From an optimization exercise on the open Yosys and OpenROAD flow, aimed at small area; shortcuts taken in it are not production practice.
The RTL was checked by simulation tests, not by an equivalence proof against the original design.
The series may have gaps, and a smaller design here may also do less where the tests do not look.

`flow/run.sh`:
```
#!/bin/bash
# synth_recipe.tcl (not shown) runs the flow's synth.tcl, then flattens the netlist and writes it again
# the make line also repeats each setting of config.mk as NAME=value (left out here)
make -C /OpenROAD-flow-scripts/flow DESIGN_CONFIG=/design/flow/config.mk WORK_HOME=/design/flow/orfs CLKGATE_MAP_FILE= SYNTH_SCRIPT=/design/flow/synth_recipe.tcl finish
```
`flow/config.mk`:
```
export PLATFORM = sky130hd
export DESIGN_NAME = median
export DESIGN_NICKNAME = median
export VERILOG_FILES = /design/flow/design.v
export SDC_FILE = /design/flow/constraint.sdc
export NUM_CORES = 4
export LEC_CHECK = 0
export CAP_MARGIN = 20
export CORE_MARGIN = 2
export CORE_UTILIZATION = 40
export SLEW_MARGIN = 20
```
`flow/constraint.sdc`:
```
create_clock -name core_clock -period 30.0 [get_ports {clk}]
set_input_delay 6.0000 -clock core_clock [delete_from_list [all_inputs] [get_ports {clk}]]
set_output_delay 6.0000 -clock core_clock [all_outputs]
set_load 0.01 [all_outputs]
```
`flow/design.v`:
```
module median
#(
    parameter MEM_DATA_WIDTH = 32,
    parameter LUT_ADDR_WIDTH = 10,  
    parameter MEM_ADDR_WIDTH = 10,  
    parameter PIXEL_DATA_WIDTH = 8,
    parameter IMG_WIDTH  = 320,
    parameter IMG_HEIGHT = 320
)(
    input clk,  
    input rst_n,  
    input [31:0] word0,
    input [31:0] word1,
    input [31:0] word2,
    output [PIXEL_DATA_WIDTH-1:0] pixel1,
    output [PIXEL_DATA_WIDTH-1:0] pixel2,
    output [PIXEL_DATA_WIDTH-1:0] pixel3,
    output [PIXEL_DATA_WIDTH-1:0] pixel4,
    output [LUT_ADDR_WIDTH-1:0] raddr_a,
    output [LUT_ADDR_WIDTH-1:0] raddr_b,
    output [LUT_ADDR_WIDTH-1:0] raddr_c,
    output [MEM_ADDR_WIDTH-1:0] waddr
);
    wire [PIXEL_DATA_WIDTH-1:0] x2_y1;
    wire [PIXEL_DATA_WIDTH-1:0] x2_y0;
    wire [PIXEL_DATA_WIDTH-1:0] x2_ym1;
    wire [PIXEL_DATA_WIDTH-1:0] x1_y1;
    wire [PIXEL_DATA_WIDTH-1:0] x1_y0;
    wire [PIXEL_DATA_WIDTH-1:0] x1_ym1;
    wire [PIXEL_DATA_WIDTH-1:0] x0_y1;
    wire [PIXEL_DATA_WIDTH-1:0] x0_y0;
    wire [PIXEL_DATA_WIDTH-1:0] x0_ym1;
    wire [PIXEL_DATA_WIDTH-1:0] xm1_y1;
    wire [PIXEL_DATA_WIDTH-1:0] xm1_y0;
    wire [PIXEL_DATA_WIDTH-1:0] xm1_ym1;
    assign x2_y1   = word0[PIXEL_DATA_WIDTH-1:0];
    assign x2_y0   = word1[PIXEL_DATA_WIDTH-1:0];
    assign x2_ym1  = word2[PIXEL_DATA_WIDTH-1:0];
    assign x1_y1   = word0[(PIXEL_DATA_WIDTH*2)-1:PIXEL_DATA_WIDTH];
    assign x1_y0   = word1[(PIXEL_DATA_WIDTH*2)-1:PIXEL_DATA_WIDTH];
    assign x1_ym1  = word2[(PIXEL_DATA_WIDTH*2)-1:PIXEL_DATA_WIDTH];
    assign x0_y1   = word0[(PIXEL_DATA_WIDTH*3)-1:(PIXEL_DATA_WIDTH*2)];
    assign x0_y0   = word1[(PIXEL_DATA_WIDTH*3)-1:(PIXEL_DATA_WIDTH*2)];
    assign x0_ym1  = word2[(PIXEL_DATA_WIDTH*3)-1:(PIXEL_DATA_WIDTH*2)];
    assign xm1_y1  = word0[(PIXEL_DATA_WIDTH*4)-1:(PIXEL_DATA_WIDTH*3)];
    assign xm1_y0  = word1[(PIXEL_DATA_WIDTH*4)-1:(PIXEL_DATA_WIDTH*3)];
    assign xm1_ym1 = word2[(PIXEL_DATA_WIDTH*4)-1:(PIXEL_DATA_WIDTH*3)];
    wire [PIXEL_DATA_WIDTH-1:0] c3l;
    wire [PIXEL_DATA_WIDTH-1:0] c3h;
    wire [PIXEL_DATA_WIDTH-1:0] c3m;
    wire [PIXEL_DATA_WIDTH-1:0] c3l_reg;
    wire [PIXEL_DATA_WIDTH-1:0] c3h_reg;
    wire [PIXEL_DATA_WIDTH-1:0] c3m_reg;
    wire [PIXEL_DATA_WIDTH-1:0] c2l;
    wire [PIXEL_DATA_WIDTH-1:0] c2h;
    wire [PIXEL_DATA_WIDTH-1:0] c2m;
    wire [PIXEL_DATA_WIDTH-1:0] c2l_reg;
    wire [PIXEL_DATA_WIDTH-1:0] c2h_reg;
    wire [PIXEL_DATA_WIDTH-1:0] c2m_reg;
    wire [PIXEL_DATA_WIDTH-1:0] c1l;
    wire [PIXEL_DATA_WIDTH-1:0] c1h;
    wire [PIXEL_DATA_WIDTH-1:0] c1m;
    wire [PIXEL_DATA_WIDTH-1:0] c0h;
    wire [PIXEL_DATA_WIDTH-1:0] c0m;
    wire [PIXEL_DATA_WIDTH-1:0] c0l;
    wire [PIXEL_DATA_WIDTH-1:0] p1_sig;
    wire [PIXEL_DATA_WIDTH-1:0] p2_sig;
    wire [PIXEL_DATA_WIDTH-1:0] p3_sig;
    state_machine
    #(
        .LUT_ADDR_WIDTH(LUT_ADDR_WIDTH),
        .IMG_WIDTH(IMG_WIDTH),
        .IMG_HEIGHT(IMG_HEIGHT)
    ) window_contol (
        .clk(clk),  
        .rst_n(rst_n),  
        .raddr_a(raddr_a),
        .raddr_b(raddr_b),
        .raddr_c(raddr_c),
        .waddr(waddr)
    );
    common_network
    #(
        .DATA_WIDTH(PIXEL_DATA_WIDTH)
    ) common_network_u0 (
        .x2_y1(x2_y1),
        .x2_y0(x2_y0),
        .x2_ym1(x2_ym1),
        .x1_y1(x1_y1),
        .x1_y0(x1_y0),
        .x1_ym1(x1_ym1),
        .x0_y1(x0_y1),
        .x0_y0(x0_y0),
        .x0_ym1(x0_ym1),
        .xm1_y1(xm1_y1),
        .xm1_y0(xm1_y0),
        .xm1_ym1(xm1_ym1),
        .c3l(c3l),
        .c3h(c3h),
        .c3m(c3m),
        .c2l(c2l),
        .c2h(c2h),
        .c2m(c2m),
        .c1l(c1l),
        .c1h(c1h),
        .c1m(c1m),
        .c0h(c0h),
        .c0m(c0m),
        .c0l(c0l)
    );
    dff_3_pipe
    #(
        .DATA_WIDTH(PIXEL_DATA_WIDTH)
    ) dff_c3_pipe (
        .clk(clk),
        .rst_n(rst_n),
        .d0(c3h),
        .d1(c3m),
        .d2(c3l),
        .q0(c3h_reg),
        .q1(c3m_reg),
        .q2(c3l_reg)
    );
    dff_3_pipe
    #(
        .DATA_WIDTH(PIXEL_DATA_WIDTH)
    ) dff_c2_pipe (
        .clk(clk),
        .rst_n(rst_n),
        .d0(c2h),
        .d1(c2m),
        .d2(c2l),
        .q0(c2h_reg),
        .q1(c2m_reg),
        .q2(c2l_reg)
    );
    dff_3_pipe
    #(
        .DATA_WIDTH(PIXEL_DATA_WIDTH)
    ) dff_out_pipe (
        .clk(clk),
        .rst_n(rst_n),
        .d0(p1_sig),
        .d1(p2_sig),
        .d2(p3_sig),
        .q0(pixel1),
        .q1(pixel2),
        .q2(pixel3)
    );
    pixel_network
    #(
        .DATA_WIDTH(PIXEL_DATA_WIDTH)
    ) pixel_network_u0 (
        .c3h(c1h),
        .c3m(c1m),
        .c3l(c1l),
        .c2h(c0h),
        .c2m(c0m),
        .c2l(c0l),
        .c1h(c3h_reg),
        .c1m(c3m_reg),
        .c1l(c3l_reg),
        .median(p1_sig)
    );
    pixel_network
    #(
        .DATA_WIDTH(PIXEL_DATA_WIDTH)
    ) pixel_network_u1 (
        .c3h(c2h),
        .c3m(c2m),
        .c3l(c2l),
        .c2h(c1h),
        .c2m(c1m),
        .c2l(c1l),
        .c1h(c0h),
        .c1m(c0m),
        .c1l(c0l),
        .median(p2_sig)
    );
    pixel_network
    #(
        .DATA_WIDTH(PIXEL_DATA_WIDTH)
    ) pixel_network_u2 (
        .c3h(c3h),
        .c3m(c3m),
        .c3l(c3l),
        .c2h(c2h),
        .c2m(c2m),
        .c2l(c2l),
        .c1h(c1h),
        .c1m(c1m),
        .c1l(c1l),
        .median(p3_sig)
    );
    pixel_network
    #(
        .DATA_WIDTH(PIXEL_DATA_WIDTH)
    ) pixel_network_u3 (
        .c3h(c0h),
        .c3m(c0m),
        .c3l(c0l),
        .c2h(c3h_reg),
        .c2m(c3m_reg),
        .c2l(c3l_reg),
        .c1h(c2h_reg),
        .c1m(c2m_reg),
        .c1l(c2l_reg),
        .median(pixel4)
    );
endmodule
module node
#(
    parameter DATA_WIDTH = 8,
    parameter LOW_MUX = 1,  
    parameter HI_MUX = 1  
)(
    input [DATA_WIDTH-1:0] data_a,
    input [DATA_WIDTH-1:0] data_b,
    output reg [DATA_WIDTH-1:0] data_hi,
    output reg [DATA_WIDTH-1:0] data_lo
);
    reg sel0;
    always @(*)
    begin : comparator
        if( data_b > data_a) begin
            sel0 = 1'b0;  
        end else begin
            sel0 = 1'b1;  
        end
    end
    always @(*)
    begin : mux_lo_hi
        case (sel0)
            1'b0 :
            begin
                if(LOW_MUX == 1)
                    data_lo = data_a;
                if(HI_MUX == 1)
                    data_hi = data_b;
            end
            1'b1 :
            begin
                if(LOW_MUX == 1)
                    data_lo = data_b;
                if(HI_MUX == 1)
                    data_hi = data_a;
            end
            default :
            begin
                data_lo = {DATA_WIDTH{1'b0}};
                data_hi = {DATA_WIDTH{1'b0}};
            end
        endcase
    end
endmodule
module pixel_network
#(
    parameter DATA_WIDTH = 8
)(
    input [DATA_WIDTH-1:0] c3h,
    input [DATA_WIDTH-1:0] c3m,
    input [DATA_WIDTH-1:0] c3l,
    input [DATA_WIDTH-1:0] c2h,
    input [DATA_WIDTH-1:0] c2m,
    input [DATA_WIDTH-1:0] c2l,
    input [DATA_WIDTH-1:0] c1h,
    input [DATA_WIDTH-1:0] c1m,
    input [DATA_WIDTH-1:0] c1l,
    output [DATA_WIDTH-1:0] median
);
    wire [DATA_WIDTH-1:0] node_u0_lo;
    wire [DATA_WIDTH-1:0] node_u1_hi;
    wire [DATA_WIDTH-1:0] node_u1_lo;
    wire [DATA_WIDTH-1:0] node_u2_hi;
    wire [DATA_WIDTH-1:0] node_u3_lo;
    wire [DATA_WIDTH-1:0] node_u4_hi;
    wire [DATA_WIDTH-1:0] node_u5_hi;
    wire [DATA_WIDTH-1:0] node_u6_lo;
    wire [DATA_WIDTH-1:0] node_u7_hi;
    wire [DATA_WIDTH-1:0] node_u7_lo;
    wire [DATA_WIDTH-1:0] node_u8_hi;
    node
    #(
        .DATA_WIDTH(DATA_WIDTH),
        .LOW_MUX(1),  
        .HI_MUX(0)  
    ) node_u0 (
        .data_a(c3h),
        .data_b(c2h),
        .data_lo(node_u0_lo)
    );
    node
    #(
        .DATA_WIDTH(DATA_WIDTH),
        .LOW_MUX(1),  
        .HI_MUX(1)  
    ) node_u1 (
        .data_a(c3m),
        .data_b(c2m),
        .data_hi(node_u1_hi),
        .data_lo(node_u1_lo)
    );
    node
    #(
        .DATA_WIDTH(DATA_WIDTH),
        .LOW_MUX(0),  
        .HI_MUX(1)  
    ) node_u2 (
        .data_a(c2l),
        .data_b(c1l),
        .data_hi(node_u2_hi)
    );
    node
    #(
        .DATA_WIDTH(DATA_WIDTH),
        .LOW_MUX(1),  
        .HI_MUX(0)  
    ) node_u3 (
        .data_a(node_u0_lo),
        .data_b(c1h),
        .data_lo(node_u3_lo)
    );
    node
    #(
        .DATA_WIDTH(DATA_WIDTH),
        .LOW_MUX(0),  
        .HI_MUX(1)  
    ) node_u4 (
        .data_a(node_u1_lo),
        .data_b(c1m),
        .data_hi(node_u4_hi)
    );
    node
    #(
        .DATA_WIDTH(DATA_WIDTH),
        .LOW_MUX(0),  
        .HI_MUX(1)  
    ) node_u5 (
        .data_a(c3l),
        .data_b(node_u2_hi),
        .data_hi(node_u5_hi)
    );
    node
    #(
        .DATA_WIDTH(DATA_WIDTH),
        .LOW_MUX(1),  
        .HI_MUX(0)  
    ) node_u6 (
        .data_a(node_u1_hi),
        .data_b(node_u4_hi),
        .data_lo(node_u6_lo)
    );
    node
    #(
        .DATA_WIDTH(DATA_WIDTH),
        .LOW_MUX(1),  
        .HI_MUX(1)  
    ) node_u7 (
        .data_a(node_u3_lo),
        .data_b(node_u6_lo),
        .data_hi(node_u7_hi),
        .data_lo(node_u7_lo)
    );
    node
    #(
        .DATA_WIDTH(DATA_WIDTH),
        .LOW_MUX(0),  
        .HI_MUX(1)  
    ) node_u8 (
        .data_a(node_u7_lo),
        .data_b(node_u5_hi),
        .data_hi(node_u8_hi)
    );
    node
    #(
        .DATA_WIDTH(DATA_WIDTH),
        .LOW_MUX(1),  
        .HI_MUX(0)  
    ) node_u9 (
        .data_a(node_u7_hi),
        .data_b(node_u8_hi),
        .data_lo(median)
    );
endmodule
module state_machine
#(
    parameter LUT_ADDR_WIDTH = 10,
    parameter IMG_WIDTH = 234,
    parameter IMG_HEIGHT = 234
)(
    input clk,  
    input rst_n,  
    output reg [LUT_ADDR_WIDTH-1:0] raddr_a,
    output reg [LUT_ADDR_WIDTH-1:0] raddr_b,
    output reg [LUT_ADDR_WIDTH-1:0] raddr_c,
    output reg [LUT_ADDR_WIDTH-1:0] waddr,
    output reg [1:0] window_line_counter,
    output reg [9:0] window_column_counter,
    output reg [9:0] memory_shift
);
    reg valid;
    always @(posedge clk or negedge rst_n)
    begin : out_memory_counter
        if(~rst_n) begin
            waddr <= {LUT_ADDR_WIDTH{1'b0}};
        end else if(valid) begin
            waddr <= waddr + 1'b1;
        end
    end
    always @(posedge clk or negedge rst_n)
    begin : addr_counter
        if(~rst_n) begin
            window_column_counter <= 10'd0;
            window_line_counter <= 2'b00;
            valid <= 1'b0;
            raddr_a <= {LUT_ADDR_WIDTH{1'b0}};
            raddr_b <= {LUT_ADDR_WIDTH{1'b0}};
            raddr_c <= {LUT_ADDR_WIDTH{1'b0}};
        end else begin
            if(window_column_counter != ((IMG_WIDTH/4)-1)) begin
                window_column_counter <= window_column_counter + 1'b1;
                valid <= 1'b1;
                raddr_a <= raddr_a + 1'b1;
                raddr_b <= raddr_b + 1'b1;
                raddr_c <= raddr_c + 1'b1;
            end else begin
                window_column_counter <= 10'd0;
                case (window_line_counter)
                    2'b00 :
                    begin
                        raddr_a <= raddr_a + 1'b1;
                        raddr_b <= raddr_b - window_column_counter;
                        raddr_c <= raddr_c - window_column_counter;
                        window_line_counter = window_line_counter + 1'b1;
                    end
                    2'b01 :
                    begin
                        raddr_b <= raddr_b + 1'b1;
                        raddr_a <= raddr_a - window_column_counter;
                        raddr_c <= raddr_c - window_column_counter;
                        window_line_counter = window_line_counter + 1'b1;
                    end
                    2'b10 :
                    begin
                        raddr_b <= raddr_b - window_column_counter;
                        raddr_a <= raddr_a - window_column_counter;
                        raddr_c <= raddr_c + 1'b1;
                        window_line_counter = 2'b00;
                    end
                    default :
                    begin
                        raddr_a <= {LUT_ADDR_WIDTH{1'b0}};
                        raddr_b <= {LUT_ADDR_WIDTH{1'b0}};
                        raddr_c <= {LUT_ADDR_WIDTH{1'b0}};
                    end
                endcase
            end
        end
    end
endmodule
module dff_3_pipe
#(
    parameter DATA_WIDTH = 8
)(
    input clk,
    input rst_n,
    input [DATA_WIDTH-1:0] d0,
    input [DATA_WIDTH-1:0] d1,
    input [DATA_WIDTH-1:0] d2,
    output reg [DATA_WIDTH-1:0] q0,
    output reg [DATA_WIDTH-1:0] q1,
    output reg [DATA_WIDTH-1:0] q2
);
always @(posedge clk or negedge rst_n)
begin : register_bank_3u
    if(~rst_n) begin
        q0 <= {DATA_WIDTH{1'b0}};
        q1 <= {DATA_WIDTH{1'b0}};
        q2 <= {DATA_WIDTH{1'b0}};
    end else begin
        q0 <= d0;
        q1 <= d1;
        q2 <= d2;
    end
end
endmodule
module common_network
#(
    parameter DATA_WIDTH = 8
)(
    input [DATA_WIDTH-1:0] x2_y1,
    input [DATA_WIDTH-1:0] x2_y0,
    input [DATA_WIDTH-1:0] x2_ym1,
    input [DATA_WIDTH-1:0] x1_y1,
    input [DATA_WIDTH-1:0] x1_y0,
    input [DATA_WIDTH-1:0] x1_ym1,
    input [DATA_WIDTH-1:0] x0_y1,
    input [DATA_WIDTH-1:0] x0_y0,
    input [DATA_WIDTH-1:0] x0_ym1,
    input [DATA_WIDTH-1:0] xm1_y1,
    input [DATA_WIDTH-1:0] xm1_y0,
    input [DATA_WIDTH-1:0] xm1_ym1,
    output [DATA_WIDTH-1:0] c3l,
    output [DATA_WIDTH-1:0] c3h,
    output [DATA_WIDTH-1:0] c3m,
    output [DATA_WIDTH-1:0] c2l,
    output [DATA_WIDTH-1:0] c2h,
    output [DATA_WIDTH-1:0] c2m,
    output [DATA_WIDTH-1:0] c1l,
    output [DATA_WIDTH-1:0] c1h,
    output [DATA_WIDTH-1:0] c1m,
    output [DATA_WIDTH-1:0] c0h,
    output [DATA_WIDTH-1:0] c0m,
    output [DATA_WIDTH-1:0] c0l
);
    wire [DATA_WIDTH-1:0] node_u0_hi;
    wire [DATA_WIDTH-1:0] node_u0_lo;
    wire [DATA_WIDTH-1:0] node_u1_hi;
    wire [DATA_WIDTH-1:0] node_u1_lo;
    wire [DATA_WIDTH-1:0] node_u2_hi;
    wire [DATA_WIDTH-1:0] node_u2_lo;
    wire [DATA_WIDTH-1:0] node_u3_hi;
    wire [DATA_WIDTH-1:0] node_u3_lo;
    wire [DATA_WIDTH-1:0] node_u4_hi;
    wire [DATA_WIDTH-1:0] node_u4_lo;
    wire [DATA_WIDTH-1:0] node_u5_hi;
    wire [DATA_WIDTH-1:0] node_u5_lo;
    wire [DATA_WIDTH-1:0] node_u6_hi;
    wire [DATA_WIDTH-1:0] node_u6_lo;
    wire [DATA_WIDTH-1:0] node_u7_hi;
    wire [DATA_WIDTH-1:0] node_u7_lo;
    wire [DATA_WIDTH-1:0] node_u8_hi;
    wire [DATA_WIDTH-1:0] node_u8_lo;
    wire [DATA_WIDTH-1:0] node_u9_hi;
    wire [DATA_WIDTH-1:0] node_u9_lo;
    wire [DATA_WIDTH-1:0] node_u10_hi;
    wire [DATA_WIDTH-1:0] node_u10_lo;
    wire [DATA_WIDTH-1:0] node_u11_hi;
    wire [DATA_WIDTH-1:0] node_u11_lo;
    wire [DATA_WIDTH-1:0] node_u12_hi;
    wire [DATA_WIDTH-1:0] node_u12_lo;
    assign c3l = node_u4_lo;
    assign c3h = node_u8_hi;
    assign c3m = node_u8_lo;
    assign c2l = node_u5_lo;
    assign c2h = node_u9_hi;
    assign c2m = node_u9_lo;
    assign c1l = node_u6_lo;
    assign c1h = node_u10_hi;
    assign c1m = node_u10_lo;
    assign c0h = node_u11_hi;
    assign c0m = node_u11_lo;
    assign c0l = node_u7_lo;
    node
    #(
        .DATA_WIDTH(DATA_WIDTH),
        .LOW_MUX(1),  
        .HI_MUX(1)  
    ) node_u0 (
        .data_a(x2_y1),
        .data_b(x2_y0),
        .data_hi(node_u0_hi),
        .data_lo(node_u0_lo)
    );
    node
    #(
        .DATA_WIDTH(DATA_WIDTH),
        .LOW_MUX(1),  
        .HI_MUX(1)  
    ) node_u1 (
        .data_a(x1_y1),
        .data_b(x1_y0),
        .data_hi(node_u1_hi),
        .data_lo(node_u1_lo)
    );
    node
    #(
        .DATA_WIDTH(DATA_WIDTH),
        .LOW_MUX(1),  
        .HI_MUX(1)  
    ) node_u2 (
        .data_a(x0_y1),
        .data_b(x0_y0),
        .data_hi(node_u2_hi),
        .data_lo(node_u2_lo)
    );
    node
    #(
        .DATA_WIDTH(DATA_WIDTH),
        .LOW_MUX(1),  
        .HI_MUX(1)  
    ) node_u3 (
        .data_a(xm1_y1),
        .data_b(xm1_y0),
        .data_hi(node_u3_hi),
        .data_lo(node_u3_lo)
    );
    node
    #(
        .DATA_WIDTH(DATA_WIDTH),
        .LOW_MUX(1),  
        .HI_MUX(1)  
    ) node_u4 (
        .data_a(node_u0_lo),
        .data_b(x2_ym1),
        .data_hi(node_u4_hi),
        .data_lo(node_u4_lo)
    );
    node
    #(
        .DATA_WIDTH(DATA_WIDTH),
        .LOW_MUX(1),  
        .HI_MUX(1)  
    ) node_u5 (
        .data_a(node_u1_lo),
        .data_b(x1_ym1),
        .data_hi(node_u5_hi),
        .data_lo(node_u5_lo)
    );
    node
    #(
        .DATA_WIDTH(DATA_WIDTH),
        .LOW_MUX(1),  
        .HI_MUX(1)  
    ) node_u6 (
        .data_a(node_u2_lo),
        .data_b(x0_ym1),
        .data_hi(node_u6_hi),
        .data_lo(node_u6_lo)
    );
    node
    #(
        .DATA_WIDTH(DATA_WIDTH),
        .LOW_MUX(1),  
        .HI_MUX(1)  
    ) node_u7 (
        .data_a(node_u3_lo),
        .data_b(xm1_ym1),
        .data_hi(node_u7_hi),
        .data_lo(node_u7_lo)
    );
    node
    #(
        .DATA_WIDTH(DATA_WIDTH),
        .LOW_MUX(1),  
        .HI_MUX(1)  
    ) node_u8 (
        .data_a(node_u0_hi),
        .data_b(node_u4_hi),
        .data_hi(node_u8_hi),
        .data_lo(node_u8_lo)
    );
    node
    #(
        .DATA_WIDTH(DATA_WIDTH),
        .LOW_MUX(1),  
        .HI_MUX(1)  
    ) node_u9 (
        .data_a(node_u1_hi),
        .data_b(node_u5_hi),
        .data_hi(node_u9_hi),
        .data_lo(node_u9_lo)
    );
    node
    #(
        .DATA_WIDTH(DATA_WIDTH),
        .LOW_MUX(1),  
        .HI_MUX(1)  
    ) node_u10 (
        .data_a(node_u2_hi),
        .data_b(node_u6_hi),
        .data_hi(node_u10_hi),
        .data_lo(node_u10_lo)
    );
    node
    #(
        .DATA_WIDTH(DATA_WIDTH),
        .LOW_MUX(1),  
        .HI_MUX(1)  
    ) node_u11 (
        .data_a(node_u3_hi),
        .data_b(node_u7_hi),
        .data_hi(node_u11_hi),
        .data_lo(node_u11_lo)
    );
endmodule
```
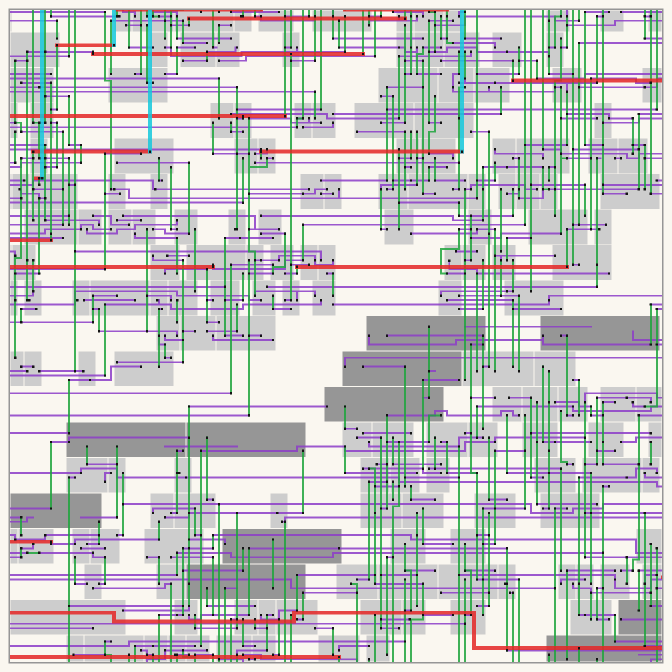
Figure 1: run 1, zoomed window.
Window x 159 to 209, y 36 to 86 µm. Cells in grey, sequential cells in the stronger grey; small squares are vias.
Green is met2. Cyan is met4. Red is met3. Purple is met1.
Netlist names of flops here include window_contol.raddr_c (6), window_contol.window_column_counter (4). Most frequent: ha_1 (23), nand2_1 (21), inv_1 (17). 176 logic cells have their middle in the window. Sequential cells in the window: 10.

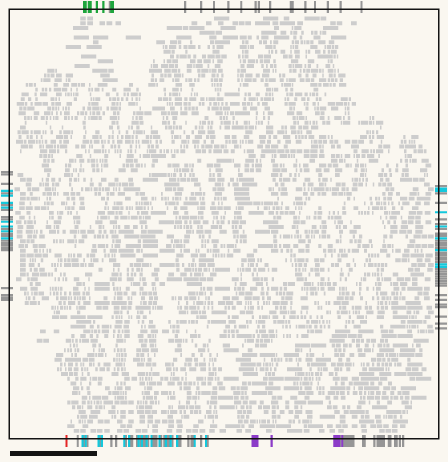
Figure 2: run 1, pin placement.
Bar = 50 µm. Pins as bars across the die edge, other pins in grey.
Red is clk, pins 1, direction input, edge bottom. Purple is raddr_b, pins 10, direction output, edge bottom. Green is pixel3, pins 8, direction output, edge top. Cyan is word1, pins 32, direction input, edge 16 bottom, 8 left, 8 right.

==> flow_metrics.tcl, run 1 <==
set metrics [dict create \
    hp-class "flop to flop" \
    clk_pin_slew_ps 60 \
    port_buffers 169 \
    drive_above_1_share_pct 6.66 \
    dp_hpwl_um 69100 \
    fillers 5809 \
    gr-usage-all-layers_pct 27.2 \
    vias_per_cell 5.94 \
    period_needed_ps 28940 \
    hold_depth 1 \
    synth_top_area_share_pct 23.0 \
    syn_nets 3620 \
    critPathCaptureType "output pin" \
    stdcell_area_mm2 0.0270 \
    async_flop_share_pct 100 \
    antenna_found_initial 2 \
    diodes 0 \
    crit_top_cell "a21oi_1" \
    ys.flop_type "dfrtp_1" \
    ys_types 99 \
    clk_root_buffer_cell "clkbuf_16" \
    grt_pass1_vias 23100 \
    drtIter0Drc 1840 \
    grt_start_max_net_pins 70 \
    syn_to_final_growth_pct 15.7 \
    arrival_ps 22940 \
    cpPeakStageDelay_ps 550 \
    yosysWarningCount 5 \
    final_util_pct 46.8 \
    r2r-start "dff_c3_pipe.q1[5]" \
    required_ps 24000 \
    r2r_end "dff_out_pipe.q0[0]" \
    syn_inst 3090 \
    final_common_cell "ha_1" \
    startpoint "word0[29]" \
    htreeDepth 4 \
    num_vias 24000 \
    max_cap_violations 0 \
    final_cell_mix "ha_1 (429), inv_1 (306), nand2_1 (276), o21ai_0 (239), a21oi_1 (234)" \
    worstSetupPathType "primary input to output pin" \
    die_w_um 246 \
    start_util_pct 40.5 \
    placementRows 88 \
    min-delay-start "window_contol.waddr[9]" \
    cp_slowest_cell "clkdlybuf4s50_1" \
    worst-path-buf-inv 13 \
    num_io_pins 170 \
    dp_worst_setup_slack_ps -372 \
    grt.overflow.total 0 \
    status "no timing/DRC/antenna violations" \
    grt_pass1_wl_um 129000 \
    yosys.area.top_type "ha_1" \
    start_kind "primary input" \
    worst-path-max-fanout 24 \
    min_to "window_contol.waddr[9]" \
    ys_seq_area_share_pct 13.4 \
    numCtsBuffers 17 \
    ys_top_cells_by_area "ha_1 (23%), dfrtp_1 (13%), mux2i_1 (7.8%), o21ai_0 (5.3%), a21oi_1 (5.1%)" \
    syn-cell-area_mm2 0.0234 \
    fin_tns_setup_ps 0 \
    hold_viol_final 0 \
    first_pass_iters 8 \
    endpoint "pixel4[1]" \
    max_slew_margin_pct 24.7 \
    finalCritPeriodShare_pct 96.5 \
    gp_congestion 0.995 \
    finalSetupViolations 0 \
    die_area_mm2 0.0603 \
    worst-slew-pin-transition_ps 1130 \
    cp_top_family "compound AO/OA/AOI/OAI gates" \
    die_h_um 246 \
    fin_ws_ps 1060 \
    hold_buffers 0 \
    hold_slack_ps 470 \
    fmax_mhz 34.6 \
    finish.net_count 3792 \
    cts_resized 2 \
    cts_sinks 125 \
    synth_edf_count 0 \
    ys_seq_elements 125 \
    skew_ps 14.5 \
    stdcell_count 4040 \
    drv_slew 0 \
    drc 0 \
    coreArea_mm2 0.0577 \
    post-place-cells 3995 \
    reg2reg_setup_slack_ps 19250 \
    final_antenna_net_count 0 \
    drt-total-wl_um 83700 \
    clock_path_buffers 2 \
    synth.avg_cell_area_um2 7.56 \
    r2r_cells 45 \
    cts_setup_buffers 0 \
    clock_latency_ps 480 \
    wl_per_cell_um 20.7 \
    critical_path_depth 91 \
    tritoncts "built" \
    placed_cell_area_mm2 0.0261 \
]
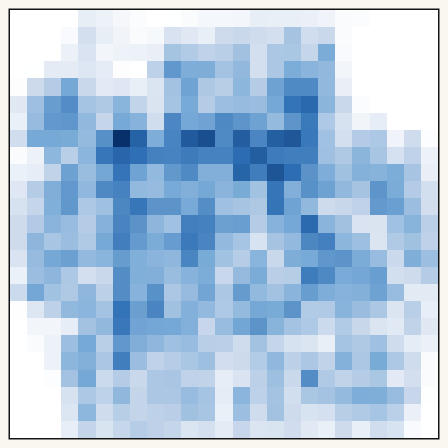
Figure 3: run 1, wire density map.
25 x 25 tiles, from white (low) to dark blue (high), scaled to the fullest tile. Values are wire area over tile area, all layers added.
11% of the tiles are nearly empty. The mean over all tiles is 0.23. 21% of the tiles are over half the peak. The densest ninth of the die: middle.

-- run 1: synth_stat cells (9+ instances only) --
cell,instances
o21bai_1,13
nor3_1,34
a21o_1,92
a211oi_1,23
a221o_1,10
or3_1,11
o21ai_0,245
o22ai_1,36
o221ai_1,22
o21ai_1,30
or2_2,13
buf_2,11
mux2_2,32
mux2i_1,182
nor2b_1,45
clkbuf_1,66
o211ai_1,25
nand4_1,41
and3_1,37
xnor2_1,53
o2111ai_1,9
a21boi_0,10
dfrtp_1,125
a21oi_1,238
o21a_1,70
a22oi_1,12
a31oi_1,21
nor2_1,213
nand2b_1,51
xor2_1,22
o31ai_1,9
buf_1,11
ha_1,429
inv_1,307
nand2_1,276
and2_1,16
and4_1,9
nand3_1,103
-- run 1: logic make-up (layout without fill, tap and decap cells) --
kind of cell / after synthesis / after routing / share of synthesized area (%)
AO/OA/AOI/OAI: 961 / 961 / 26.5
AND/OR/NAND/NOR: 875 / 875 / 17.8
adder cells (fa/ha/maj): 436 / 436 / 23.4
buffers and inverters: 403 / 588 / 6.63
multiplexers: 215 / 215 / 9.41
flip-flops: 125 / 125 / 13.4
XOR/XNOR: 75 / 75 / 2.81
-- run 1: area by class of cell --
type / instances / area (µm²) / share of cell area (%)
inverter: 311 / 1170 / 4.33
multi-input combinational: 2562 / 18900 / 69.8
tap: 765 / 957 / 3.54
sequential: 125 / 3130 / 11.6
clock buffer: 17 / 425 / 1.57
clock inverter: 15 / 185 / 0.685
timing repair buffer: 245 / 2300 / 8.50
-- run 1: per-layer routing --
layer  GRT usage (%)  part of all wire (%)  up-vias
met5               0                     0        -
met3            3.15                   5.9      168
li1                -                     -    11600
met1            35.2                    44    11400
met4            14.3                   5.2        0
met2            44.5                    45      816
-- run 1: flip-flops by register name, indices dropped and copies added, names as in the netlist, 2 cells and up --
register and cells:
window_contol.window_line_counter 2, window_contol.raddr_c 10, dff_c2_pipe.q2 8, window_contol.raddr_a 10, dff_c3_pipe.q0 8, window_contol.raddr_b 10, dff_c2_pipe.q0 8, dff_out_pipe.q0 8
window_contol.waddr 10, window_contol.window_column_counter 10, dff_c2_pipe.q1 8, dff_out_pipe.q1 8, dff_c3_pipe.q1 8, dff_c3_pipe.q2 8, dff_out_pipe.q2 8
Figure 4. Routed clock nets over the placement (run 1).
Bar = 50 µm.
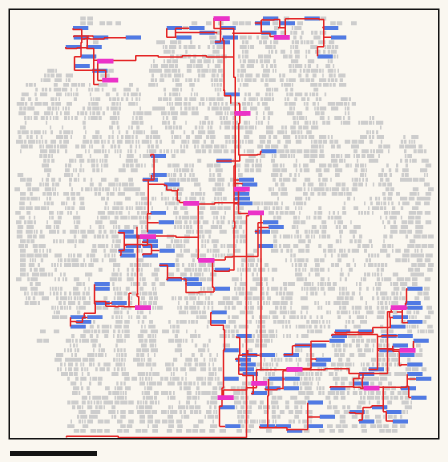

--- run 2 (changed files replaced; the others as in run 1) ---
==> flow/design.v <==
module median (
    input         clk,
    input         rst_n,
    input  [31:0] word0,
    input  [31:0] word1,
    input  [31:0] word2,
    output [7:0]  pixel1,
    output [7:0]  pixel2,
    output [7:0]  pixel3,
    output [7:0]  pixel4,
    output [9:0]  raddr_a,
    output [9:0]  raddr_b,
    output [9:0]  raddr_c,
    output [9:0]  waddr
);
    function gt8;
        input [7:0] a;
        input [7:0] b;
        integer i;
        reg g;
        begin
            g = 1'b0;
            for (i = 0; i < 8; i = i + 1)
                g = (a[i] & ~b[i]) | (~(a[i] ^ b[i]) & g);
            gt8 = g;
        end
    endfunction
    wire [7:0] b0_0 = word0[7:0],   b0_1 = word1[7:0],   b0_2 = word2[7:0];
    wire [7:0] b1_0 = word0[15:8],  b1_1 = word1[15:8],  b1_2 = word2[15:8];
    wire [7:0] b2_0 = word0[23:16], b2_1 = word1[23:16], b2_2 = word2[23:16];
    wire [7:0] b3_0 = word0[31:24], b3_1 = word1[31:24], b3_2 = word2[31:24];
    wire [7:0] c0l, c0m, c0h, c1l, c1m, c1h, c2l, c2m, c2h, c3l, c3m, c3h;
    sort3 s0 (.a(b0_0), .b(b0_1), .c(b0_2), .lo(c0l), .mid(c0m), .hi(c0h));
    sort3 s1 (.a(b1_0), .b(b1_1), .c(b1_2), .lo(c1l), .mid(c1m), .hi(c1h));
    sort3 s2 (.a(b2_0), .b(b2_1), .c(b2_2), .lo(c2l), .mid(c2m), .hi(c2h));
    sort3 s3 (.a(b3_0), .b(b3_1), .c(b3_2), .lo(c3l), .mid(c3m), .hi(c3h));
    reg [7:0] r0l, r0m, r0h, r1l, r1m, r1h;
    always @(posedge clk or negedge rst_n) begin
        if (!rst_n) begin
            r0l <= 8'd0; r0m <= 8'd0; r0h <= 8'd0;
            r1l <= 8'd0; r1m <= 8'd0; r1h <= 8'd0;
        end else begin
            r0l <= c0l; r0m <= c0m; r0h <= c0h;
            r1l <= c1l; r1m <= c1m; r1h <= c1h;
        end
    end
    wire [7:0] pa_l, pa_h, pa_ml, pa_mh;    
    wire [7:0] pb_l, pb_h, pb_ml, pb_mh;    
    pair pa (.al(r0l), .am(r0m), .ah(r0h), .bl(c3l), .bm(c3m), .bh(c3h),
             .l(pa_l), .h(pa_h), .ml(pa_ml), .mh(pa_mh));
    pair pb (.al(c2l), .am(c2m), .ah(c2h), .bl(c1l), .bm(c1m), .bh(c1h),
             .l(pb_l), .h(pb_h), .ml(pb_ml), .mh(pb_mh));
    wire [7:0] m1, m2, m3;
    window w4 (.l(pa_l), .h(pa_h), .ml(pa_ml), .mh(pa_mh),
               .cl(r1l), .cm(r1m), .ch(r1h), .med(pixel4));
    window w1 (.l(pa_l), .h(pa_h), .ml(pa_ml), .mh(pa_mh),
               .cl(c2l), .cm(c2m), .ch(c2h), .med(m1));
    window w2 (.l(pb_l), .h(pb_h), .ml(pb_ml), .mh(pb_mh),
               .cl(c3l), .cm(c3m), .ch(c3h), .med(m2));
    window w3 (.l(pb_l), .h(pb_h), .ml(pb_ml), .mh(pb_mh),
               .cl(c0l), .cm(c0m), .ch(c0h), .med(m3));
    reg [7:0] p1_q, p2_q, p3_q;
    always @(posedge clk or negedge rst_n) begin
        if (!rst_n) begin
            p1_q <= 8'd0; p2_q <= 8'd0; p3_q <= 8'd0;
        end else begin
            p1_q <= m1; p2_q <= m2; p3_q <= m3;
        end
    end
    assign pixel1 = p1_q;
    assign pixel2 = p2_q;
    assign pixel3 = p3_q;
    reg [9:0] rc;
    reg [2:0] col_hi;
    reg       sa, sb;
    reg [9:0] wa;
    wire nib  = &rc[3:0];
    wire wrap = nib & col_hi[2];           
    wire valid = wa[0] ^ rc[0];
    always @(posedge clk or negedge rst_n) begin
        if (!rst_n) begin
            rc     <= 10'd0;
            col_hi <= 3'd0;
            sa     <= 1'b0;
            sb     <= 1'b0;
            wa     <= 10'd0;
        end else begin
            rc[3:0] <= rc[3:0] + 4'd1;
            if (nib)
                rc[9:4] <= rc[9:4] + ((wrap & ~sb) ? 6'd60 : 6'd1);
            if (nib)
                col_hi <= wrap ? 3'd0 : col_hi + 3'd1;
            if (wrap) begin
                sa <= ~sb;
                sb <= sa & ~sb;
            end
            if (valid)
                wa <= wa + 10'd1;
        end
    end
    assign raddr_c = rc;
    assign raddr_a = {rc[9:4] + {3'b000, sa, 1'b0, sa}, rc[3:0]};
    assign raddr_b = {rc[9:4] + {3'b000, sb, 1'b0, sb}, rc[3:0]};
    assign waddr   = wa;
endmodule
module sort3 (
    input  [7:0] a,
    input  [7:0] b,
    input  [7:0] c,
    output [7:0] lo,
    output [7:0] mid,
    output [7:0] hi
);
    function gt8;
        input [7:0] x;
        input [7:0] y;
        integer i;
        reg g;
        begin
            g = 1'b0;
            for (i = 0; i < 8; i = i + 1)
                g = (x[i] & ~y[i]) | (~(x[i] ^ y[i]) & g);
            gt8 = g;
        end
    endfunction
    wire ab = gt8(a, b);
    wire bc = gt8(b, c);
    wire ac = gt8(a, c);
    assign mid = (ab == bc) ? b : ((ab == ac) ? c : a);
    assign lo  = ab ? (bc ? c : b) : (ac ? c : a);
    assign hi  = ab ? (ac ? a : c) : (bc ? b : c);
endmodule
module pair (
    input  [7:0] al, am, ah,
    input  [7:0] bl, bm, bh,
    output [7:0] l,       
    output [7:0] h,       
    output [7:0] ml,      
    output [7:0] mh       
);
    function gt8;
        input [7:0] x;
        input [7:0] y;
        integer i;
        reg g;
        begin
            g = 1'b0;
            for (i = 0; i < 8; i = i + 1)
                g = (x[i] & ~y[i]) | (~(x[i] ^ y[i]) & g);
            gt8 = g;
        end
    endfunction
    wire gl = gt8(al, bl);
    wire gh = gt8(ah, bh);
    wire gm = gt8(am, bm);
    assign l  = gl ? al : bl;
    assign h  = gh ? bh : ah;
    assign ml = gm ? bm : am;
    assign mh = gm ? am : bm;
endmodule
module window (
    input  [7:0] l, h, ml, mh,
    input  [7:0] cl, cm, ch,
    output [7:0] med
);
    function gt8;
        input [7:0] x;
        input [7:0] y;
        integer i;
        reg g;
        begin
            g = 1'b0;
            for (i = 0; i < 8; i = i + 1)
                g = (x[i] & ~y[i]) | (~(x[i] ^ y[i]) & g);
            gt8 = g;
        end
    endfunction
    wire [7:0] lo  = gt8(cl, l) ? cl : l;
    wire [7:0] hi  = gt8(ch, h) ? h : ch;
    wire [7:0] mid = gt8(ml, cm) ? ml : (gt8(cm, mh) ? mh : cm);
    wire ab = gt8(lo, mid);
    wire bc = gt8(mid, hi);
    wire ac = gt8(lo, hi);
    assign med = (ab == bc) ? mid : ((ab == ac) ? hi : lo);
endmodule
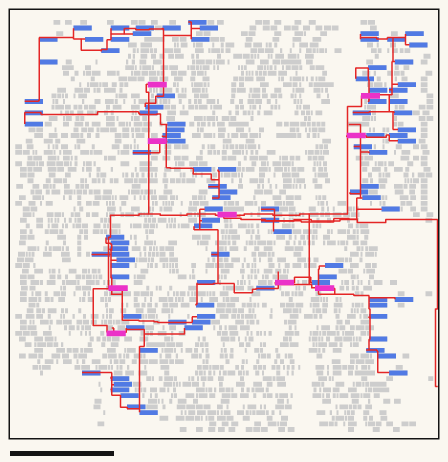
Figure 5: run 2, routed clock nets over the placement.
Bar = 50 µm.
Magenta is cells driving clock nets, count 9. Red is clock wires, length 1,760 µm. Blue is flip-flops, count 97.
There are 10 routed clock nets. Position of the flops: spread over the die.
Clock Latency Late Sink: 390 ps

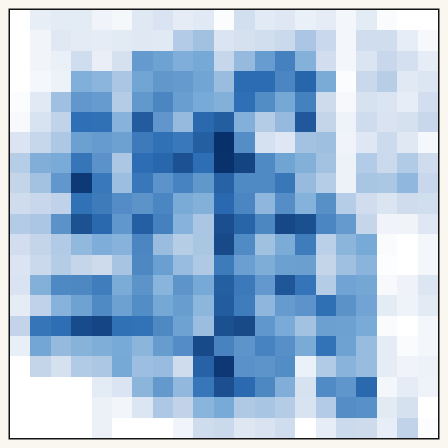
Figure 6: run 2, wire density map.
21 x 21 tiles, from white (low) to dark blue (high), scaled to the fullest tile. Values are wire area over tile area, all layers added.
The fullest tile reaches 0.55. 7.3% of the tiles are nearly empty. The mean over all tiles is 0.21. The densest ninth of the die: middle.

==> run 2 against run 1 <==
Compared with the run above:
- maximum frequency is 30% higher
- flip-flop and latch count is 28 lower
- first-iteration DRC count is 31% lower
- core utilization is 0.25 points higher
- critical endpoint is now pixel4[6]
- still clean on timing, DRC and antenna
- critical path depth is 52 lower
- sequential share of layout area is 1.3 points higher
- largest cell class unchanged
- clock skew is 2.8 ps lower
- count of clock-buffer cells in the layout is 8 lower
- register-to-register slack better by 3500 ps
- worst setup slack better by 6700 ps
==> flow_metrics.tcl, run 2 <==
set metrics [dict create \
    status "no timing/DRC/antenna violations" \
    die_w_um 206 \
    max_slew_margin_pct 23.3 \
    ys_types 99 \
    post-place-cells 2671 \
    fmax_mhz 44.9 \
    tritoncts "built" \
    r2r_cells 29 \
    drt-total-wl_um 55800 \
    yosys.area.top_type "ha_1" \
    num_vias 15900 \
    top_regs "rc (10), wa (10)" \
    max_cap_violations 0 \
    synth_top_area_share_pct 28.5 \
    required_ps 24000 \
    syn_to_final_growth_pct 15.6 \
    stdcell_area_mm2 0.0188 \
    min-delay-start "wa[9]" \
    wl_met2_um 25800 \
    fillers 3919 \
    dp_worst_setup_slack_ps 7800 \
    synth.avg_cell_area_um2 8.09 \
    hp-class "flop to flop" \
    die_area_mm2 0.0424 \
    cts_setup_buffers 0 \
    vias_per_cell 5.90 \
    placed_cell_area_mm2 0.0185 \
    placementRows 73 \
    coreArea_mm2 0.0400 \
    gr-usage-all-layers_pct 26.5 \
    yosysMostFrequentCell "ha_1" \
    start_util_pct 40.7 \
    clock_path_buffers 2 \
    synth_edf_count 0 \
    first_pass_iters 6 \
    htreeDepth 3 \
    ys_top_cells_by_area "ha_1 (28%), dfrtp_1 (15%), inv_1 (5.9%), mux2i_1 (5.1%), a21oi_1 (5.0%)" \
    synth_common_cells "ha_1 (371), inv_1 (255), nor2_1 (173), a21oi_1 (162), nand2_1 (130)" \
    dr_wl_met3_um 3350 \
    cpPeakStageDelay_ps 630 \
    drc 0 \
    drive_above_1_share_pct 4.95 \
    grt_start_max_net_pins 67 \
    reg2reg_setup_slack_ps 22740 \
    finalCritPeriodShare_pct 74.2 \
    numCtsBuffers 9 \
    worst-slew-pin-transition_ps 1140 \
    syn_nets 2485 \
    fin_tns_setup_ps 0 \
    crit_top_cell "nor2_1" \
    port_buffers 169 \
]
[run 2: changes by cell type after synthesis, moves of 47 or more]
cell / change
nand3_1: -58
nand2_1: -146
ha_1: -58
a21oi_1: -76
mux2i_1: -99
inv_1: -52
o21ai_0: -167
a21o_1: -47
[run 2: routing by layer]
layer  vias to the layer above  GRT usage [%]
met1                      7498           36.3
met2                       597           44.3
met5                         -              0
met3                        70           2.40
met4                         0           7.78
li1                       7693              -
[run 2: kinds of logic (layout without fill, tap and decap cells)]
family,after synthesis,count (layout),share of synthesized area [%]
AOI/OAI and AO/OA,610,610,26.2
xor gates and xnor gates,34,34,1.99
adders and majority gates,371,371,28.5
buffers and inverters,306,451,7.25
DFF,97,97,14.9
muxes,111,111,7.20
and+or+nand+nor,487,487,14.0
[run 2: area by class of cell]
cell class                      instances  area (µm²)  area share [%]
Clock buffer                            9         225            1.20
Clock inverter                          6        91.3           0.485
Inverter                              255         957            5.08
Multi-Input combinational cell       1613       12700            67.4
Sequential cell                        97        2430            12.9
Tap cell                              525         657            3.49
Timing Repair Buffer                  181        1780            9.44
[run 2: stage by stage]
stage,util [%],hold slack (ps)
2_1_floorplan,-,454
3_3_place_gp,46.3,462
3_5_place_dp,46.3,465
4_1_cts,47.1,479
5_1_grt,47.1,497
6_report,47.1,471
[run 2: worst max path at each step]
stage,end,from,depth (start not counted)
after global placement,pixel4[1],word1[26],39
after CTS,pixel4[7],word1[26],39
after floorplan,pixel4[1],word1[31],37
final,pixel4[6],word1[26],39
after detailed placement,pixel4[7],word1[26],39
after global routing,pixel4[7],word1[26],39
[run 2: critical path: cells and delay by family]
family	cells	cell delay [ps]
buffers and inverters	6	1850
adders and majority gates	4	1220
AOI/OAI and AO/OA	19	4910
muxes	2	510
xor gates and xnor gates	1	250
and+or+nand+nor	7	1480
Figure 7. Zoomed window (run 2).
Window x 129 to 179, y 26 to 76 µm. Cells in grey, sequential cells in the stronger grey; small squares are vias.
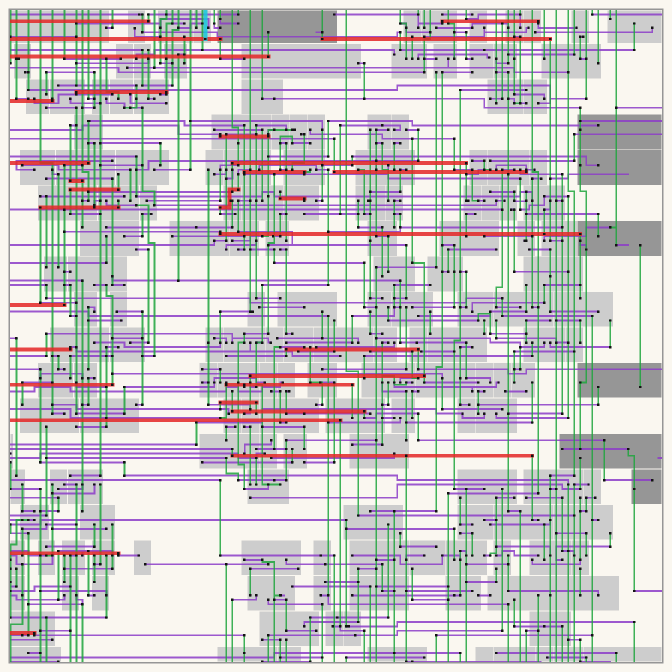

--- run 3 (changed files replaced; the others as in run 2) ---
removed: flow/run.sh
==> flow/design.v <==
module median (
    input         clk,
    input         rst_n,
    input  [31:0] word0,
    input  [31:0] word1,
    input  [31:0] word2,
    output [7:0]  pixel1,
    output [7:0]  pixel2,
    output [7:0]  pixel3,
    output [7:0]  pixel4,
    output [9:0]  raddr_a,
    output [9:0]  raddr_b,
    output [9:0]  raddr_c,
    output [9:0]  waddr
);
    function gt;
        input [7:0] a;
        input [7:0] b;
        integer i;
        reg g;
        begin
            g = 1'b0;
            for (i = 0; i < 8; i = i + 1)
                g = (a[i] & ~b[i]) | (g & (a[i] | ~b[i]));
            gt = g;
        end
    endfunction
    function [7:0] med3;
        input [7:0] x;
        input [7:0] y;
        input [7:0] z;
        input xy;
        input yz;
        input xz;
        begin
            med3 = (xy == yz) ? y : ((xy == xz) ? z : x);
        end
    endfunction
    wire [7:0] l0, m0, h0, l1, m1, h1, l2, m2, h2, l3, m3, h3;
    sort3 s0 (.a(word0[7:0]),   .b(word1[7:0]),   .c(word2[7:0]),   .lo(l0), .mid(m0), .hi(h0));
    sort3 s1 (.a(word0[15:8]),  .b(word1[15:8]),  .c(word2[15:8]),  .lo(l1), .mid(m1), .hi(h1));
    sort3 s2 (.a(word0[23:16]), .b(word1[23:16]), .c(word2[23:16]), .lo(l2), .mid(m2), .hi(h2));
    sort3 s3 (.a(word0[31:24]), .b(word1[31:24]), .c(word2[31:24]), .lo(l3), .mid(m3), .hi(h3));
    wire [7:0] lo10 = gt(l1, l0) ? l1 : l0;      
    wire [7:0] lo32 = gt(l3, l2) ? l3 : l2;
    wire [7:0] hi10 = gt(h1, h0) ? h0 : h1;      
    wire [7:0] hi32 = gt(h3, h2) ? h2 : h3;
    wire g10 = gt(m1, m0);
    wire g21 = gt(m2, m1);
    wire g20 = gt(m2, m0);
    wire g32 = gt(m3, m2);
    wire g31 = gt(m3, m1);
    reg [7:0] r0l, r0m, r0h, r1m, rlo, rhi;
    reg       rg10;
    always @(posedge clk or negedge rst_n) begin
        if (!rst_n) begin
            r0l <= 8'd0; r0m <= 8'd0; r0h <= 8'd0; r1m <= 8'd0;
            rlo <= 8'd0; rhi <= 8'd0; rg10 <= 1'b0;
        end else begin
            r0l <= l0; r0m <= m0; r0h <= h0; r1m <= m1;
            rlo <= lo10; rhi <= hi10; rg10 <= g10;
        end
    end
    wire g03 = gt(r0m, m3);      
    wire g02 = gt(r0m, m2);
    wire g13 = gt(r1m, m3);      
    wire [7:0] w4l = gt(l3, rlo) ? l3 : rlo;
    wire [7:0] w4h = gt(h3, rhi) ? rhi : h3;
    wire [7:0] w4m = med3(r1m, r0m, m3, rg10, g03, g13);
    wire [7:0] w1l = gt(r0l, lo32) ? r0l : lo32;
    wire [7:0] w1h = gt(r0h, hi32) ? hi32 : r0h;
    wire [7:0] w1m = med3(r0m, m3, m2, g03, g32, g02);
    wire [7:0] w2l = gt(l1, lo32) ? l1 : lo32;
    wire [7:0] w2h = gt(h1, hi32) ? hi32 : h1;
    wire [7:0] w2m = med3(m3, m2, m1, g32, g21, g31);
    wire [7:0] w3l = gt(l2, lo10) ? l2 : lo10;
    wire [7:0] w3h = gt(h2, hi10) ? hi10 : h2;
    wire [7:0] w3m = med3(m2, m1, m0, g21, g10, g20);
    wire [7:0] o4 = med3(w4l, w4m, w4h, gt(w4l, w4m), gt(w4m, w4h), gt(w4l, w4h));
    wire [7:0] o1 = med3(w1l, w1m, w1h, gt(w1l, w1m), gt(w1m, w1h), gt(w1l, w1h));
    wire [7:0] o2 = med3(w2l, w2m, w2h, gt(w2l, w2m), gt(w2m, w2h), gt(w2l, w2h));
    wire [7:0] o3 = med3(w3l, w3m, w3h, gt(w3l, w3m), gt(w3m, w3h), gt(w3l, w3h));
    reg [7:0] p1_q, p2_q, p3_q;
    always @(posedge clk or negedge rst_n) begin
        if (!rst_n) begin
            p1_q <= 8'd0; p2_q <= 8'd0; p3_q <= 8'd0;
        end else begin
            p1_q <= o1; p2_q <= o2; p3_q <= o3;
        end
    end
    assign pixel1 = p1_q;
    assign pixel2 = p2_q;
    assign pixel3 = p3_q;
    assign pixel4 = o4;
    reg [9:0] rc;
    reg [2:0] col_hi;
    reg       sa, sb;
    reg [9:0] wa;
    wire nib  = &rc[3:0];
    wire wrap = nib & col_hi[2];           
    wire valid = wa[0] ^ rc[0];
    always @(posedge clk or negedge rst_n) begin
        if (!rst_n) begin
            rc     <= 10'd0;
            col_hi <= 3'd0;
            sa     <= 1'b0;
            sb     <= 1'b0;
            wa     <= 10'd0;
        end else begin
            rc[3:0] <= rc[3:0] + 4'd1;
            if (nib)
                rc[9:4] <= rc[9:4] + ((wrap & ~sb) ? 6'd60 : 6'd1);
            if (nib)
                col_hi <= wrap ? 3'd0 : col_hi + 3'd1;
            if (wrap) begin
                sa <= ~sb;
                sb <= sa & ~sb;
            end
            if (valid)
                wa <= wa + 10'd1;
        end
    end
    assign raddr_c = rc;
    assign raddr_a = {rc[9:4] + {3'b000, sa, 1'b0, sa}, rc[3:0]};
    assign raddr_b = {rc[9:4] + {3'b000, sb, 1'b0, sb}, rc[3:0]};
    assign waddr   = wa;
endmodule
module sort3 (
    input  [7:0] a,
    input  [7:0] b,
    input  [7:0] c,
    output [7:0] lo,
    output [7:0] mid,
    output [7:0] hi
);
    function gt;
        input [7:0] x;
        input [7:0] y;
        integer i;
        reg g;
        begin
            g = 1'b0;
            for (i = 0; i < 8; i = i + 1)
                g = (x[i] & ~y[i]) | (g & (x[i] | ~y[i]));
            gt = g;
        end
    endfunction
    wire ab = gt(a, b);
    wire bc = gt(b, c);
    wire ac = gt(a, c);
    assign mid = (ab == bc) ? b : ((ab == ac) ? c : a);
    assign lo  = ab ? (bc ? c : b) : (ac ? c : a);
    assign hi  = ab ? (ac ? a : c) : (bc ? b : c);
endmodule
==> flow/flow/run.sh <==
#!/bin/bash
# Own layout flow: the standard flow (standard.sh), with two changes:
#  - ABC maps for area (flow/abc.script) instead of ORFS's speed script with
#    gate up-sizing; ORFS reads that script from SCRIPTS_DIR, so the flow
#    runs on a copy of ORFS's scripts folder with only that file replaced;
#  - the port buffers are sky130_fd_sc_hd__buf_1.
# Everything else (synthesis passes, flattening, register names, floorplan,
# power grid, CTS, routing) is the standard flow.
set -euo pipefail
W=$(pwd)
rm -rf "$W/orfs_scripts"
cp -r "$FLOW_HOME/scripts" "$W/orfs_scripts"
cp "$W/flow/abc.script" "$W/orfs_scripts/abc_speed.script"
bash "$W/standard.sh" "SCRIPTS_DIR=$W/orfs_scripts" \
    "BUFFER_PORTS_ARGS=-buffer_cell sky130_fd_sc_hd__buf_1" finish \
    > "$W/standard.log" 2>&1
==> flow/flow/abc.script <==
&get -n
&st
&syn2
&synch2
&deepsyn -T 60
&dch
&nf -R 1000
&put
==> flow/standard.sh <==
#!/bin/bash
# synth_recipe.tcl (not shown) runs the flow's synth.tcl, then flattens the netlist and writes it again
# the make line also repeats each setting of config.mk as NAME=value (left out here)
make -C /OpenROAD-flow-scripts/flow DESIGN_CONFIG=/design/flow/config.mk WORK_HOME=/design/flow/orfs CLKGATE_MAP_FILE= SYNTH_SCRIPT=/design/flow/synth_recipe.tcl "${@:-finish}"
==> flow/config.mk <==
export PLATFORM = sky130hd
export DESIGN_NAME = median
export DESIGN_NICKNAME = median
export VERILOG_FILES = /design/flow/design.v
export SDC_FILE = /design/flow/constraint.sdc
export NUM_CORES = 4
export LEC_CHECK = 0
export CAP_MARGIN = 20
export CORE_MARGIN = 2
export CORE_UTILIZATION = 40
export GPL_TIMING_DRIVEN = 0
export SLEW_MARGIN = 20
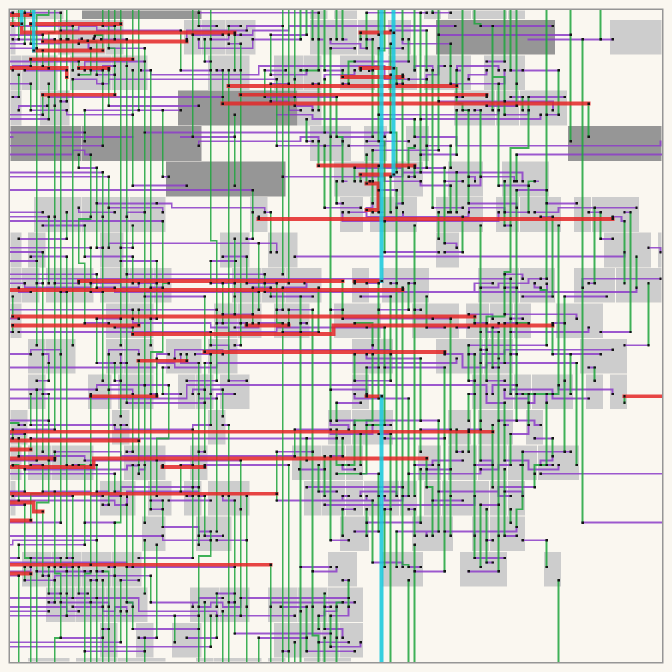
Figure 8: run 3, zoomed window.
Window x 98 to 148, y 16 to 66 µm. Cells in grey, sequential cells in the stronger grey; small squares are vias.
Purple is met1. Cyan is met4. Green is met2. Red is met3.
161 logic cells have their middle in the window. Most frequent: nand2_1 (22), maj3_1 (14), o21ai_0 (13). Netlist names of flops here include r1m (5), rlo (1). Sequential cells in the window: 6.

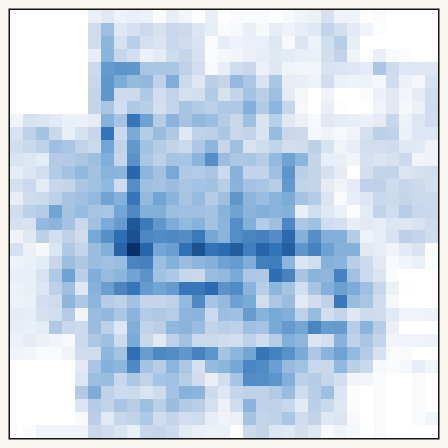
Figure 9: run 3, wire density map.
33 x 33 tiles, from white (low) to dark blue (high), scaled to the fullest tile. Values are wire area over tile area, all layers added.
The densest ninth of the die: middle. The fullest tile reaches 0.89. The mean over all tiles is 0.23.
Routed WL per cell: 19.2 µm
gr usage total: 27.2%
via count: 11,600
Post-Route WL: 36,700 µm

==> run 3 against run 2 <==
Compared with the run above:
- synthesized cell count fell by 31%
- first-iteration DRC count shrank 13%
- still clean
- count of clock-buffer cells in the layout is the same
- highest routed layer unchanged
==> flow_metrics.tcl, run 3 <==
set metrics [dict create \
    status "no timing/DRC/antenna violations" \
    die_w_um 164 \
    drive_above_1_share_pct 1.83 \
    drtIter0Drc 1099 \
    ys_seq_area_share_pct 24.0 \
    ys.flop_type "dfrtp_1" \
    start_kind "primary input" \
    cp_slowest_cell "o211ai_1" \
    fillers 2622 \
    clock_path_buffers 2 \
    gp_congestion 0.967 \
    syn_inst 1394 \
    arrival_ps 16060 \
    required_ps 24000 \
    top_regs "rc (10), wa (10)" \
    cts_setup_buffers 0 \
    numCtsBuffers 9 \
    ys_top_cells_by_area "dfrtp_1 (24%), maj3_1 (11%), nand2_1 (6.7%), o22ai_1 (6.4%), a21oi_1 (6.1%)" \
    yosysMostFrequentCell "nand2_1" \
    crit_top_cell "maj3_1" \
    grt_pass1_vias 10300 \
    final_cell_mix "nand2_1 (182), buf_1 (169), nor2_1 (150), a21oi_1 (124), clkinv_1 (118)" \
    worst-path-max-fanout 16 \
    finalCritPeriodShare_pct 73.5 \
    grt.overflow.total 0 \
    syn_nets 1506 \
    yosys.area.top_type "dfrtp_1" \
    dp_hpwl_um 30100 \
    synth_edf_count 0 \
    yosysWarningCount 2 \
    finish.net_count 1689 \
    ys_types 43 \
    first_pass_iters 7 \
    syn_to_final_growth_pct 13.8 \
    die_h_um 164 \
    period_needed_ps 22060 \
    grt_pass1_wl_um 56700 \
    synth_common_cells "nand2_1 (182), nor2_1 (150), a21oi_1 (125), o21ai_0 (120), clkinv_1 (118)" \
    synth.avg_cell_area_um2 7.32 \
    max_cap_violations 0 \
    fin_tns_setup_ps 0 \
    critPathCaptureType "output pin" \
    coreArea_mm2 0.0251 \
    antenna_found_initial 0 \
    cts_sinks 98 \
    async_flop_share_pct 100 \
]
## run 3: cell count changes after synthesis, sizes merged, moves of 39 or more
cell / previous run / this run
clkinv: 0 / 118
inv: 255 / 0
clkbuf: 39 / 0
ha: 371 / 14
mux2i: 87 / 22
o22ai: 40 / 105
maj3: 0 / 115
nand2: 130 / 182
## run 3: layer usage
metal	vias to the layer above	GRT usage (%)	part of all wire [%]	wire, µm
li1	5620	-	-	-
met1	5408	36.4	43	15800
met2	518	44.1	45	16600
met3	72	4.87	8.5	3130
met4	0	9.45	3.2	1180
met5	-	0	0	0
## run 3: worst paths after layout
kind,from,end,slack [ps],cells past startpoint
worst max-delay path,word2[26],pixel4[0],7940,32
worst min-delay path,col_hi[0],col_hi[0],480,1
worst max register to register,r0h[1],p1_q[2],23750,21
worst min register to register,col_hi[0],col_hi[0],480,1
max in group asynchronous,rst_n,r0l[3],23650,3
min in group asynchronous,rst_n,wa[0],5600,1
## run 3: cell families after synthesis
group           after synthesis  synth area share, %
fa+ha+maj                   129                 13.0
mux                          28                 2.82
xor+xnor                     37                 3.17
buf+inv                     127                 4.96
simple gates                428                 17.7
compound gates              547                 34.4
flops                        98                 24.0
## run 3: final cells by class
class / count / area share (%)
Multi-Input combinational cell: 1169 / 62.5
Tap cell: 330 / 3.55
Clock inverter: 6 / 0.495
Buffer: 9 / 0.549
Clock buffer: 9 / 1.94
Timing Repair Buffer: 172 / 6.05
Inverter: 118 / 3.81
Sequential cell: 98 / 21.1
## run 3: metrics by stage
| stage | instance area (µm²) | utilization, % | std cells | setup slack [ps] |
|---|---|---|---|---|
| 2_1_floorplan | 10200 | - | 1394 | 9580 |
| 3_3_place_gp | 11300 | 44.8 | 1893 | 7970 |
| 3_5_place_dp | 11300 | 45.1 | 1896 | 7870 |
| 4_1_cts | 11600 | 46.2 | 1911 | 7850 |
| 5_1_grt | 11600 | 46.3 | 1911 | 7230 |
| 6_report | 11600 | 46.3 | 1911 | 7940 |
## run 3: worst max-delay path: cells and delay by family
kind            cells  cell delay (ps)
simple gates        5             1420
fa+ha+maj           9             3320
xor+xnor            2             1260
buf+inv             3              530
compound gates     13             3510
Figure 10. Routed clock nets over the placement (run 3).
Bar = 50 µm.
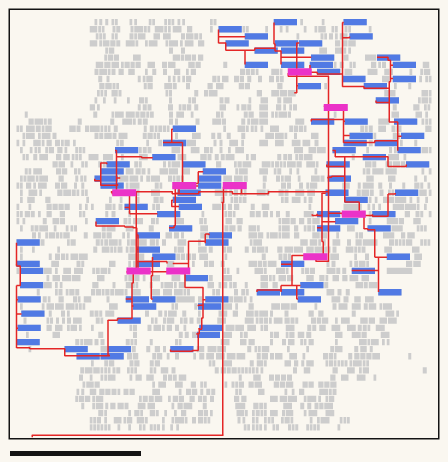

==> run 3 -> run 4 <==
==> flow/flow/abc.script (replaced) <==
&get -n
&st
&syn2
&synch2
&dch
&nf -R 1000
&put
--- a/flow/config.mk
+++ b/flow/config.mk
@@ -8,5 +8,4 @@
 export CAP_MARGIN = 20
 export CORE_MARGIN = 2
 export CORE_UTILIZATION = 40
-export GPL_TIMING_DRIVEN = 0
 export SLEW_MARGIN = 20
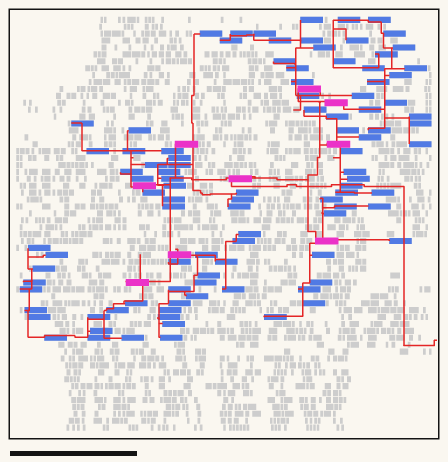
Figure 11: run 4, routed clock nets over the placement.
Bar = 50 µm.
Magenta is cells driving clock nets, count 9. Blue is flip-flops, count 98. Red is clock wires, length 1,360 µm.
There are 10 routed clock nets. Position of the flops: spread over the die.
Final Skew: 14.4 ps
Clock Latency Late Sink: 360 ps

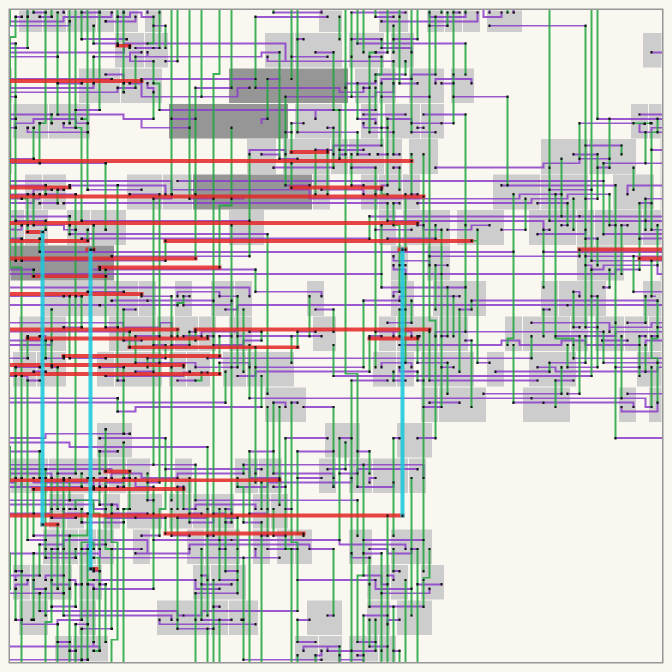
Figure 12: run 4, zoomed window.
Window x 101 to 151, y 17 to 67 µm. Cells in grey, sequential cells in the stronger grey; small squares are vias.
Purple is met1. Red is met3. Cyan is met4. Green is met2.
Sequential cells in the window: 4. 175 logic cells have their middle in the window. Most frequent: nand2_1 (31), o21ai_0 (26), maj3_1 (21). Netlist names of flops here include r1m (4).

==> run 4 against run 3 <==
Compared with the run above:
- still clean on timing, DRC and antenna
- clock skew increased by 2.6 ps
- wire length increased by 5.6%
- area after synthesis rose by 5.9%
- sequential share of layout area is 1.3 points lower
- cell area grew 6.6%
- cell count rose by 9.4%
- synthesized cell count up 10%
- hold slack got worse by 4.1 ps
- via count is 9.1% higher
- critical path type unchanged
==> flow_metrics.tcl, run 4 <==
set metrics [dict create \
    grt.overflow.total 0 \
    die_area_mm2 0.0284 \
    ys_types 47 \
    period_needed_ps 21620 \
    hold_buffers 0 \
    ys_seq_area_share_pct 22.7 \
    syn_to_final_growth_pct 14.6 \
    numCtsBuffers 9 \
    htreeDepth 3 \
    fmax_mhz 46.3 \
    first_pass_iters 5 \
    syn_inst 1537 \
    synth_compound_area_share_pct 36.8 \
    critical_path_depth 32 \
    tritoncts "built" \
    status "no timing/DRC/antenna violations" \
    coreArea_mm2 0.0267 \
    arrival_ps 15620 \
    drt-total-wl_um 38700 \
    fin_tns_setup_ps 0 \
    final_antenna_net_count 0 \
    worst-path-max-fanout 13 \
    drive_above_1_share_pct 3.14 \
    finalSetupViolations 0 \
    r2r_cells 21 \
    yosysMostFrequentCell "nand2_1" \
    vias_per_cell 6.07 \
    num_vias 12700 \
    finalCritPeriodShare_pct 72.1 \
    final_cell_mix "nand2_1 (205), nor2_1 (174), buf_1 (168), o21ai_0 (165), a21oi_1 (145)" \
    final_common_cell "nand2_1" \
    muxShareOfSynthArea_pct 3.64 \
    cp_top_family "adder cells" \
    grt_pass1_wl_um 60900 \
    port_buffers 169 \
    wl_per_cell_um 18.5 \
    synth-simple-area-share_pct 19.4 \
    clk_root_buffer_cell "clkbuf_16" \
    clk_pin_slew_ps 80 \
    regArea_mm2 0.00245 \
    hold_viol_final 0 \
    yosysWarningCount 2 \
    syn_nets 1649 \
    top_regs "rc (10), wa (10)" \
    num_io_pins 170 \
    synth.avg_cell_area_um2 7.04 \
    crit_top_cell "maj3_1" \
    required_ps 24000 \
    synth_fa_ha_area_share_pct 9.21 \
    gp_congestion 0.975 \
    dp_hpwl_um 31200 \
    die_h_um 168 \
    antenna_found_initial 0 \
    ys_seq_elements 98 \
    synth_top_area_share_pct 22.7 \
    finish.net_count 1856 \
    cts_resized 0 \
    cpPeakStageDelay_ps 620 \
    fillers 2797 \
    grt_pass1_vias 11100 \
    critPathCaptureType "output pin" \
    worst-slew-pin-transition_ps 1110 \
    synth_edf_count 0 \
    async_flop_share_pct 100 \
    worst-path-buf-inv 4 \
    hp-class "flop to flop" \
    diodes 0 \
    ys_top_cells_by_area "dfrtp_1 (23%), o21ai_0 (7.6%), maj3_1 (7.6%), nand2_1 (7.1%), a21oi_1 (6.7%)" \
    grt_start_max_net_pins 79 \
    cts_setup_buffers 0 \
    max_slew_margin_pct 25.7 \
    synth_top_family_by_area "compound AO/OA/AOI/OAI gates" \
    hold_depth 1 \
]
-- run 4: worst register-to-register path, stage by stage, from the launching register on --
cell	delay (ps)
dfrtp_1	450
a31oi_1	160
a21oi_1	60
maj3_1	360
maj3_1	370
maj3_1	360
maj3_1	350
a21oi_1	120
o21ai_0	140
xnor2_1	630
and2_0	220
o22ai_1	210
nor2_1	180
nor3_1	60
a221oi_1	230
o21ai_0	140
maj3_1	370
a21oi_1	110
o21ai_0	120
maj3_1	380
xnor2_1	730
o21ai_0	220
-- run 4: logic make-up (layout without fill, tap and decap cells) --
group	after synthesis	in the layout
and+or+nand+nor	495	495
xor gates and xnor gates	37	37
DFF	98	98
muxes	37	37
AOI/OAI and AO/OA	630	630
adders and majority gates	96	96
buffers and inverters	144	356
-- run 4: metrics by stage --
step | setup slack, ps | hold slack [ps] | cells | instance area (µm²)
4_1_cts | 8460 | 485 | 2090 | 12400
2_1_floorplan | 9270 | 469 | 1537 | 10800
3_3_place_gp | 8570 | 467 | 2074 | 12100
3_5_place_dp | 8460 | 475 | 2074 | 12100
6_report | 8380 | 476 | 2090 | 12400
5_1_grt | 7590 | 511 | 2090 | 12400
-- run 4: per-layer routing --
metal	vias up	track usage (%)	part of all wire, %
li1	6183	-	-
met2	558	41.7	44
met3	72	3.27	7.7
met4	0	10.6	3.8
met1	5865	38.4	44
met5	-	0	0
-- run 4: area by class of cell --
class	count	share of cell area, %
repair buffers	205	7.36
clock inverters	6	0.384
clock buffers	10	1.93
flip-flops and latches	98	19.8
inverters	135	4.09
well taps	341	3.44
multi-input cells	1295	63.0
-- run 4: final timing paths --
check	startpoint	end	slack, ps
min in group asynchronous	rst_n	rc[7]	5560
max	word1[25]	pixel4[0]	8380
max reg2reg	r0m[0]	p1_q[6]	23870
min reg2reg	wa[9]	wa[9]	480
min	wa[9]	wa[9]	480
max in group asynchronous	rst_n	rhi[1]	23430
Figure 13. Clock nets (run 4).
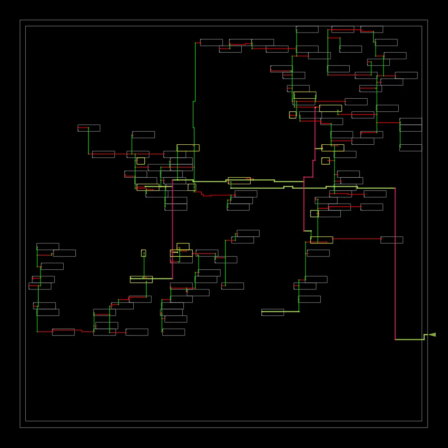

==> run 4 -> run 5 <==
--- a/flow/design.v
+++ b/flow/design.v
@@ -95,17 +95,18 @@
     reg [9:0] rc;
     reg [2:0] col_hi;
     reg       sa, sb;
-    reg [9:0] wa;
+    reg       first;
+    reg [5:0] wa_hi;
     wire nib  = &rc[3:0];
     wire wrap = nib & col_hi[2];           
-    wire valid = wa[0] ^ rc[0];
     always @(posedge clk or negedge rst_n) begin
         if (!rst_n) begin
             rc     <= 10'd0;
             col_hi <= 3'd0;
             sa     <= 1'b0;
             sb     <= 1'b0;
-            wa     <= 10'd0;
+            first  <= 1'b0;
+            wa_hi  <= 6'd0;
         end else begin
             rc[3:0] <= rc[3:0] + 4'd1;
             if (nib)
@@ -116,14 +117,15 @@
                 sa <= ~sb;
                 sb <= sa & ~sb;
             end
-            if (valid)
-                wa <= wa + 10'd1;
+            first <= 1'b1;
+            if (first && rc[3:0] == 4'd0)
+                wa_hi <= wa_hi + 6'd1;
         end
     end
     assign raddr_c = rc;
     assign raddr_a = {rc[9:4] + {3'b000, sa, 1'b0, sa}, rc[3:0]};
-    assign raddr_b = {rc[9:4] + {3'b000, sb, 1'b0, sb}, rc[3:0]};
-    assign waddr   = wa;
+    assign raddr_b = sb ? raddr_a : rc;    
+    assign waddr   = {wa_hi, rc[3:0] - {3'b000, first}};
 endmodule
 module sort3 (
     input  [7:0] a,
==> flow/flow/abc.script (replaced) <==
&get -n
&st
&syn2
&synch2
&deepsyn -T 60
&dch
&nf -R 1000
&put
--- a/flow/config.mk
+++ b/flow/config.mk
@@ -5,7 +5,10 @@
 export SDC_FILE = /design/flow/constraint.sdc
 export NUM_CORES = 4
 export LEC_CHECK = 0
-export CAP_MARGIN = 20
+export CAP_MARGIN = 0
 export CORE_MARGIN = 2
 export CORE_UTILIZATION = 40
-export SLEW_MARGIN = 20
+export CTS_BUF_LIST = sky130_fd_sc_hd__clkbuf_16
+export CTS_CLUSTER_SIZE = 50
+export GPL_TIMING_DRIVEN = 0
+export SLEW_MARGIN = 0
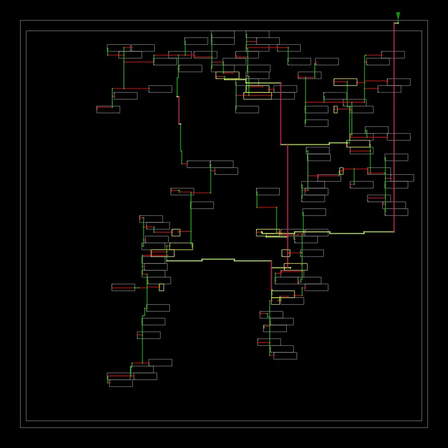
Figure 14: run 5, clock nets.
seq_cells: 95
CTS sink cnt: 95
CLK BUF: 9

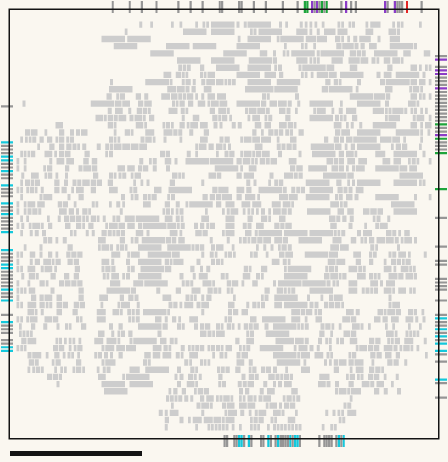
Figure 15: run 5, pin placement.
Bar = 50 µm. Pins as bars across the die edge, other pins in grey.
Green is pixel3, pins 8, direction output, edge 4 top, 4 right. Red is clk, pins 1, direction input, edge top. Purple is raddr_b, pins 10, direction output, edge 5 right, 5 top. Cyan is word1, pins 32, direction input, edge 16 left, 10 bottom, 6 right.
All pins by edge: 52 right, 49 left, 36 top, 33 bottom.
Die Span Y: 162 µm
DIE WIDTH: 162 µm
Port-buffer cells: 169

==> run 5 against run 4 <==
Compared with the run above:
- now fails the layout checks on capacitance limit
- cell count is 8.5% lower
- flip-flop and latch count is 3 lower
- worst setup slack better by 450 ps
- wire length hardly changed
- area after synthesis is 7.8% lower
- critical path depth is 2 higher
- count of clock-buffer cells in the layout is 1 lower
- clock skew is 2.7 ps lower
- cell area is 8.1% lower
==> flow_metrics.tcl, run 5 <==
set metrics [dict create \
    status "failed layout checks" \
    so_faults "capacitance limit" \
    worst-path-buf-inv 5 \
    synth_common_cells "nor2_1 (160), clkinv_1 (149), o22ai_1 (144), a21oi_1 (142)" \
    num_io_pins 170 \
    syn_nets 1509 \
    synth.avg_cell_area_um2 7.14 \
    final_util_pct 46.7 \
    vias_per_cell 6.33 \
    start_util_pct 40.9 \
    critical_path_depth 34 \
    worst-path-max-fanout 11 \
    max_cap_violations 1 \
    max_slew_margin_pct -3.76 \
    placementRows 57 \
    die_area_mm2 0.0262 \
    final_common_cell "buf_1" \
    final_cell_mix "buf_1 (168), nor2_1 (160), clkinv_1 (150), o22ai_1 (144), a21oi_1 (142)" \
    drc 0 \
    dr_wl_met3_um 2950 \
    gr-usage-all-layers_pct 28.8 \
    num_vias 12100 \
    ys.flop_type "dfrtp_1" \
    ys_seq_elements 95 \
    cp_top_family "compound AO/OA/AOI/OAI gates" \
    grt.overflow.total 0 \
    clock_latency_ps 360 \
    grt_use_met2_pct 44.8 \
    syn-cell-area_mm2 0.00998 \
    use_met3_pct 4.19 \
    crit_top_cell "o21ai_0" \
    coreArea_mm2 0.0244 \
    fin_tns_setup_ps 0 \
    hp-class "flop to flop" \
    drive_above_1_share_pct 1.83 \
    diodes 0 \
    numCtsBuffers 9 \
    top_register "rc" \
    finish.net_count 1695 \
    first_pass_iters 6 \
    required_ps 24000 \
    r2r_cells 23 \
    htreeDepth 3 \
    syn_to_final_growth_pct 14.1 \
    finalSetupViolations 0 \
    met1_usage_pct 39.4 \
    clk_root_buffer_cell "clkbuf_16" \
    synth_top_area_share_pct 23.8 \
    critPathCaptureType "output pin" \
    grt_pass1_vias 10600 \
]
## run 5: cell types whose count changed after synthesis, moves of 15 or more
| cell | previous run | this run |
|---|---|---|
| nand2b_1 | 32 | 14 |
| o221ai_1 | 39 | 24 |
| o22ai_1 | 89 | 144 |
| a211oi_1 | 18 | 2 |
| maj3_1 | 82 | 54 |
| nand2_1 | 205 | 141 |
| o21ai_0 | 165 | 141 |
| a221oi_1 | 33 | 56 |
| o211ai_1 | 19 | 1 |
## run 5: layout make-up
type / instances / area (µm²)
Fill cell: 2553 / 13000
Tap cell: 324 / 405
Sequential cell: 95 / 2380
Buffer: 8 / 60.1
Clock buffer: 9 / 225
Multi-Input combinational cell: 1145 / 6980
Inverter: 149 / 559
Timing Repair Buffer: 175 / 706
Clock inverter: 7 / 68.8
## run 5: path summary, 6_finish.rpt
path	startpoint	end	slack, ps
min reg2reg	col_hi[0]	col_hi[0]	480
min	col_hi[0]	col_hi[0]	480
max in group asynchronous	rst_n	col_hi[1]	23420
min in group asynchronous	rst_n	r0m[5]	5690
max	word2[24]	pixel4[2]	8830
max reg2reg	r0m[2]	p1_q[3]	24160
## run 5: kinds of logic after synthesis
logic type / after synthesis / synth area share, %
adder cells (fa/ha/maj): 68 / 7.17
other: 1 / 0.0376
AND/OR/NAND/NOR: 357 / 14.6
buffers and inverters: 157 / 6.21
XOR/XNOR: 31 / 2.72
AO/OA/AOI/OAI: 660 / 42.4
flip-flops: 95 / 23.8
multiplexers: 28 / 3.00
## run 5: per-stage QoR
| step | cells | instance area [µm²] | setup WS, ps | hold WS [ps] |
|---|---|---|---|---|
| after floorplan | 1397 | 9980 | 11180 | 446 |
| after global placement | 1890 | 11000 | 8940 | 458 |
| after detailed placement | 1896 | 11100 | 8830 | 469 |
| after CTS | 1912 | 11400 | 8810 | 479 |
| after global routing | 1912 | 11400 | 8110 | 498 |
| final | 1912 | 11400 | 8830 | 475 |
Figure 16. Sequential cells coloured by netlist name (run 5).
Bar = 50 µm. Other sequential cells in the stronger grey, the rest of the logic in the fainter grey.
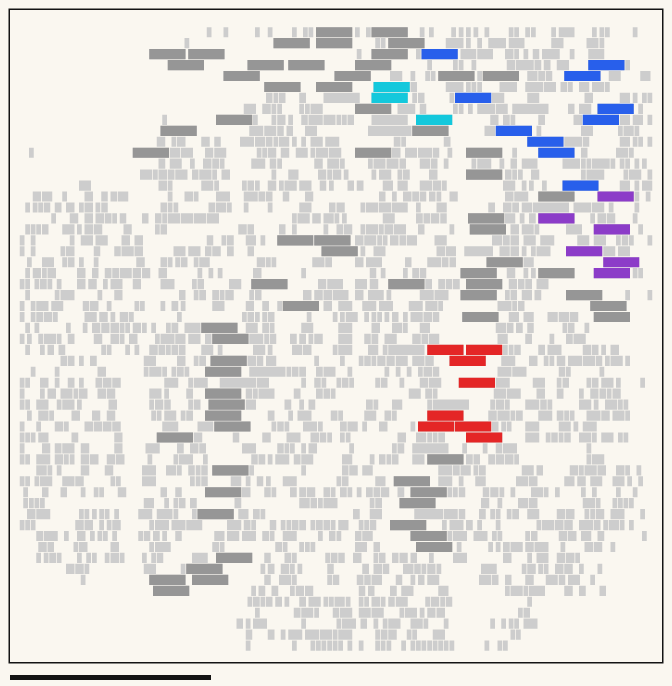

==> run 5 -> run 6 <==
==> flow/config.mk (replaced) <==
export PLATFORM = sky130hd
export DESIGN_NAME = median
export DESIGN_NICKNAME = median
export VERILOG_FILES = /design/flow/design.v
export SDC_FILE = /design/flow/constraint.sdc
export NUM_CORES = 4
export LEC_CHECK = 0
export CAP_MARGIN = 20
export CORE_MARGIN = 2
export CORE_UTILIZATION = 40
export CTS_BUF_LIST = sky130_fd_sc_hd__clkbuf_8
export GPL_TIMING_DRIVEN = 0
export SLEW_MARGIN = 20
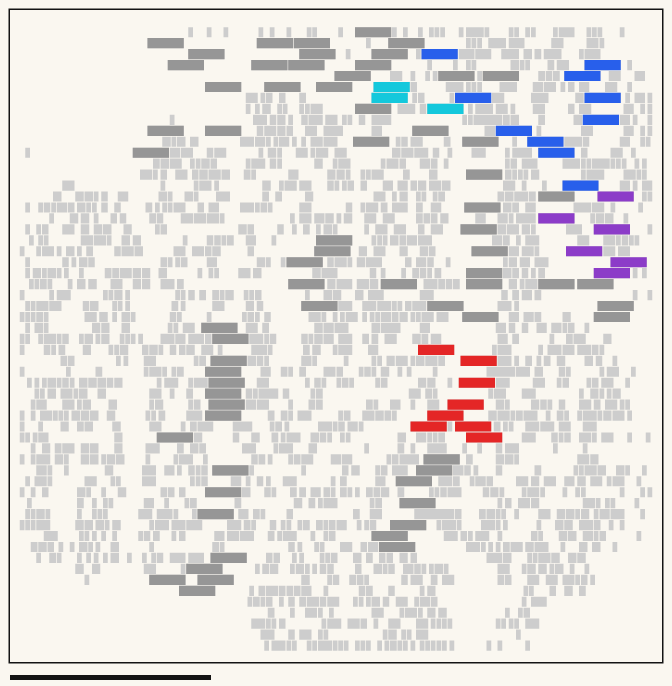
Figure 17: run 6, sequential cells coloured by netlist name.
Bar = 50 µm. Other sequential cells in the stronger grey, the rest of the logic in the fainter grey.
Blue is rc, sequential cells 10, where top right. Red is rlo, sequential cells 8. Purple is wa_hi, sequential cells 6. Cyan is col_hi, sequential cells 3.
Seq/total area: 21.0%
Core Util, Final: 46.3%

==> run 6 against run 5 <==
Compared with the run above:
- die area unchanged
- flip-flop and latch count is the same
- cell area shrank 0.71%
- sequential share of layout area up 0.15 points
- via count increased by 0.54%
- register-to-register slack worse by 40 ps
- wire length is 0.17% lower
- global-route usage shrank 0.11 points
- synthesized cell count unchanged
- count of clock-buffer cells in the layout did not move
- now clean on timing, DRC and antenna
==> flow_metrics.tcl, run 6 <==
set metrics [dict create \
    grt_start_max_net_pins 32 \
    worst-slew-pin-transition_ps 1230 \
    hold_viol_final 0 \
    start_util_pct 40.9 \
    start_kind "primary input" \
    coreArea_mm2 0.0244 \
    finalSetupViolations 0 \
    worstSetupPathType "primary input to output pin" \
    drtIter0Drc 1408 \
    synth.avg_cell_area_um2 7.14 \
    ys.flop_type "dfrtp_1" \
    grt_pass1_wl_um 59700 \
    yosys.area.top_type "dfrtp_1" \
    cts_sinks 95 \
    clk_pin_slew_ps 100 \
    final_common_cell "buf_1" \
    syn_to_final_growth_pct 13.3 \
    drive_above_1_share_pct 2.01 \
    synth_top_area_share_pct 23.8 \
    drt-total-wl_um 38700 \
    largest_reg_flops 10 \
    ys_seq_elements 95 \
    diodes 0 \
    max_slew_margin_pct 17.4 \
    syn-cell-area_mm2 0.00998 \
    gp_congestion 0.953 \
    synth_common_cells "nor2_1 (160), clkinv_1 (149), o22ai_1 (144), a21oi_1 (142)" \
    drc 0 \
    arrival_ps 14940 \
    finalCritPeriodShare_pct 69.8 \
    yosysWarningCount 2 \
    required_ps 24000 \
    fin_ws_ps 9060 \
    crit_top_cell "o21ai_0" \
    syn_inst 1397 \
    wl_per_cell_um 20.2 \
    hp-class "flop to flop" \
    fin_tns_setup_ps 0 \
    tritoncts "built" \
    final_antenna_net_count 0 \
    vias_per_cell 6.35 \
    cts_setup_buffers 0 \
    max_cap_violations 0 \
    rsz0062_at_grt "false" \
    num_vias 12200 \
    critPathCaptureType "output pin" \
    ys_types 45 \
    finish.net_count 1698 \
    grt_pass1_vias 10700 \
    cp_slowest_cell "o21ai_0" \
    clk_root_buffer_cell "clkbuf_8" \
    ys_seq_area_share_pct 23.8 \
    ys_top_cells_by_area "dfrtp_1 (24%), o22ai_1 (9.0%), a21oi_1 (7.1%), o21ai_0 (7.1%), nor2_1 (6.0%)" \
    async_flop_share_pct 100 \
    die_area_mm2 0.0262 \
    cpPeakStageDelay_ps 820 \
    clock_latency_ps 380 \
    status "no timing/DRC/antenna violations" \
    drv_slew 0 \
    placementRows 57 \
    grt.overflow.total 0 \
    worst-path-max-fanout 11 \
    htreeDepth 3 \
    top_register "rc" \
    skew_ps 6.13 \
    die_w_um 162 \
    yosysMostFrequentCell "nor2_1" \
    hold_buffers 0 \
    fmax_mhz 47.8 \
    cts_resized 0 \
    period_needed_ps 20940 \
    gr-usage-all-layers_pct 28.7 \
    numCtsBuffers 9 \
    syn_nets 1509 \
    num_io_pins 170 \
    dp_worst_setup_slack_ps 9290 \
    synth_edf_count 0 \
    clock_path_buffers 2 \
    first_pass_iters 6 \
    port_buffers 169 \
    die_h_um 162 \
    dp_hpwl_um 31100 \
    final_cell_mix "buf_1 (168), nor2_1 (160), clkinv_1 (149), o22ai_1 (144), a21oi_1 (142)" \
    antenna_found_initial 0 \
]
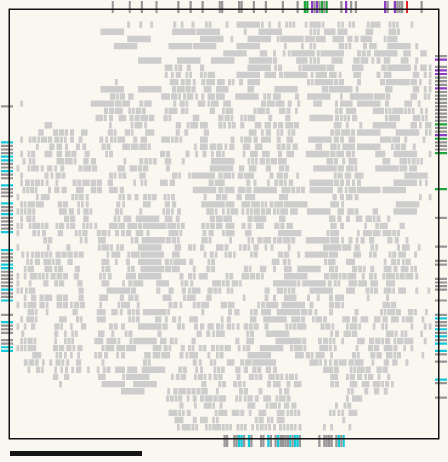
Figure 18: run 6, pin placement.
Bar = 50 µm. Pins as bars across the die edge, other pins in grey.
Green is pixel3, pins 8, direction output, edge 4 top, 4 right. Red is clk, pins 1, direction input, edge top. Purple is raddr_b, pins 10, direction output, edge 5 right, 5 top. Cyan is word1, pins 32, direction input, edge 16 left, 10 bottom, 6 right.
All pins by edge: 52 right, 49 left, 36 top, 33 bottom.

==> run 6: layout make-up <==
type / count / area [µm²]
Inverter: 149 / 559
Sequential cell: 95 / 2380
Buffer: 8 / 60.1
Clock inverter: 7 / 48.8
Timing Repair Buffer: 178 / 746
Fill cell: 2569 / 13100
Tap cell: 324 / 405
Clock buffer: 9 / 124
Multi-Input combinational cell: 1145 / 6980
==> run 6: final timing paths <==
path	from	to	slack, ps	cells past startpoint
min reg2reg	wa_hi[5]	wa_hi[5]	480	1
max	word2[24]	pixel4[0]	9060	34
max in group asynchronous	rst_n	p1_q[7]	23690	3
max reg2reg	r0m[1]	p1_q[3]	24120	23
min in group asynchronous	rst_n	rlo[2]	5570	1
min	wa_hi[5]	wa_hi[5]	480	1
==> run 6: routing by layer <==
| metal | global-route usage (%) | routed length [µm] | part of all wire, % | vias up |
|---|---|---|---|---|
| li1 | - | - | - | 5759 |
| met1 | 38.9 | 16800 | 43 | 5704 |
| met2 | 45.6 | 17400 | 45 | 624 |
| met3 | 4.32 | 2980 | 7.7 | 78 |
| met4 | 12.3 | 1520 | 3.9 | 0 |
| met5 | 0 | 0 | 0 | - |
==> run 6: stage by stage <==
| stage | cell area (µm²) | cells | utilization, % | hold slack [ps] |
|---|---|---|---|---|
| floorplan | 9980 | 1397 | - | 446 |
| CTS | 11300 | 1915 | 46.3 | 482 |
| global route | 11300 | 1915 | 46.3 | 499 |
| finish | 11300 | 1915 | 46.3 | 477 |
| detailed placement | 11100 | 1899 | 45.6 | 464 |
| global placement | 11000 | 1890 | 45.2 | 458 |
==> run 6: worst max-delay path: cells and delay by family <==
family	cells	cell delay, ps
AOI/OAI and AO/OA	18	4260
xor gates and xnor gates	1	400
adders and majority gates	3	1070
buffers and inverters	5	1130
muxes	1	440
and+or+nand+nor	6	1610
==> run 6: cells by family after synthesis <==
| family | share of synthesized area (%) |
|---|---|
| other | 0.0376 |
| AO/OA/AOI/OAI | 42.4 |
| buffers and inverters | 6.21 |
| AND/OR/NAND/NOR | 14.6 |
| multiplexers | 3.00 |
| adder cells (fa/ha/maj) | 7.17 |
| XOR/XNOR | 2.72 |
| flip-flops | 23.8 |
Figure 19. Clock nets (run 6).
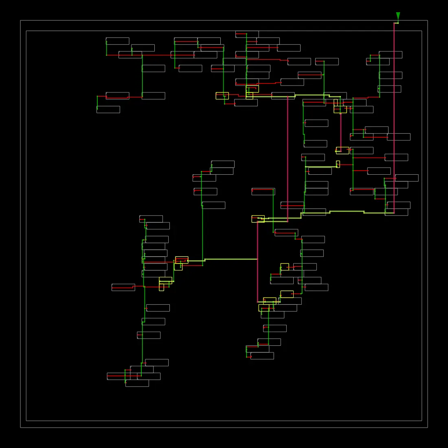

==> run 6 -> run 7 <==
==> flow/flow/run.sh (replaced) <==
#!/bin/bash
# Own layout flow: the standard flow (standard.sh), with three changes:
#  - ABC maps for area (flow/abc.script) instead of ORFS's speed script with
#    gate up-sizing; ORFS reads that script from SCRIPTS_DIR, so the flow
#    runs on a copy of ORFS's scripts folder with only that file replaced;
#  - the port buffers are sky130_fd_sc_hd__buf_1;
#  - so are the buffers synthesis puts on pass-through wires.
# Everything else (synthesis passes, flattening, register names, floorplan,
# power grid, CTS, routing) is the standard flow. All output of the flow is
# in standard.log and in ORFS's own logs under orfs/logs.
set -euo pipefail
W=$(pwd)
rm -rf "$W/orfs_scripts"
cp -r "$FLOW_HOME/scripts" "$W/orfs_scripts"
cp "$W/flow/abc.script" "$W/orfs_scripts/abc_speed.script"
bash "$W/standard.sh" "SCRIPTS_DIR=$W/orfs_scripts" \
    "BUFFER_PORTS_ARGS=-buffer_cell sky130_fd_sc_hd__buf_1" \
    "MIN_BUF_CELL_AND_PORTS=sky130_fd_sc_hd__buf_1 A X" finish \
    > "$W/standard.log" 2>&1
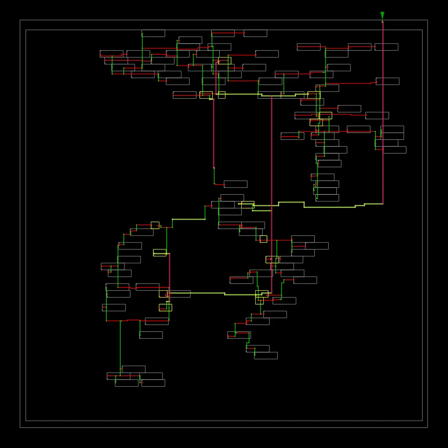
Figure 20: run 7, clock nets.
CTS Buf Count: 9
Final Skew: 16.5 ps
Clock Latency Late Sink: 390 ps
CLK BUF: 10

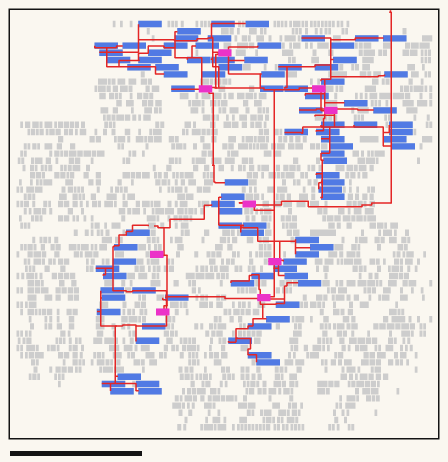
Figure 21: run 7, routed clock nets over the placement.
Bar = 50 µm.
Red is clock wires, length 1,370 µm. Magenta is cells driving clock nets, count 9. Blue is flip-flops, count 95.
There are 10 routed clock nets.

==> run 7 against run 6 <==
Compared with the run above:
- sequential share of layout area about the same
- wire length down 1.1%
- count of clock-buffer cells in the layout increased by 1
- hold slack got worse by 4.7 ps
- maximum frequency hardly changed
- flip-flop and latch count unchanged
- critical endpoint is now pixel4[6]
==> flow_metrics.tcl, run 7 <==
set metrics [dict create \
    cts_setup_buffers 0 \
    worstSetupPathType "primary input to output pin" \
    required_ps 24000 \
    tritoncts "built" \
    max_slew_margin_pct 17.6 \
    status "no timing/DRC/antenna violations" \
    fillers 2546 \
    dp_hpwl_um 31000 \
    multiInputGateArea_mm2 0.00699 \
    wl_per_cell_um 20.0 \
    first_pass_iters 6 \
    period_needed_ps 20950 \
    antenna_found_initial 0 \
    hp-class "flop to flop" \
    start_util_pct 40.8 \
    worst-path-max-fanout 11 \
    rsz0062_at_grt "false" \
    synth_edf_count 0 \
    ys_types 45 \
    fin_ws_ps 9050 \
    syn_to_final_growth_pct 13.4 \
    vias_per_cell 6.32 \
    crit_top_cell "o21ai_0" \
    yosys.area.top_type "dfrtp_1" \
    fmax_mhz 47.7 \
    drive_above_1_share_pct 1.57 \
    ys.flop_type "dfrtp_1" \
    drt-total-wl_um 38300 \
    post-place-cells 1898 \
    stdcell_area_mm2 0.0113 \
    finalCritPeriodShare_pct 69.8 \
    clock_path_buffers 2 \
    yosysWarningCount 2 \
    gr-usage-all-layers_pct 28.6 \
    top_register "rc" \
    stdcell_count 1913 \
    placementRows 57 \
    coreArea_mm2 0.0244 \
    drtIter0Drc 1205 \
    ys_seq_elements 95 \
    hold_viol_final 0 \
    placed_cell_area_mm2 0.0111 \
    hold_buffers 0 \
    fin_tns_setup_ps 0 \
    clk_pin_slew_ps 100 \
    grt_pass1_vias 10600 \
    cts_sinks 95 \
    drv_slew 0 \
    syn_inst 1397 \
    drc 0 \
    clk_root_buffer_cell "clkbuf_8" \
    finalSetupViolations 0 \
    grt_pass1_wl_um 59100 \
]
==> run 7: layout make-up <==
class	count	area share (%)
Buffer	8	0.266
Clock buffer	10	1.22
Clock inverter	5	0.366
Inverter	149	4.96
Multi-Input combinational cell	1145	61.9
Sequential cell	95	21.1
Tap cell	324	3.59
Timing Repair Buffer	177	6.57
==> run 7: metal layers <==
layer / vias up / GRT usage [%] / part of all wire [%]
met5: - / 0 / 0
met4: 0 / 13.2 / 4.7
met3: 87 / 3.47 / 8.4
met2: 597 / 44.4 / 43
met1: 5659 / 39.9 / 43
li1: 5749 / - / -
==> run 7: kinds of logic (layout without fill, tap and decap cells) <==
group	after synthesis	count (layout)	share of synthesized area (%)
other cells	1	1	0.0377
xor+xnor	31	31	2.73
flops	95	95	23.9
fa+ha+maj	68	68	7.20
compound gates	660	660	42.5
simple gates	357	357	14.7
mux	28	28	3.01
buf+inv	157	349	5.93
==> run 7: worst max-delay path, delay by kind of cell <==
kind | cells | cell delay (ps)
AO/OA/AOI/OAI | 18 | 4170
AND/OR/NAND/NOR | 6 | 1660
buffers and inverters | 5 | 1080
adder cells (fa/ha/maj) | 3 | 1080
XOR/XNOR | 1 | 500
multiplexers | 1 | 440
==> run 7: worst paths after layout <==
| path | from | to | slack [ps] | cells past startpoint |
|---|---|---|---|---|
| setup / recovery | word2[24] | pixel4[6] | 9050 | 34 |
| hold / removal | wa_hi[5] | wa_hi[5] | 470 | 1 |
| setup reg to reg | r0m[2] | p1_q[3] | 23980 | 22 |
| hold reg to reg | wa_hi[5] | wa_hi[5] | 470 | 1 |
| max in group asynchronous | rst_n | rlo[2] | 23820 | 3 |
| min in group asynchronous | rst_n | rc[9] | 5500 | 1 |
==> run 7: per-stage QoR <==
step           hold slack (ps)  util (%)
2_1_floorplan              446         -
3_3_place_gp               455      45.0
3_5_place_dp               457      45.5
4_1_cts                    475      46.2
5_1_grt                    483      46.2
6_report                   472      46.2
==> run 7 -> run 8 <==
--- a/flow/config.mk
+++ b/flow/config.mk
@@ -9,5 +9,7 @@
 export CORE_MARGIN = 2
 export CORE_UTILIZATION = 40
 export CTS_BUF_LIST = sky130_fd_sc_hd__clkbuf_8
+export CTS_CLUSTER_DIAMETER = 150
+export CTS_CLUSTER_SIZE = 30
 export GPL_TIMING_DRIVEN = 0
 export SLEW_MARGIN = 20
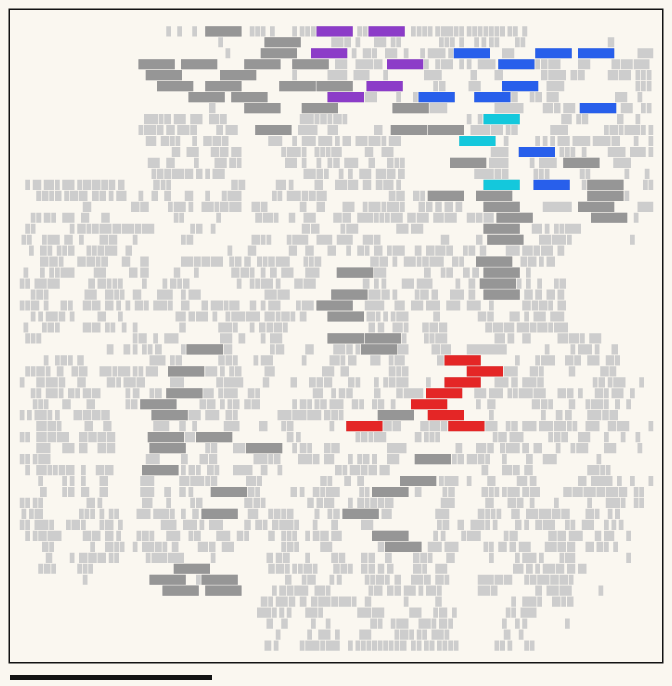
Figure 22: run 8, sequential cells coloured by netlist name.
Bar = 50 µm. Other sequential cells in the stronger grey, the rest of the logic in the fainter grey.
Purple is wa_hi, sequential cells 6, where top middle. Red is rlo, sequential cells 8. Cyan is col_hi, sequential cells 3. Blue is rc, sequential cells 10, where top right.
sequential cell area: 0.00238 mm²
Seq/total area: 21.1%

==> run 8 against run 7 <==
Compared with the run above:
- still clean
- cell count unchanged
- first-iteration DRC count unchanged
- clock skew unchanged
- non-clock buffer count unchanged
- count of clock-buffer cells in the layout unchanged
- maximum frequency unchanged
- area after synthesis unchanged
- critical endpoint unchanged
==> flow_metrics.tcl, run 8 <==
set metrics [dict create \
    ys.flop_type "dfrtp_1" \
    clock_latency_ps 390 \
    diodes 0 \
    period_needed_ps 20950 \
    cts_setup_buffers 0 \
    tritoncts "built" \
    status "no timing/DRC/antenna violations" \
    gp_congestion 0.976 \
    grt_pass1_wl_um 59100 \
    ys_seq_elements 95 \
    dp_hpwl_um 31000 \
    drc 0 \
    cts_sinks 95 \
    dr_wl_met3_um 3220 \
    numCtsBuffers 9 \
    worstSetupPathType "primary input to output pin" \
    grt_pass1_vias 10600 \
    antenna_found_initial 0 \
    syn_inst 1397 \
    die_w_um 162 \
    finish.net_count 1697 \
    htreeDepth 3 \
    ys_types 45 \
    first_pass_iters 6 \
    final_antenna_net_count 0 \
    drv_slew 0 \
    max_slew_margin_pct 17.6 \
    yosys.area.top_type "dfrtp_1" \
    max_cap_violations 0 \
    dp_worst_setup_slack_ps 9150 \
    coreArea_mm2 0.0244 \
    start_util_pct 40.8 \
    fin_tns_setup_ps 0 \
    fmax_mhz 47.7 \
    drt-total-wl_um 38300 \
    placed_cell_area_mm2 0.0111 \
    start_kind "primary input" \
    grt_start_max_net_pins 35 \
    highest-signal-layer "met4" \
    hold_buffers 0 \
    num_vias 12100 \
    wl_met2_um 16600 \
    synth_edf_count 0 \
    clk_pin_slew_ps 100 \
    num_io_pins 170 \
    synth.avg_cell_area_um2 7.12 \
    syn-cell-area_mm2 0.00995 \
    yosysWarningCount 2 \
    required_ps 24000 \
    ys_seq_area_share_pct 23.9 \
    ys_top_cells_by_area "dfrtp_1 (24%), o22ai_1 (9.1%), a21oi_1 (7.1%), o21ai_0 (7.1%), nor2_1 (6.0%)" \
    final_cell_mix "buf_1 (176), nor2_1 (160), clkinv_1 (149), o22ai_1 (144), a21oi_1 (142)" \
    drtIter0Drc 1205 \
    met1_length_um 16600 \
    fillers 2546 \
    cts_resized 0 \
    cp_slowest_cell "o21ai_0" \
    hold_viol_final 0 \
    stdcell_area_mm2 0.0113 \
    async_flop_share_pct 100 \
    die_h_um 162 \
    gr-usage-all-layers_pct 28.6 \
    finalSetupViolations 0 \
    largest_reg_flops 10 \
    crit_top_cell "o21ai_0" \
    final_common_cell "buf_1" \
    clock_path_buffers 2 \
    fin_ws_ps 9050 \
    synth_common_cells "nor2_1 (160), clkinv_1 (149), o22ai_1 (144), a21oi_1 (142)" \
    grt.overflow.total 0 \
    cpPeakStageDelay_ps 900 \
    finalCritPeriodShare_pct 69.8 \
    syn_nets 1509 \
    drive_above_1_share_pct 1.57 \
    hp-class "flop to flop" \
    skew_ps 16.5 \
    final_util_pct 46.2 \
    rsz0062_at_grt "false" \
    worst-path-max-fanout 11 \
    critPathCaptureType "output pin" \
    placementRows 57 \
    synth_top_area_share_pct 23.9 \
    syn_to_final_growth_pct 13.4 \
    vias_per_cell 6.32 \
    port_buffers 169 \
    clk_root_buffer_cell "clkbuf_8" \
    yosysMostFrequentCell "nor2_1" \
    worst-slew-pin-transition_ps 1220 \
    arrival_ps 14950 \
    top_register "rc" \
    wl_per_cell_um 20.0 \
    die_area_mm2 0.0261 \
]
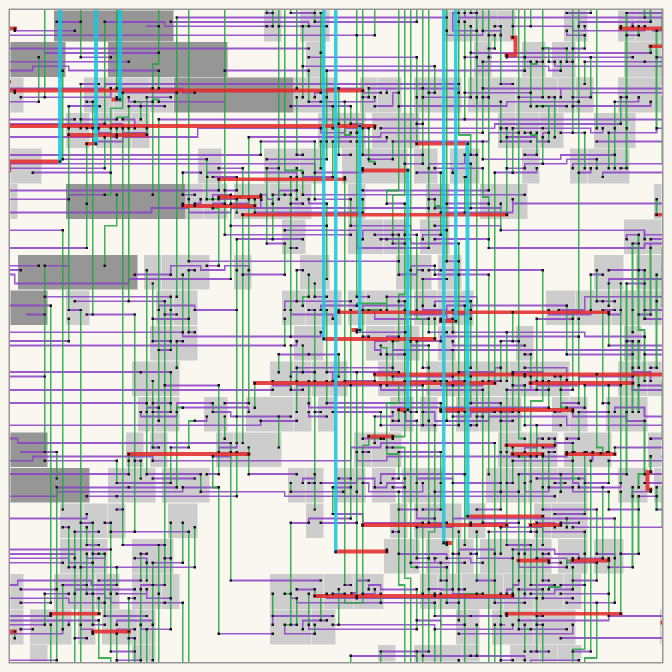
Figure 23: run 8, zoomed window.
Window x 96 to 146, y 15 to 65 µm. Cells in grey, sequential cells in the stronger grey; small squares are vias.
Cyan is met4. Green is met2. Red is met3. Purple is met1.
Most frequent: nor2_1 (21), clkinv_1 (19), o22ai_1 (18). Netlist names of flops here include rhi (3), rlo (3). 182 logic cells have their middle in the window. Sequential cells in the window: 6.

[run 8: layer usage]
layer | vias to the layer above | global-route usage [%]
met5 | - | 0
met4 | 0 | 13.2
met3 | 87 | 3.47
met2 | 597 | 44.4
met1 | 5659 | 39.9
li1 | 5749 | -
[run 8: cell families after synthesis]
family          synth area share (%)
compound gates                  42.5
simple gates                    14.7
buf+inv                         5.93
flops                           23.9
fa+ha+maj                       7.20
xor+xnor                        2.73
mux                             3.01
other cells                   0.0377
[run 8: stage by stage]
step,hold WS [ps],instances
after floorplan,446,1397
after global placement,455,1890
after detailed placement,457,1898
after CTS,475,1913
after global routing,483,1913
final,472,1913
[run 8: cell type report]
type	instances	area, µm²	area share [%]
flip-flops and latches	95	2380	21.1
multi-input cells	1145	6990	61.9
inverters	149	559	4.96
clock buffers	10	138	1.22
clock inverters	5	41.3	0.366
plain buffers	8	30.0	0.266
well taps	324	405	3.59
repair buffers	177	741	6.57
[run 8: critical path: cells and delay by family]
kind	cells	cell delay (ps)
XOR/XNOR	1	500
AND/OR/NAND/NOR	6	1660
AO/OA/AOI/OAI	18	4170
multiplexers	1	440
buffers and inverters	5	1080
adder cells (fa/ha/maj)	3	1080
[run 8: final timing paths]
kind,start,to,slack [ps],cells after the start
setup reg to reg,r0m[2],p1_q[3],23980,22
hold reg to reg,wa_hi[5],wa_hi[5],470,1
hold / removal,wa_hi[5],wa_hi[5],470,1
min in group asynchronous,rst_n,rc[9],5500,1
setup / recovery,word2[24],pixel4[6],9050,34
max in group asynchronous,rst_n,rlo[2],23820,3
Figure 24. Pin placement (run 8).
Bar = 50 µm. Pins as bars across the die edge, other pins in grey.
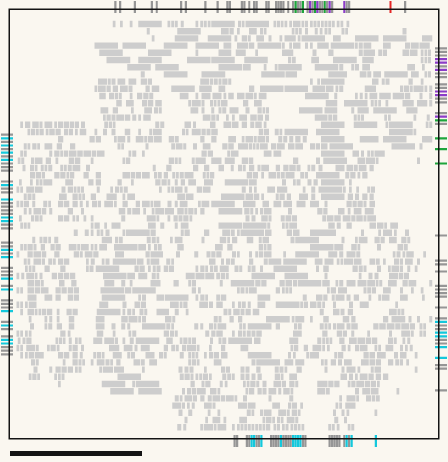

==> run 8 -> run 9 <==
==> flow/flow/abc.script (replaced) <==
&get -n
&st
&syn2
&synch2
&deepsyn -T 60
&dch
&nf -R 1000 -p -C 32 -F 8 -a -A 8
&put
--- a/flow/config.mk
+++ b/flow/config.mk
@@ -7,9 +7,7 @@
 export LEC_CHECK = 0
 export CAP_MARGIN = 20
 export CORE_MARGIN = 2
-export CORE_UTILIZATION = 40
+export CORE_UTILIZATION = 55
 export CTS_BUF_LIST = sky130_fd_sc_hd__clkbuf_8
-export CTS_CLUSTER_DIAMETER = 150
-export CTS_CLUSTER_SIZE = 30
 export GPL_TIMING_DRIVEN = 0
 export SLEW_MARGIN = 20
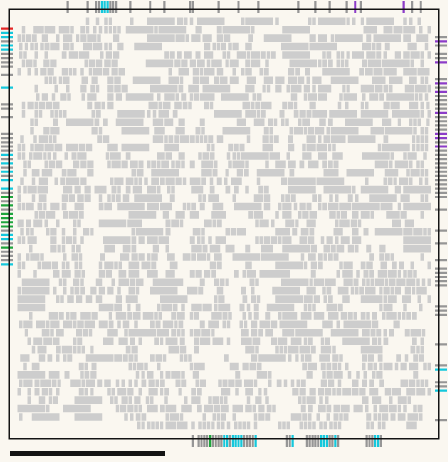
Figure 25: run 9, pin placement.
Bar = 50 µm. Pins as bars across the die edge, other pins in grey.
Green is pixel3, pins 8, direction output, edge 7 left, 1 bottom. Purple is raddr_b, pins 10, direction output, edge 8 right, 2 top. Red is clk, pins 1, direction input, edge left. Cyan is word1, pins 32, direction input, edge 14 bottom, 13 left, 3 top, 2 right.
DIE WIDTH: 138 µm
Die Span Y: 138 µm

==> run 9 against run 8 <==
Compared with the run above:
- first-iteration DRC count up 39%
- cell count decreased by 6.0%
- area after synthesis fell by 0.28%
- clock skew is 7.3 ps lower
- wire length down 2.0%
- critical endpoint is now pixel4[1]
==> flow_metrics.tcl, run 9 <==
set metrics [dict create \
    drc 0 \
    synth_edf_count 0 \
    drtIter0Drc 1672 \
    grt_pass1_vias 10400 \
    ys_seq_elements 95 \
    worst-slew-pin-transition_ps 1280 \
    syn-cell-area_mm2 0.00992 \
    cp_slowest_cell "o221ai_1" \
    placementRows 49 \
    drt-total-wl_um 37500 \
    synth_top_area_share_pct 24.0 \
    hold_buffers 0 \
    async_flop_share_pct 100 \
    first_pass_iters 8 \
    tritoncts "built" \
    syn_inst 1381 \
    hold_depth 1 \
    crit_top_cell "a221oi_1" \
    start_util_pct 55.6 \
    worst-path-buf-inv 4 \
    coreArea_mm2 0.0178 \
    drive_above_1_share_pct 1.53 \
    max_cap_violations 0 \
    clock_path_buffers 2 \
    required_ps 24000 \
    rsz0062_at_grt "false" \
    clk_root_buffer_cell "clkbuf_8" \
    wl_per_cell_um 20.8 \
    finalCritPeriodShare_pct 68.1 \
    numCtsBuffers 9 \
    ys_types 46 \
    start_kind "primary input" \
    finish.net_count 1677 \
    critical_path_depth 36 \
    status "no timing/DRC/antenna violations" \
    grt_start_max_net_pins 29 \
    drv_slew 0 \
    grt_use_met2_pct 57.2 \
    hold_viol_final 0 \
    fin_ws_ps 9560 \
    ys_seq_area_share_pct 24.0 \
    met1_usage_pct 52.5 \
    dp_hpwl_um 29700 \
    yosysWarningCount 2 \
    cts_setup_buffers 0 \
    cp_top_family "compound AO/OA/AOI/OAI gates" \
    htreeDepth 3 \
    grt.overflow.total 0 \
    cts_sinks 95 \
    syn_nets 1493 \
    grt_pass1_wl_um 57600 \
    worst-path-max-fanout 11 \
    yosys.area.top_type "dfrtp_1" \
    largest_reg_flops 10 \
    cpPeakStageDelay_ps 800 \
    port_buffers 169 \
    final_cell_mix "buf_1 (176), nor2_1 (169), clkinv_1 (154), o22ai_1 (153), a21oi_1 (131)" \
    ys_top_cells_by_area "dfrtp_1 (24%), o22ai_1 (9.7%), a21oi_1 (6.6%), nor2_1 (6.4%), clkinv_1 (5.8%)" \
    fin_tns_setup_ps 0 \
]
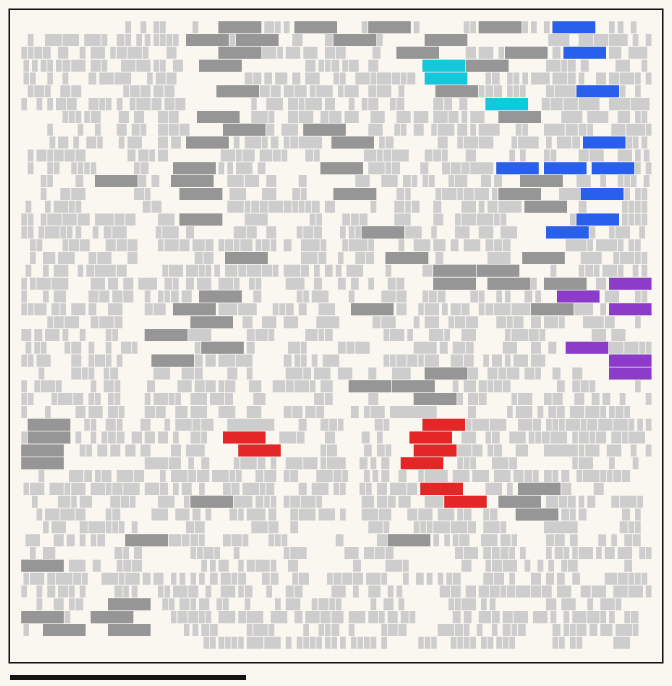
Figure 26: run 9, sequential cells coloured by netlist name.
Bar = 50 µm. Other sequential cells in the stronger grey, the rest of the logic in the fainter grey.
Cyan is col_hi, sequential cells 3. Red is rlo, sequential cells 8. Purple is wa_hi, sequential cells 6, where right middle. Blue is rc, sequential cells 10, where top right.
Another 68 sequential cells are not coloured.
Core Util, Final: 62.5%
Seq/total area: 21.3%

run 9: area by class of cell:
cell class | instances | area, µm²
Inverter | 154 | 578
Timing Repair Buffer | 173 | 731
Clock buffer | 10 | 138
Fill cell | 1700 | 6690
Buffer | 8 | 30.0
Clock inverter | 6 | 58.8
Tap cell | 229 | 287
Multi-Input combinational cell | 1124 | 6950
Sequential cell | 95 | 2380
run 9: worst paths after layout:
| path | end | slack (ps) | startpoint |
|---|---|---|---|
| max in group asynchronous | col_hi[2] | 24000 | rst_n |
| min | wa_hi[5] | 480 | wa_hi[5] |
| max | pixel4[1] | 9560 | word2[24] |
| min reg2reg | wa_hi[5] | 480 | wa_hi[5] |
| min in group asynchronous | rhi[5] | 5410 | rst_n |
| max reg2reg | p1_q[4] | 23760 | r0m[1] |
run 9: metal layers:
metal / vias to the layer above / wire (µm)
li1: 5722 / -
met1: 5605 / 15200
met2: 881 / 16300
met3: 108 / 4490
met4: 0 / 1460
met5: - / 0
run 9: cells by family after synthesis:
logic type      after synthesis  synth area share, %
fa+ha+maj                    58                 6.21
compound gates              633                 41.7
xor+xnor                     32                 2.83
mux                          39                 4.11
flops                        95                 24.0
other cells                   1               0.0378
buf+inv                     162                 6.13
simple gates                361                 15.1
run 9: through the flow:
step / hold slack, ps / instance area (µm²)
2_1_floorplan: 446 / 9920
3_3_place_gp: 456 / 10800
3_5_place_dp: 468 / 10900
4_1_cts: 486 / 11100
5_1_grt: 500 / 11100
6_report: 481 / 11100
Figure 27. Routed clock nets over the placement (run 9).
Bar = 50 µm.
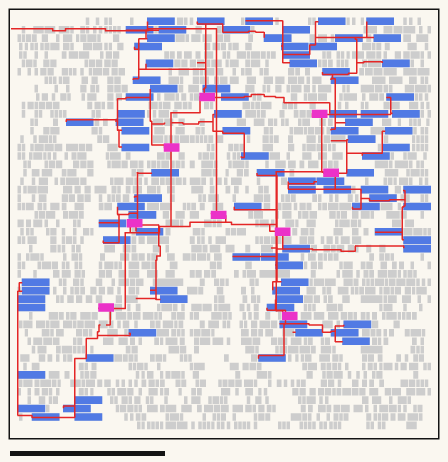

==> run 9 -> run 10 <==
--- a/flow/config.mk
+++ b/flow/config.mk
@@ -7,7 +7,7 @@
 export LEC_CHECK = 0
 export CAP_MARGIN = 20
 export CORE_MARGIN = 2
-export CORE_UTILIZATION = 55
+export CORE_UTILIZATION = 70
 export CTS_BUF_LIST = sky130_fd_sc_hd__clkbuf_8
 export GPL_TIMING_DRIVEN = 0
 export SLEW_MARGIN = 20
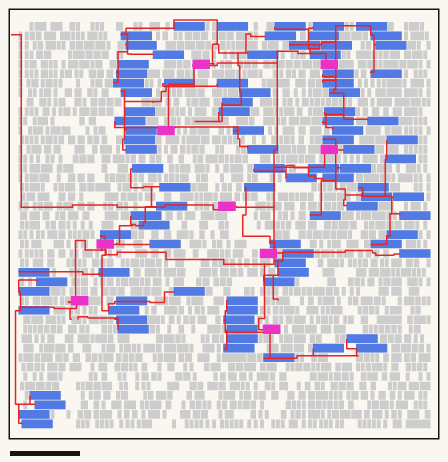
Figure 28: run 10, routed clock nets over the placement.
Bar = 20 µm.
Magenta is cells driving clock nets, count 9. Blue is flip-flops, count 95. Red is clock wires, length 1,310 µm.
There are 10 routed clock nets. Position of the flops: spread over the die.
Clock Latency Late Sink: 410 ps
Final Skew: 9.25 ps

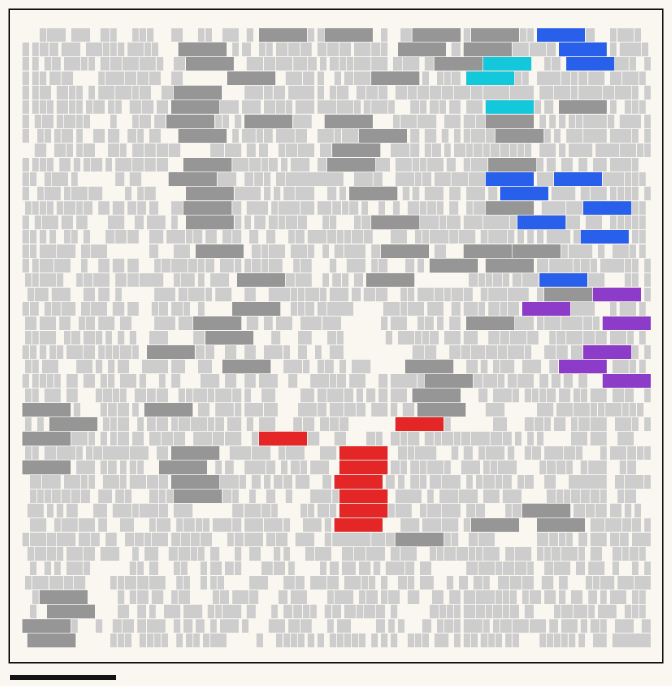
Figure 29: run 10, sequential cells coloured by netlist name.
Bar = 20 µm. Other sequential cells in the stronger grey, the rest of the logic in the fainter grey.
Blue is rc, sequential cells 10. Purple is wa_hi, sequential cells 6, where right middle. Cyan is col_hi, sequential cells 3. Red is rlo, sequential cells 8.
Another 68 sequential cells are not coloured.
Seq/total area: 21.5%
Core Util, Final: 79.6%

==> run 10 against run 9 <==
Compared with the run above:
- area after synthesis unchanged
- die area down 21%
- cell count down 2.8%
- hold slack worse by 8.2 ps
- maximum frequency down 0.11%
- sequential share of layout area up 0.18 points
- critical endpoint is now pixel4[0]
- highest routed layer unchanged
==> flow_metrics.tcl, run 10 <==
set metrics [dict create \
    grt_pass1_wl_um 56200 \
    multiInputGateArea_mm2 0.00695 \
    gr-usage-all-layers_pct 48.2 \
    yosys.area.top_type "dfrtp_1" \
    required_ps 24000 \
    diodes 0 \
    placementRows 43 \
    htreeDepth 3 \
    dp_worst_setup_slack_ps 9780 \
    synth_xor_area_share_pct 2.83 \
    synth.avg_cell_area_um2 7.18 \
    rsz0062_at_grt "false" \
    worst-path-max-fanout 11 \
    numCtsBuffers 9 \
    cts_setup_buffers 0 \
    ys_top_cells_by_area "dfrtp_1 (24%), o22ai_1 (9.7%), a21oi_1 (6.6%), nor2_1 (6.4%), clkinv_1 (5.8%)" \
    ys.flop_type "dfrtp_1" \
    grt_pass1_vias 10700 \
    num_vias 12900 \
    coreArea_mm2 0.0139 \
    ys_seq_elements 95 \
    first_pass_iters 11 \
    fin_ws_ps 9540 \
    vias_per_cell 7.35 \
    fillers 1049 \
    die_w_um 123 \
    die_h_um 123 \
    fin_tns_setup_ps 0 \
    synth_compound_area_share_pct 41.7 \
    drt-total-wl_um 37200 \
    synth_top_area_share_pct 24.0 \
    crit_top_cell "a221oi_1" \
    hp-class "flop to flop" \
    drc 0 \
    grt_start_max_net_pins 34 \
    cpPeakStageDelay_ps 890 \
    yosysWarningCount 2 \
    grt.overflow.total 0 \
    antenna_found_initial 0 \
    syn_inst 1381 \
    finalCritPeriodShare_pct 68.2 \
    arrival_ps 14460 \
    wl_per_cell_um 21.3 \
    syn_to_final_growth_pct 11.5 \
    clk_pin_slew_ps 90 \
    worstSetupPathType "primary input to output pin" \
    final_common_cell "buf_1" \
    yosysMostFrequentCell "nor2_1" \
    wl_met2_um 15700 \
    syn-cell-area_mm2 0.00992 \
    max_cap_violations 0 \
    cp_slowest_cell "o21ai_0" \
    hold_viol_final 0 \
    status "no timing/DRC/antenna violations" \
    cts_resized 0 \
    period_needed_ps 20460 \
    drtIter0Drc 2601 \
    cts_sinks 95 \
    hold_buffers 0 \
    dr_wl_met3_um 5700 \
    synth_fa_ha_area_share_pct 6.21 \
    regArea_mm2 0.00238 \
    largest_reg_flops 10 \
    drive_above_1_share_pct 1.40 \
    final_cell_mix "buf_1 (176), nor2_1 (169), clkinv_1 (154), o22ai_1 (153), a21oi_1 (131)" \
    worst-slew-pin-transition_ps 1190 \
    top_register "rc" \
    start_util_pct 71.5 \
    syn_nets 1493 \
    synth-simple-area-share_pct 15.1 \
    clock_path_buffers 2 \
    clk_root_buffer_cell "clkbuf_8" \
    num_io_pins 170 \
    finalSetupViolations 0 \
    gp_congestion 1.14 \
    fmax_mhz 48.9 \
    final_antenna_net_count 0 \
    die_area_mm2 0.0151 \
]
## run 10: cell counts after synthesis
No cell type changed its count.
## run 10: cell families (layout without fill, tap and decap cells)
logic type / Yosys count / count (layout)
flip-flops: 95 / 95
other: 1 / 1
adder cells (fa/ha/maj): 58 / 58
AND/OR/NAND/NOR: 361 / 361
multiplexers: 39 / 39
XOR/XNOR: 32 / 32
buffers and inverters: 162 / 349
AO/OA/AOI/OAI: 633 / 633
## run 10: worst paths after layout
| kind | from | end | slack, ps | depth (start not counted) |
|---|---|---|---|---|
| setup / recovery | word2[24] | pixel4[0] | 9540 | 36 |
| hold / removal | wa_hi[5] | wa_hi[5] | 470 | 1 |
| setup reg to reg | r0m[1] | p1_q[4] | 23830 | 22 |
| hold reg to reg | wa_hi[5] | wa_hi[5] | 470 | 1 |
| max in group asynchronous | rst_n | p3_q[4] | 23790 | 4 |
| min in group asynchronous | rst_n | wa_hi[3] | 5530 | 2 |
## run 10: cell type report
type,instances,share of cell area (%)
tap,180,2.04
clock buffer,9,1.12
clock inverter,6,0.679
buffer,8,0.272
sequential,95,21.5
timing repair buffer,172,6.29
inverter,154,5.23
multi-input combinational,1124,62.9
## run 10: routing by layer
metal  vias to the layer above  global-route usage (%)
met5                         -                       0
met4                         0                    24.6
met3                       230                    14.9
met2                      1141                    71.1
met1                      5755                    63.9
li1                       5729                       -
## run 10: critical path: cells and delay by family
family                     cells  cell delay, ps
xor gates and xnor gates       1             440
AOI/OAI and AO/OA             20            4760
muxes                          1             430
buffers and inverters          4             890
and+or+nand+nor                9            1740
adders and majority gates      1             190
## run 10: metrics by stage
| step | hold slack [ps] | util (%) | std cells |
|---|---|---|---|
| 2_1_floorplan | 446 | - | 1381 |
| 3_3_place_gp | 455 | 77.6 | 1730 |
| 3_5_place_dp | 456 | 78.1 | 1733 |
| 4_1_cts | 473 | 79.6 | 1748 |
| 5_1_grt | 498 | 79.6 | 1748 |
| 6_report | 473 | 79.6 | 1748 |

## Gallery

Pin placement.
(a)
Bar = 50 µm. Pins as bars across the die edge, other pins in grey.
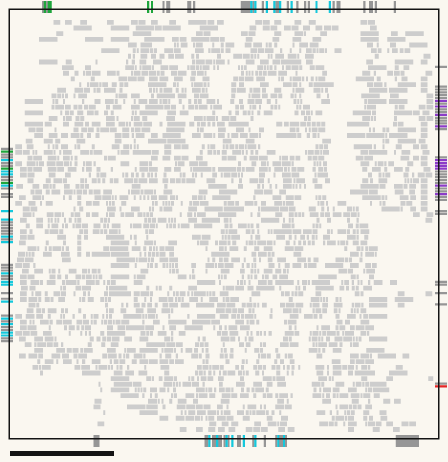
(b)
Bar = 20 µm. Pins as bars across the die edge, other pins in grey.
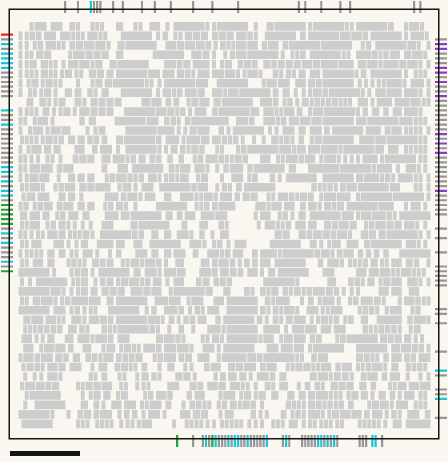
(c)
Bar = 50 µm. Pins as bars across the die edge, other pins in grey.
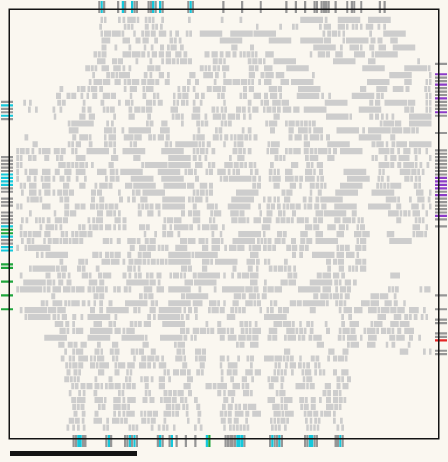
The one with the largest die is (a).
(c) -> run 4
(a) -> run 2
(b) -> run 10

Key to (c):
Cyan is word1, pins 32, direction input, edge 16 bottom, 10 left, 6 top. Green is pixel3, pins 8, direction output, edge 7 left, 1 bottom. Purple is raddr_b, pins 10, direction output, edge right. Red is clk, pins 1, direction input, edge right.
All pins by edge: 50 bottom, 46 right, 37 top, 37 left.

separate check: timing with driven ports:
No port has a modelled driver above. Below, the same layouts with a new extraction and two added sets of constraints. Step 1, drivers: a clkbuf_16 drives clk and a buf_2 each remaining input, both assumed. Step 2 adds t to the input delays and takes it off the output delays; t is the mean of the earliest and latest rising clock arrival at the registers after step 1. Input paths then give back, and output paths get back, about the clock's delay inside the block. Three values: no drivers, after step 1, after step 2; two values: the first two.
run	shift t [ns]	setup slack, ns	latest minus earliest clock arrival (ns)	slew at the worst register clock pin (ns)	pins driven straight from the clock port
run 1	0.535	1.059 / 1.025 / 1.025	0.016 / 0.016	0.08 / 0.08	1
run 2	0.430	7.751 / 7.720 / 7.720	0.013 / 0.013	0.08 / 0.08	1
run 3	0.402	7.941 / 7.915 / 7.915	0.015 / 0.015	0.08 / 0.08	1
run 4	0.398	8.382 / 8.353 / 8.353	0.014 / 0.014	0.08 / 0.08	1
run 5	0.398	8.835 / 8.809 / 8.809	0.017 / 0.017	0.07 / 0.07	1
run 6	0.416	9.064 / 9.037 / 9.037	0.015 / 0.014	0.10 / 0.10	1
run 7	0.423	9.055 / 9.033 / 9.033	0.018 / 0.018	0.11 / 0.11	1
run 8	0.423	9.055 / 9.033 / 9.033	0.018 / 0.018	0.11 / 0.11	1
run 9	0.434	9.558 / 9.537 / 9.537	0.020 / 0.020	0.11 / 0.11	1
run 10	0.447	9.536 / 9.514 / 9.514	0.012 / 0.012	0.11 / 0.11	1
The setup slack of run 1, which loses most, moves by -0.034 ns with the drivers and by -0.034 ns with both steps.
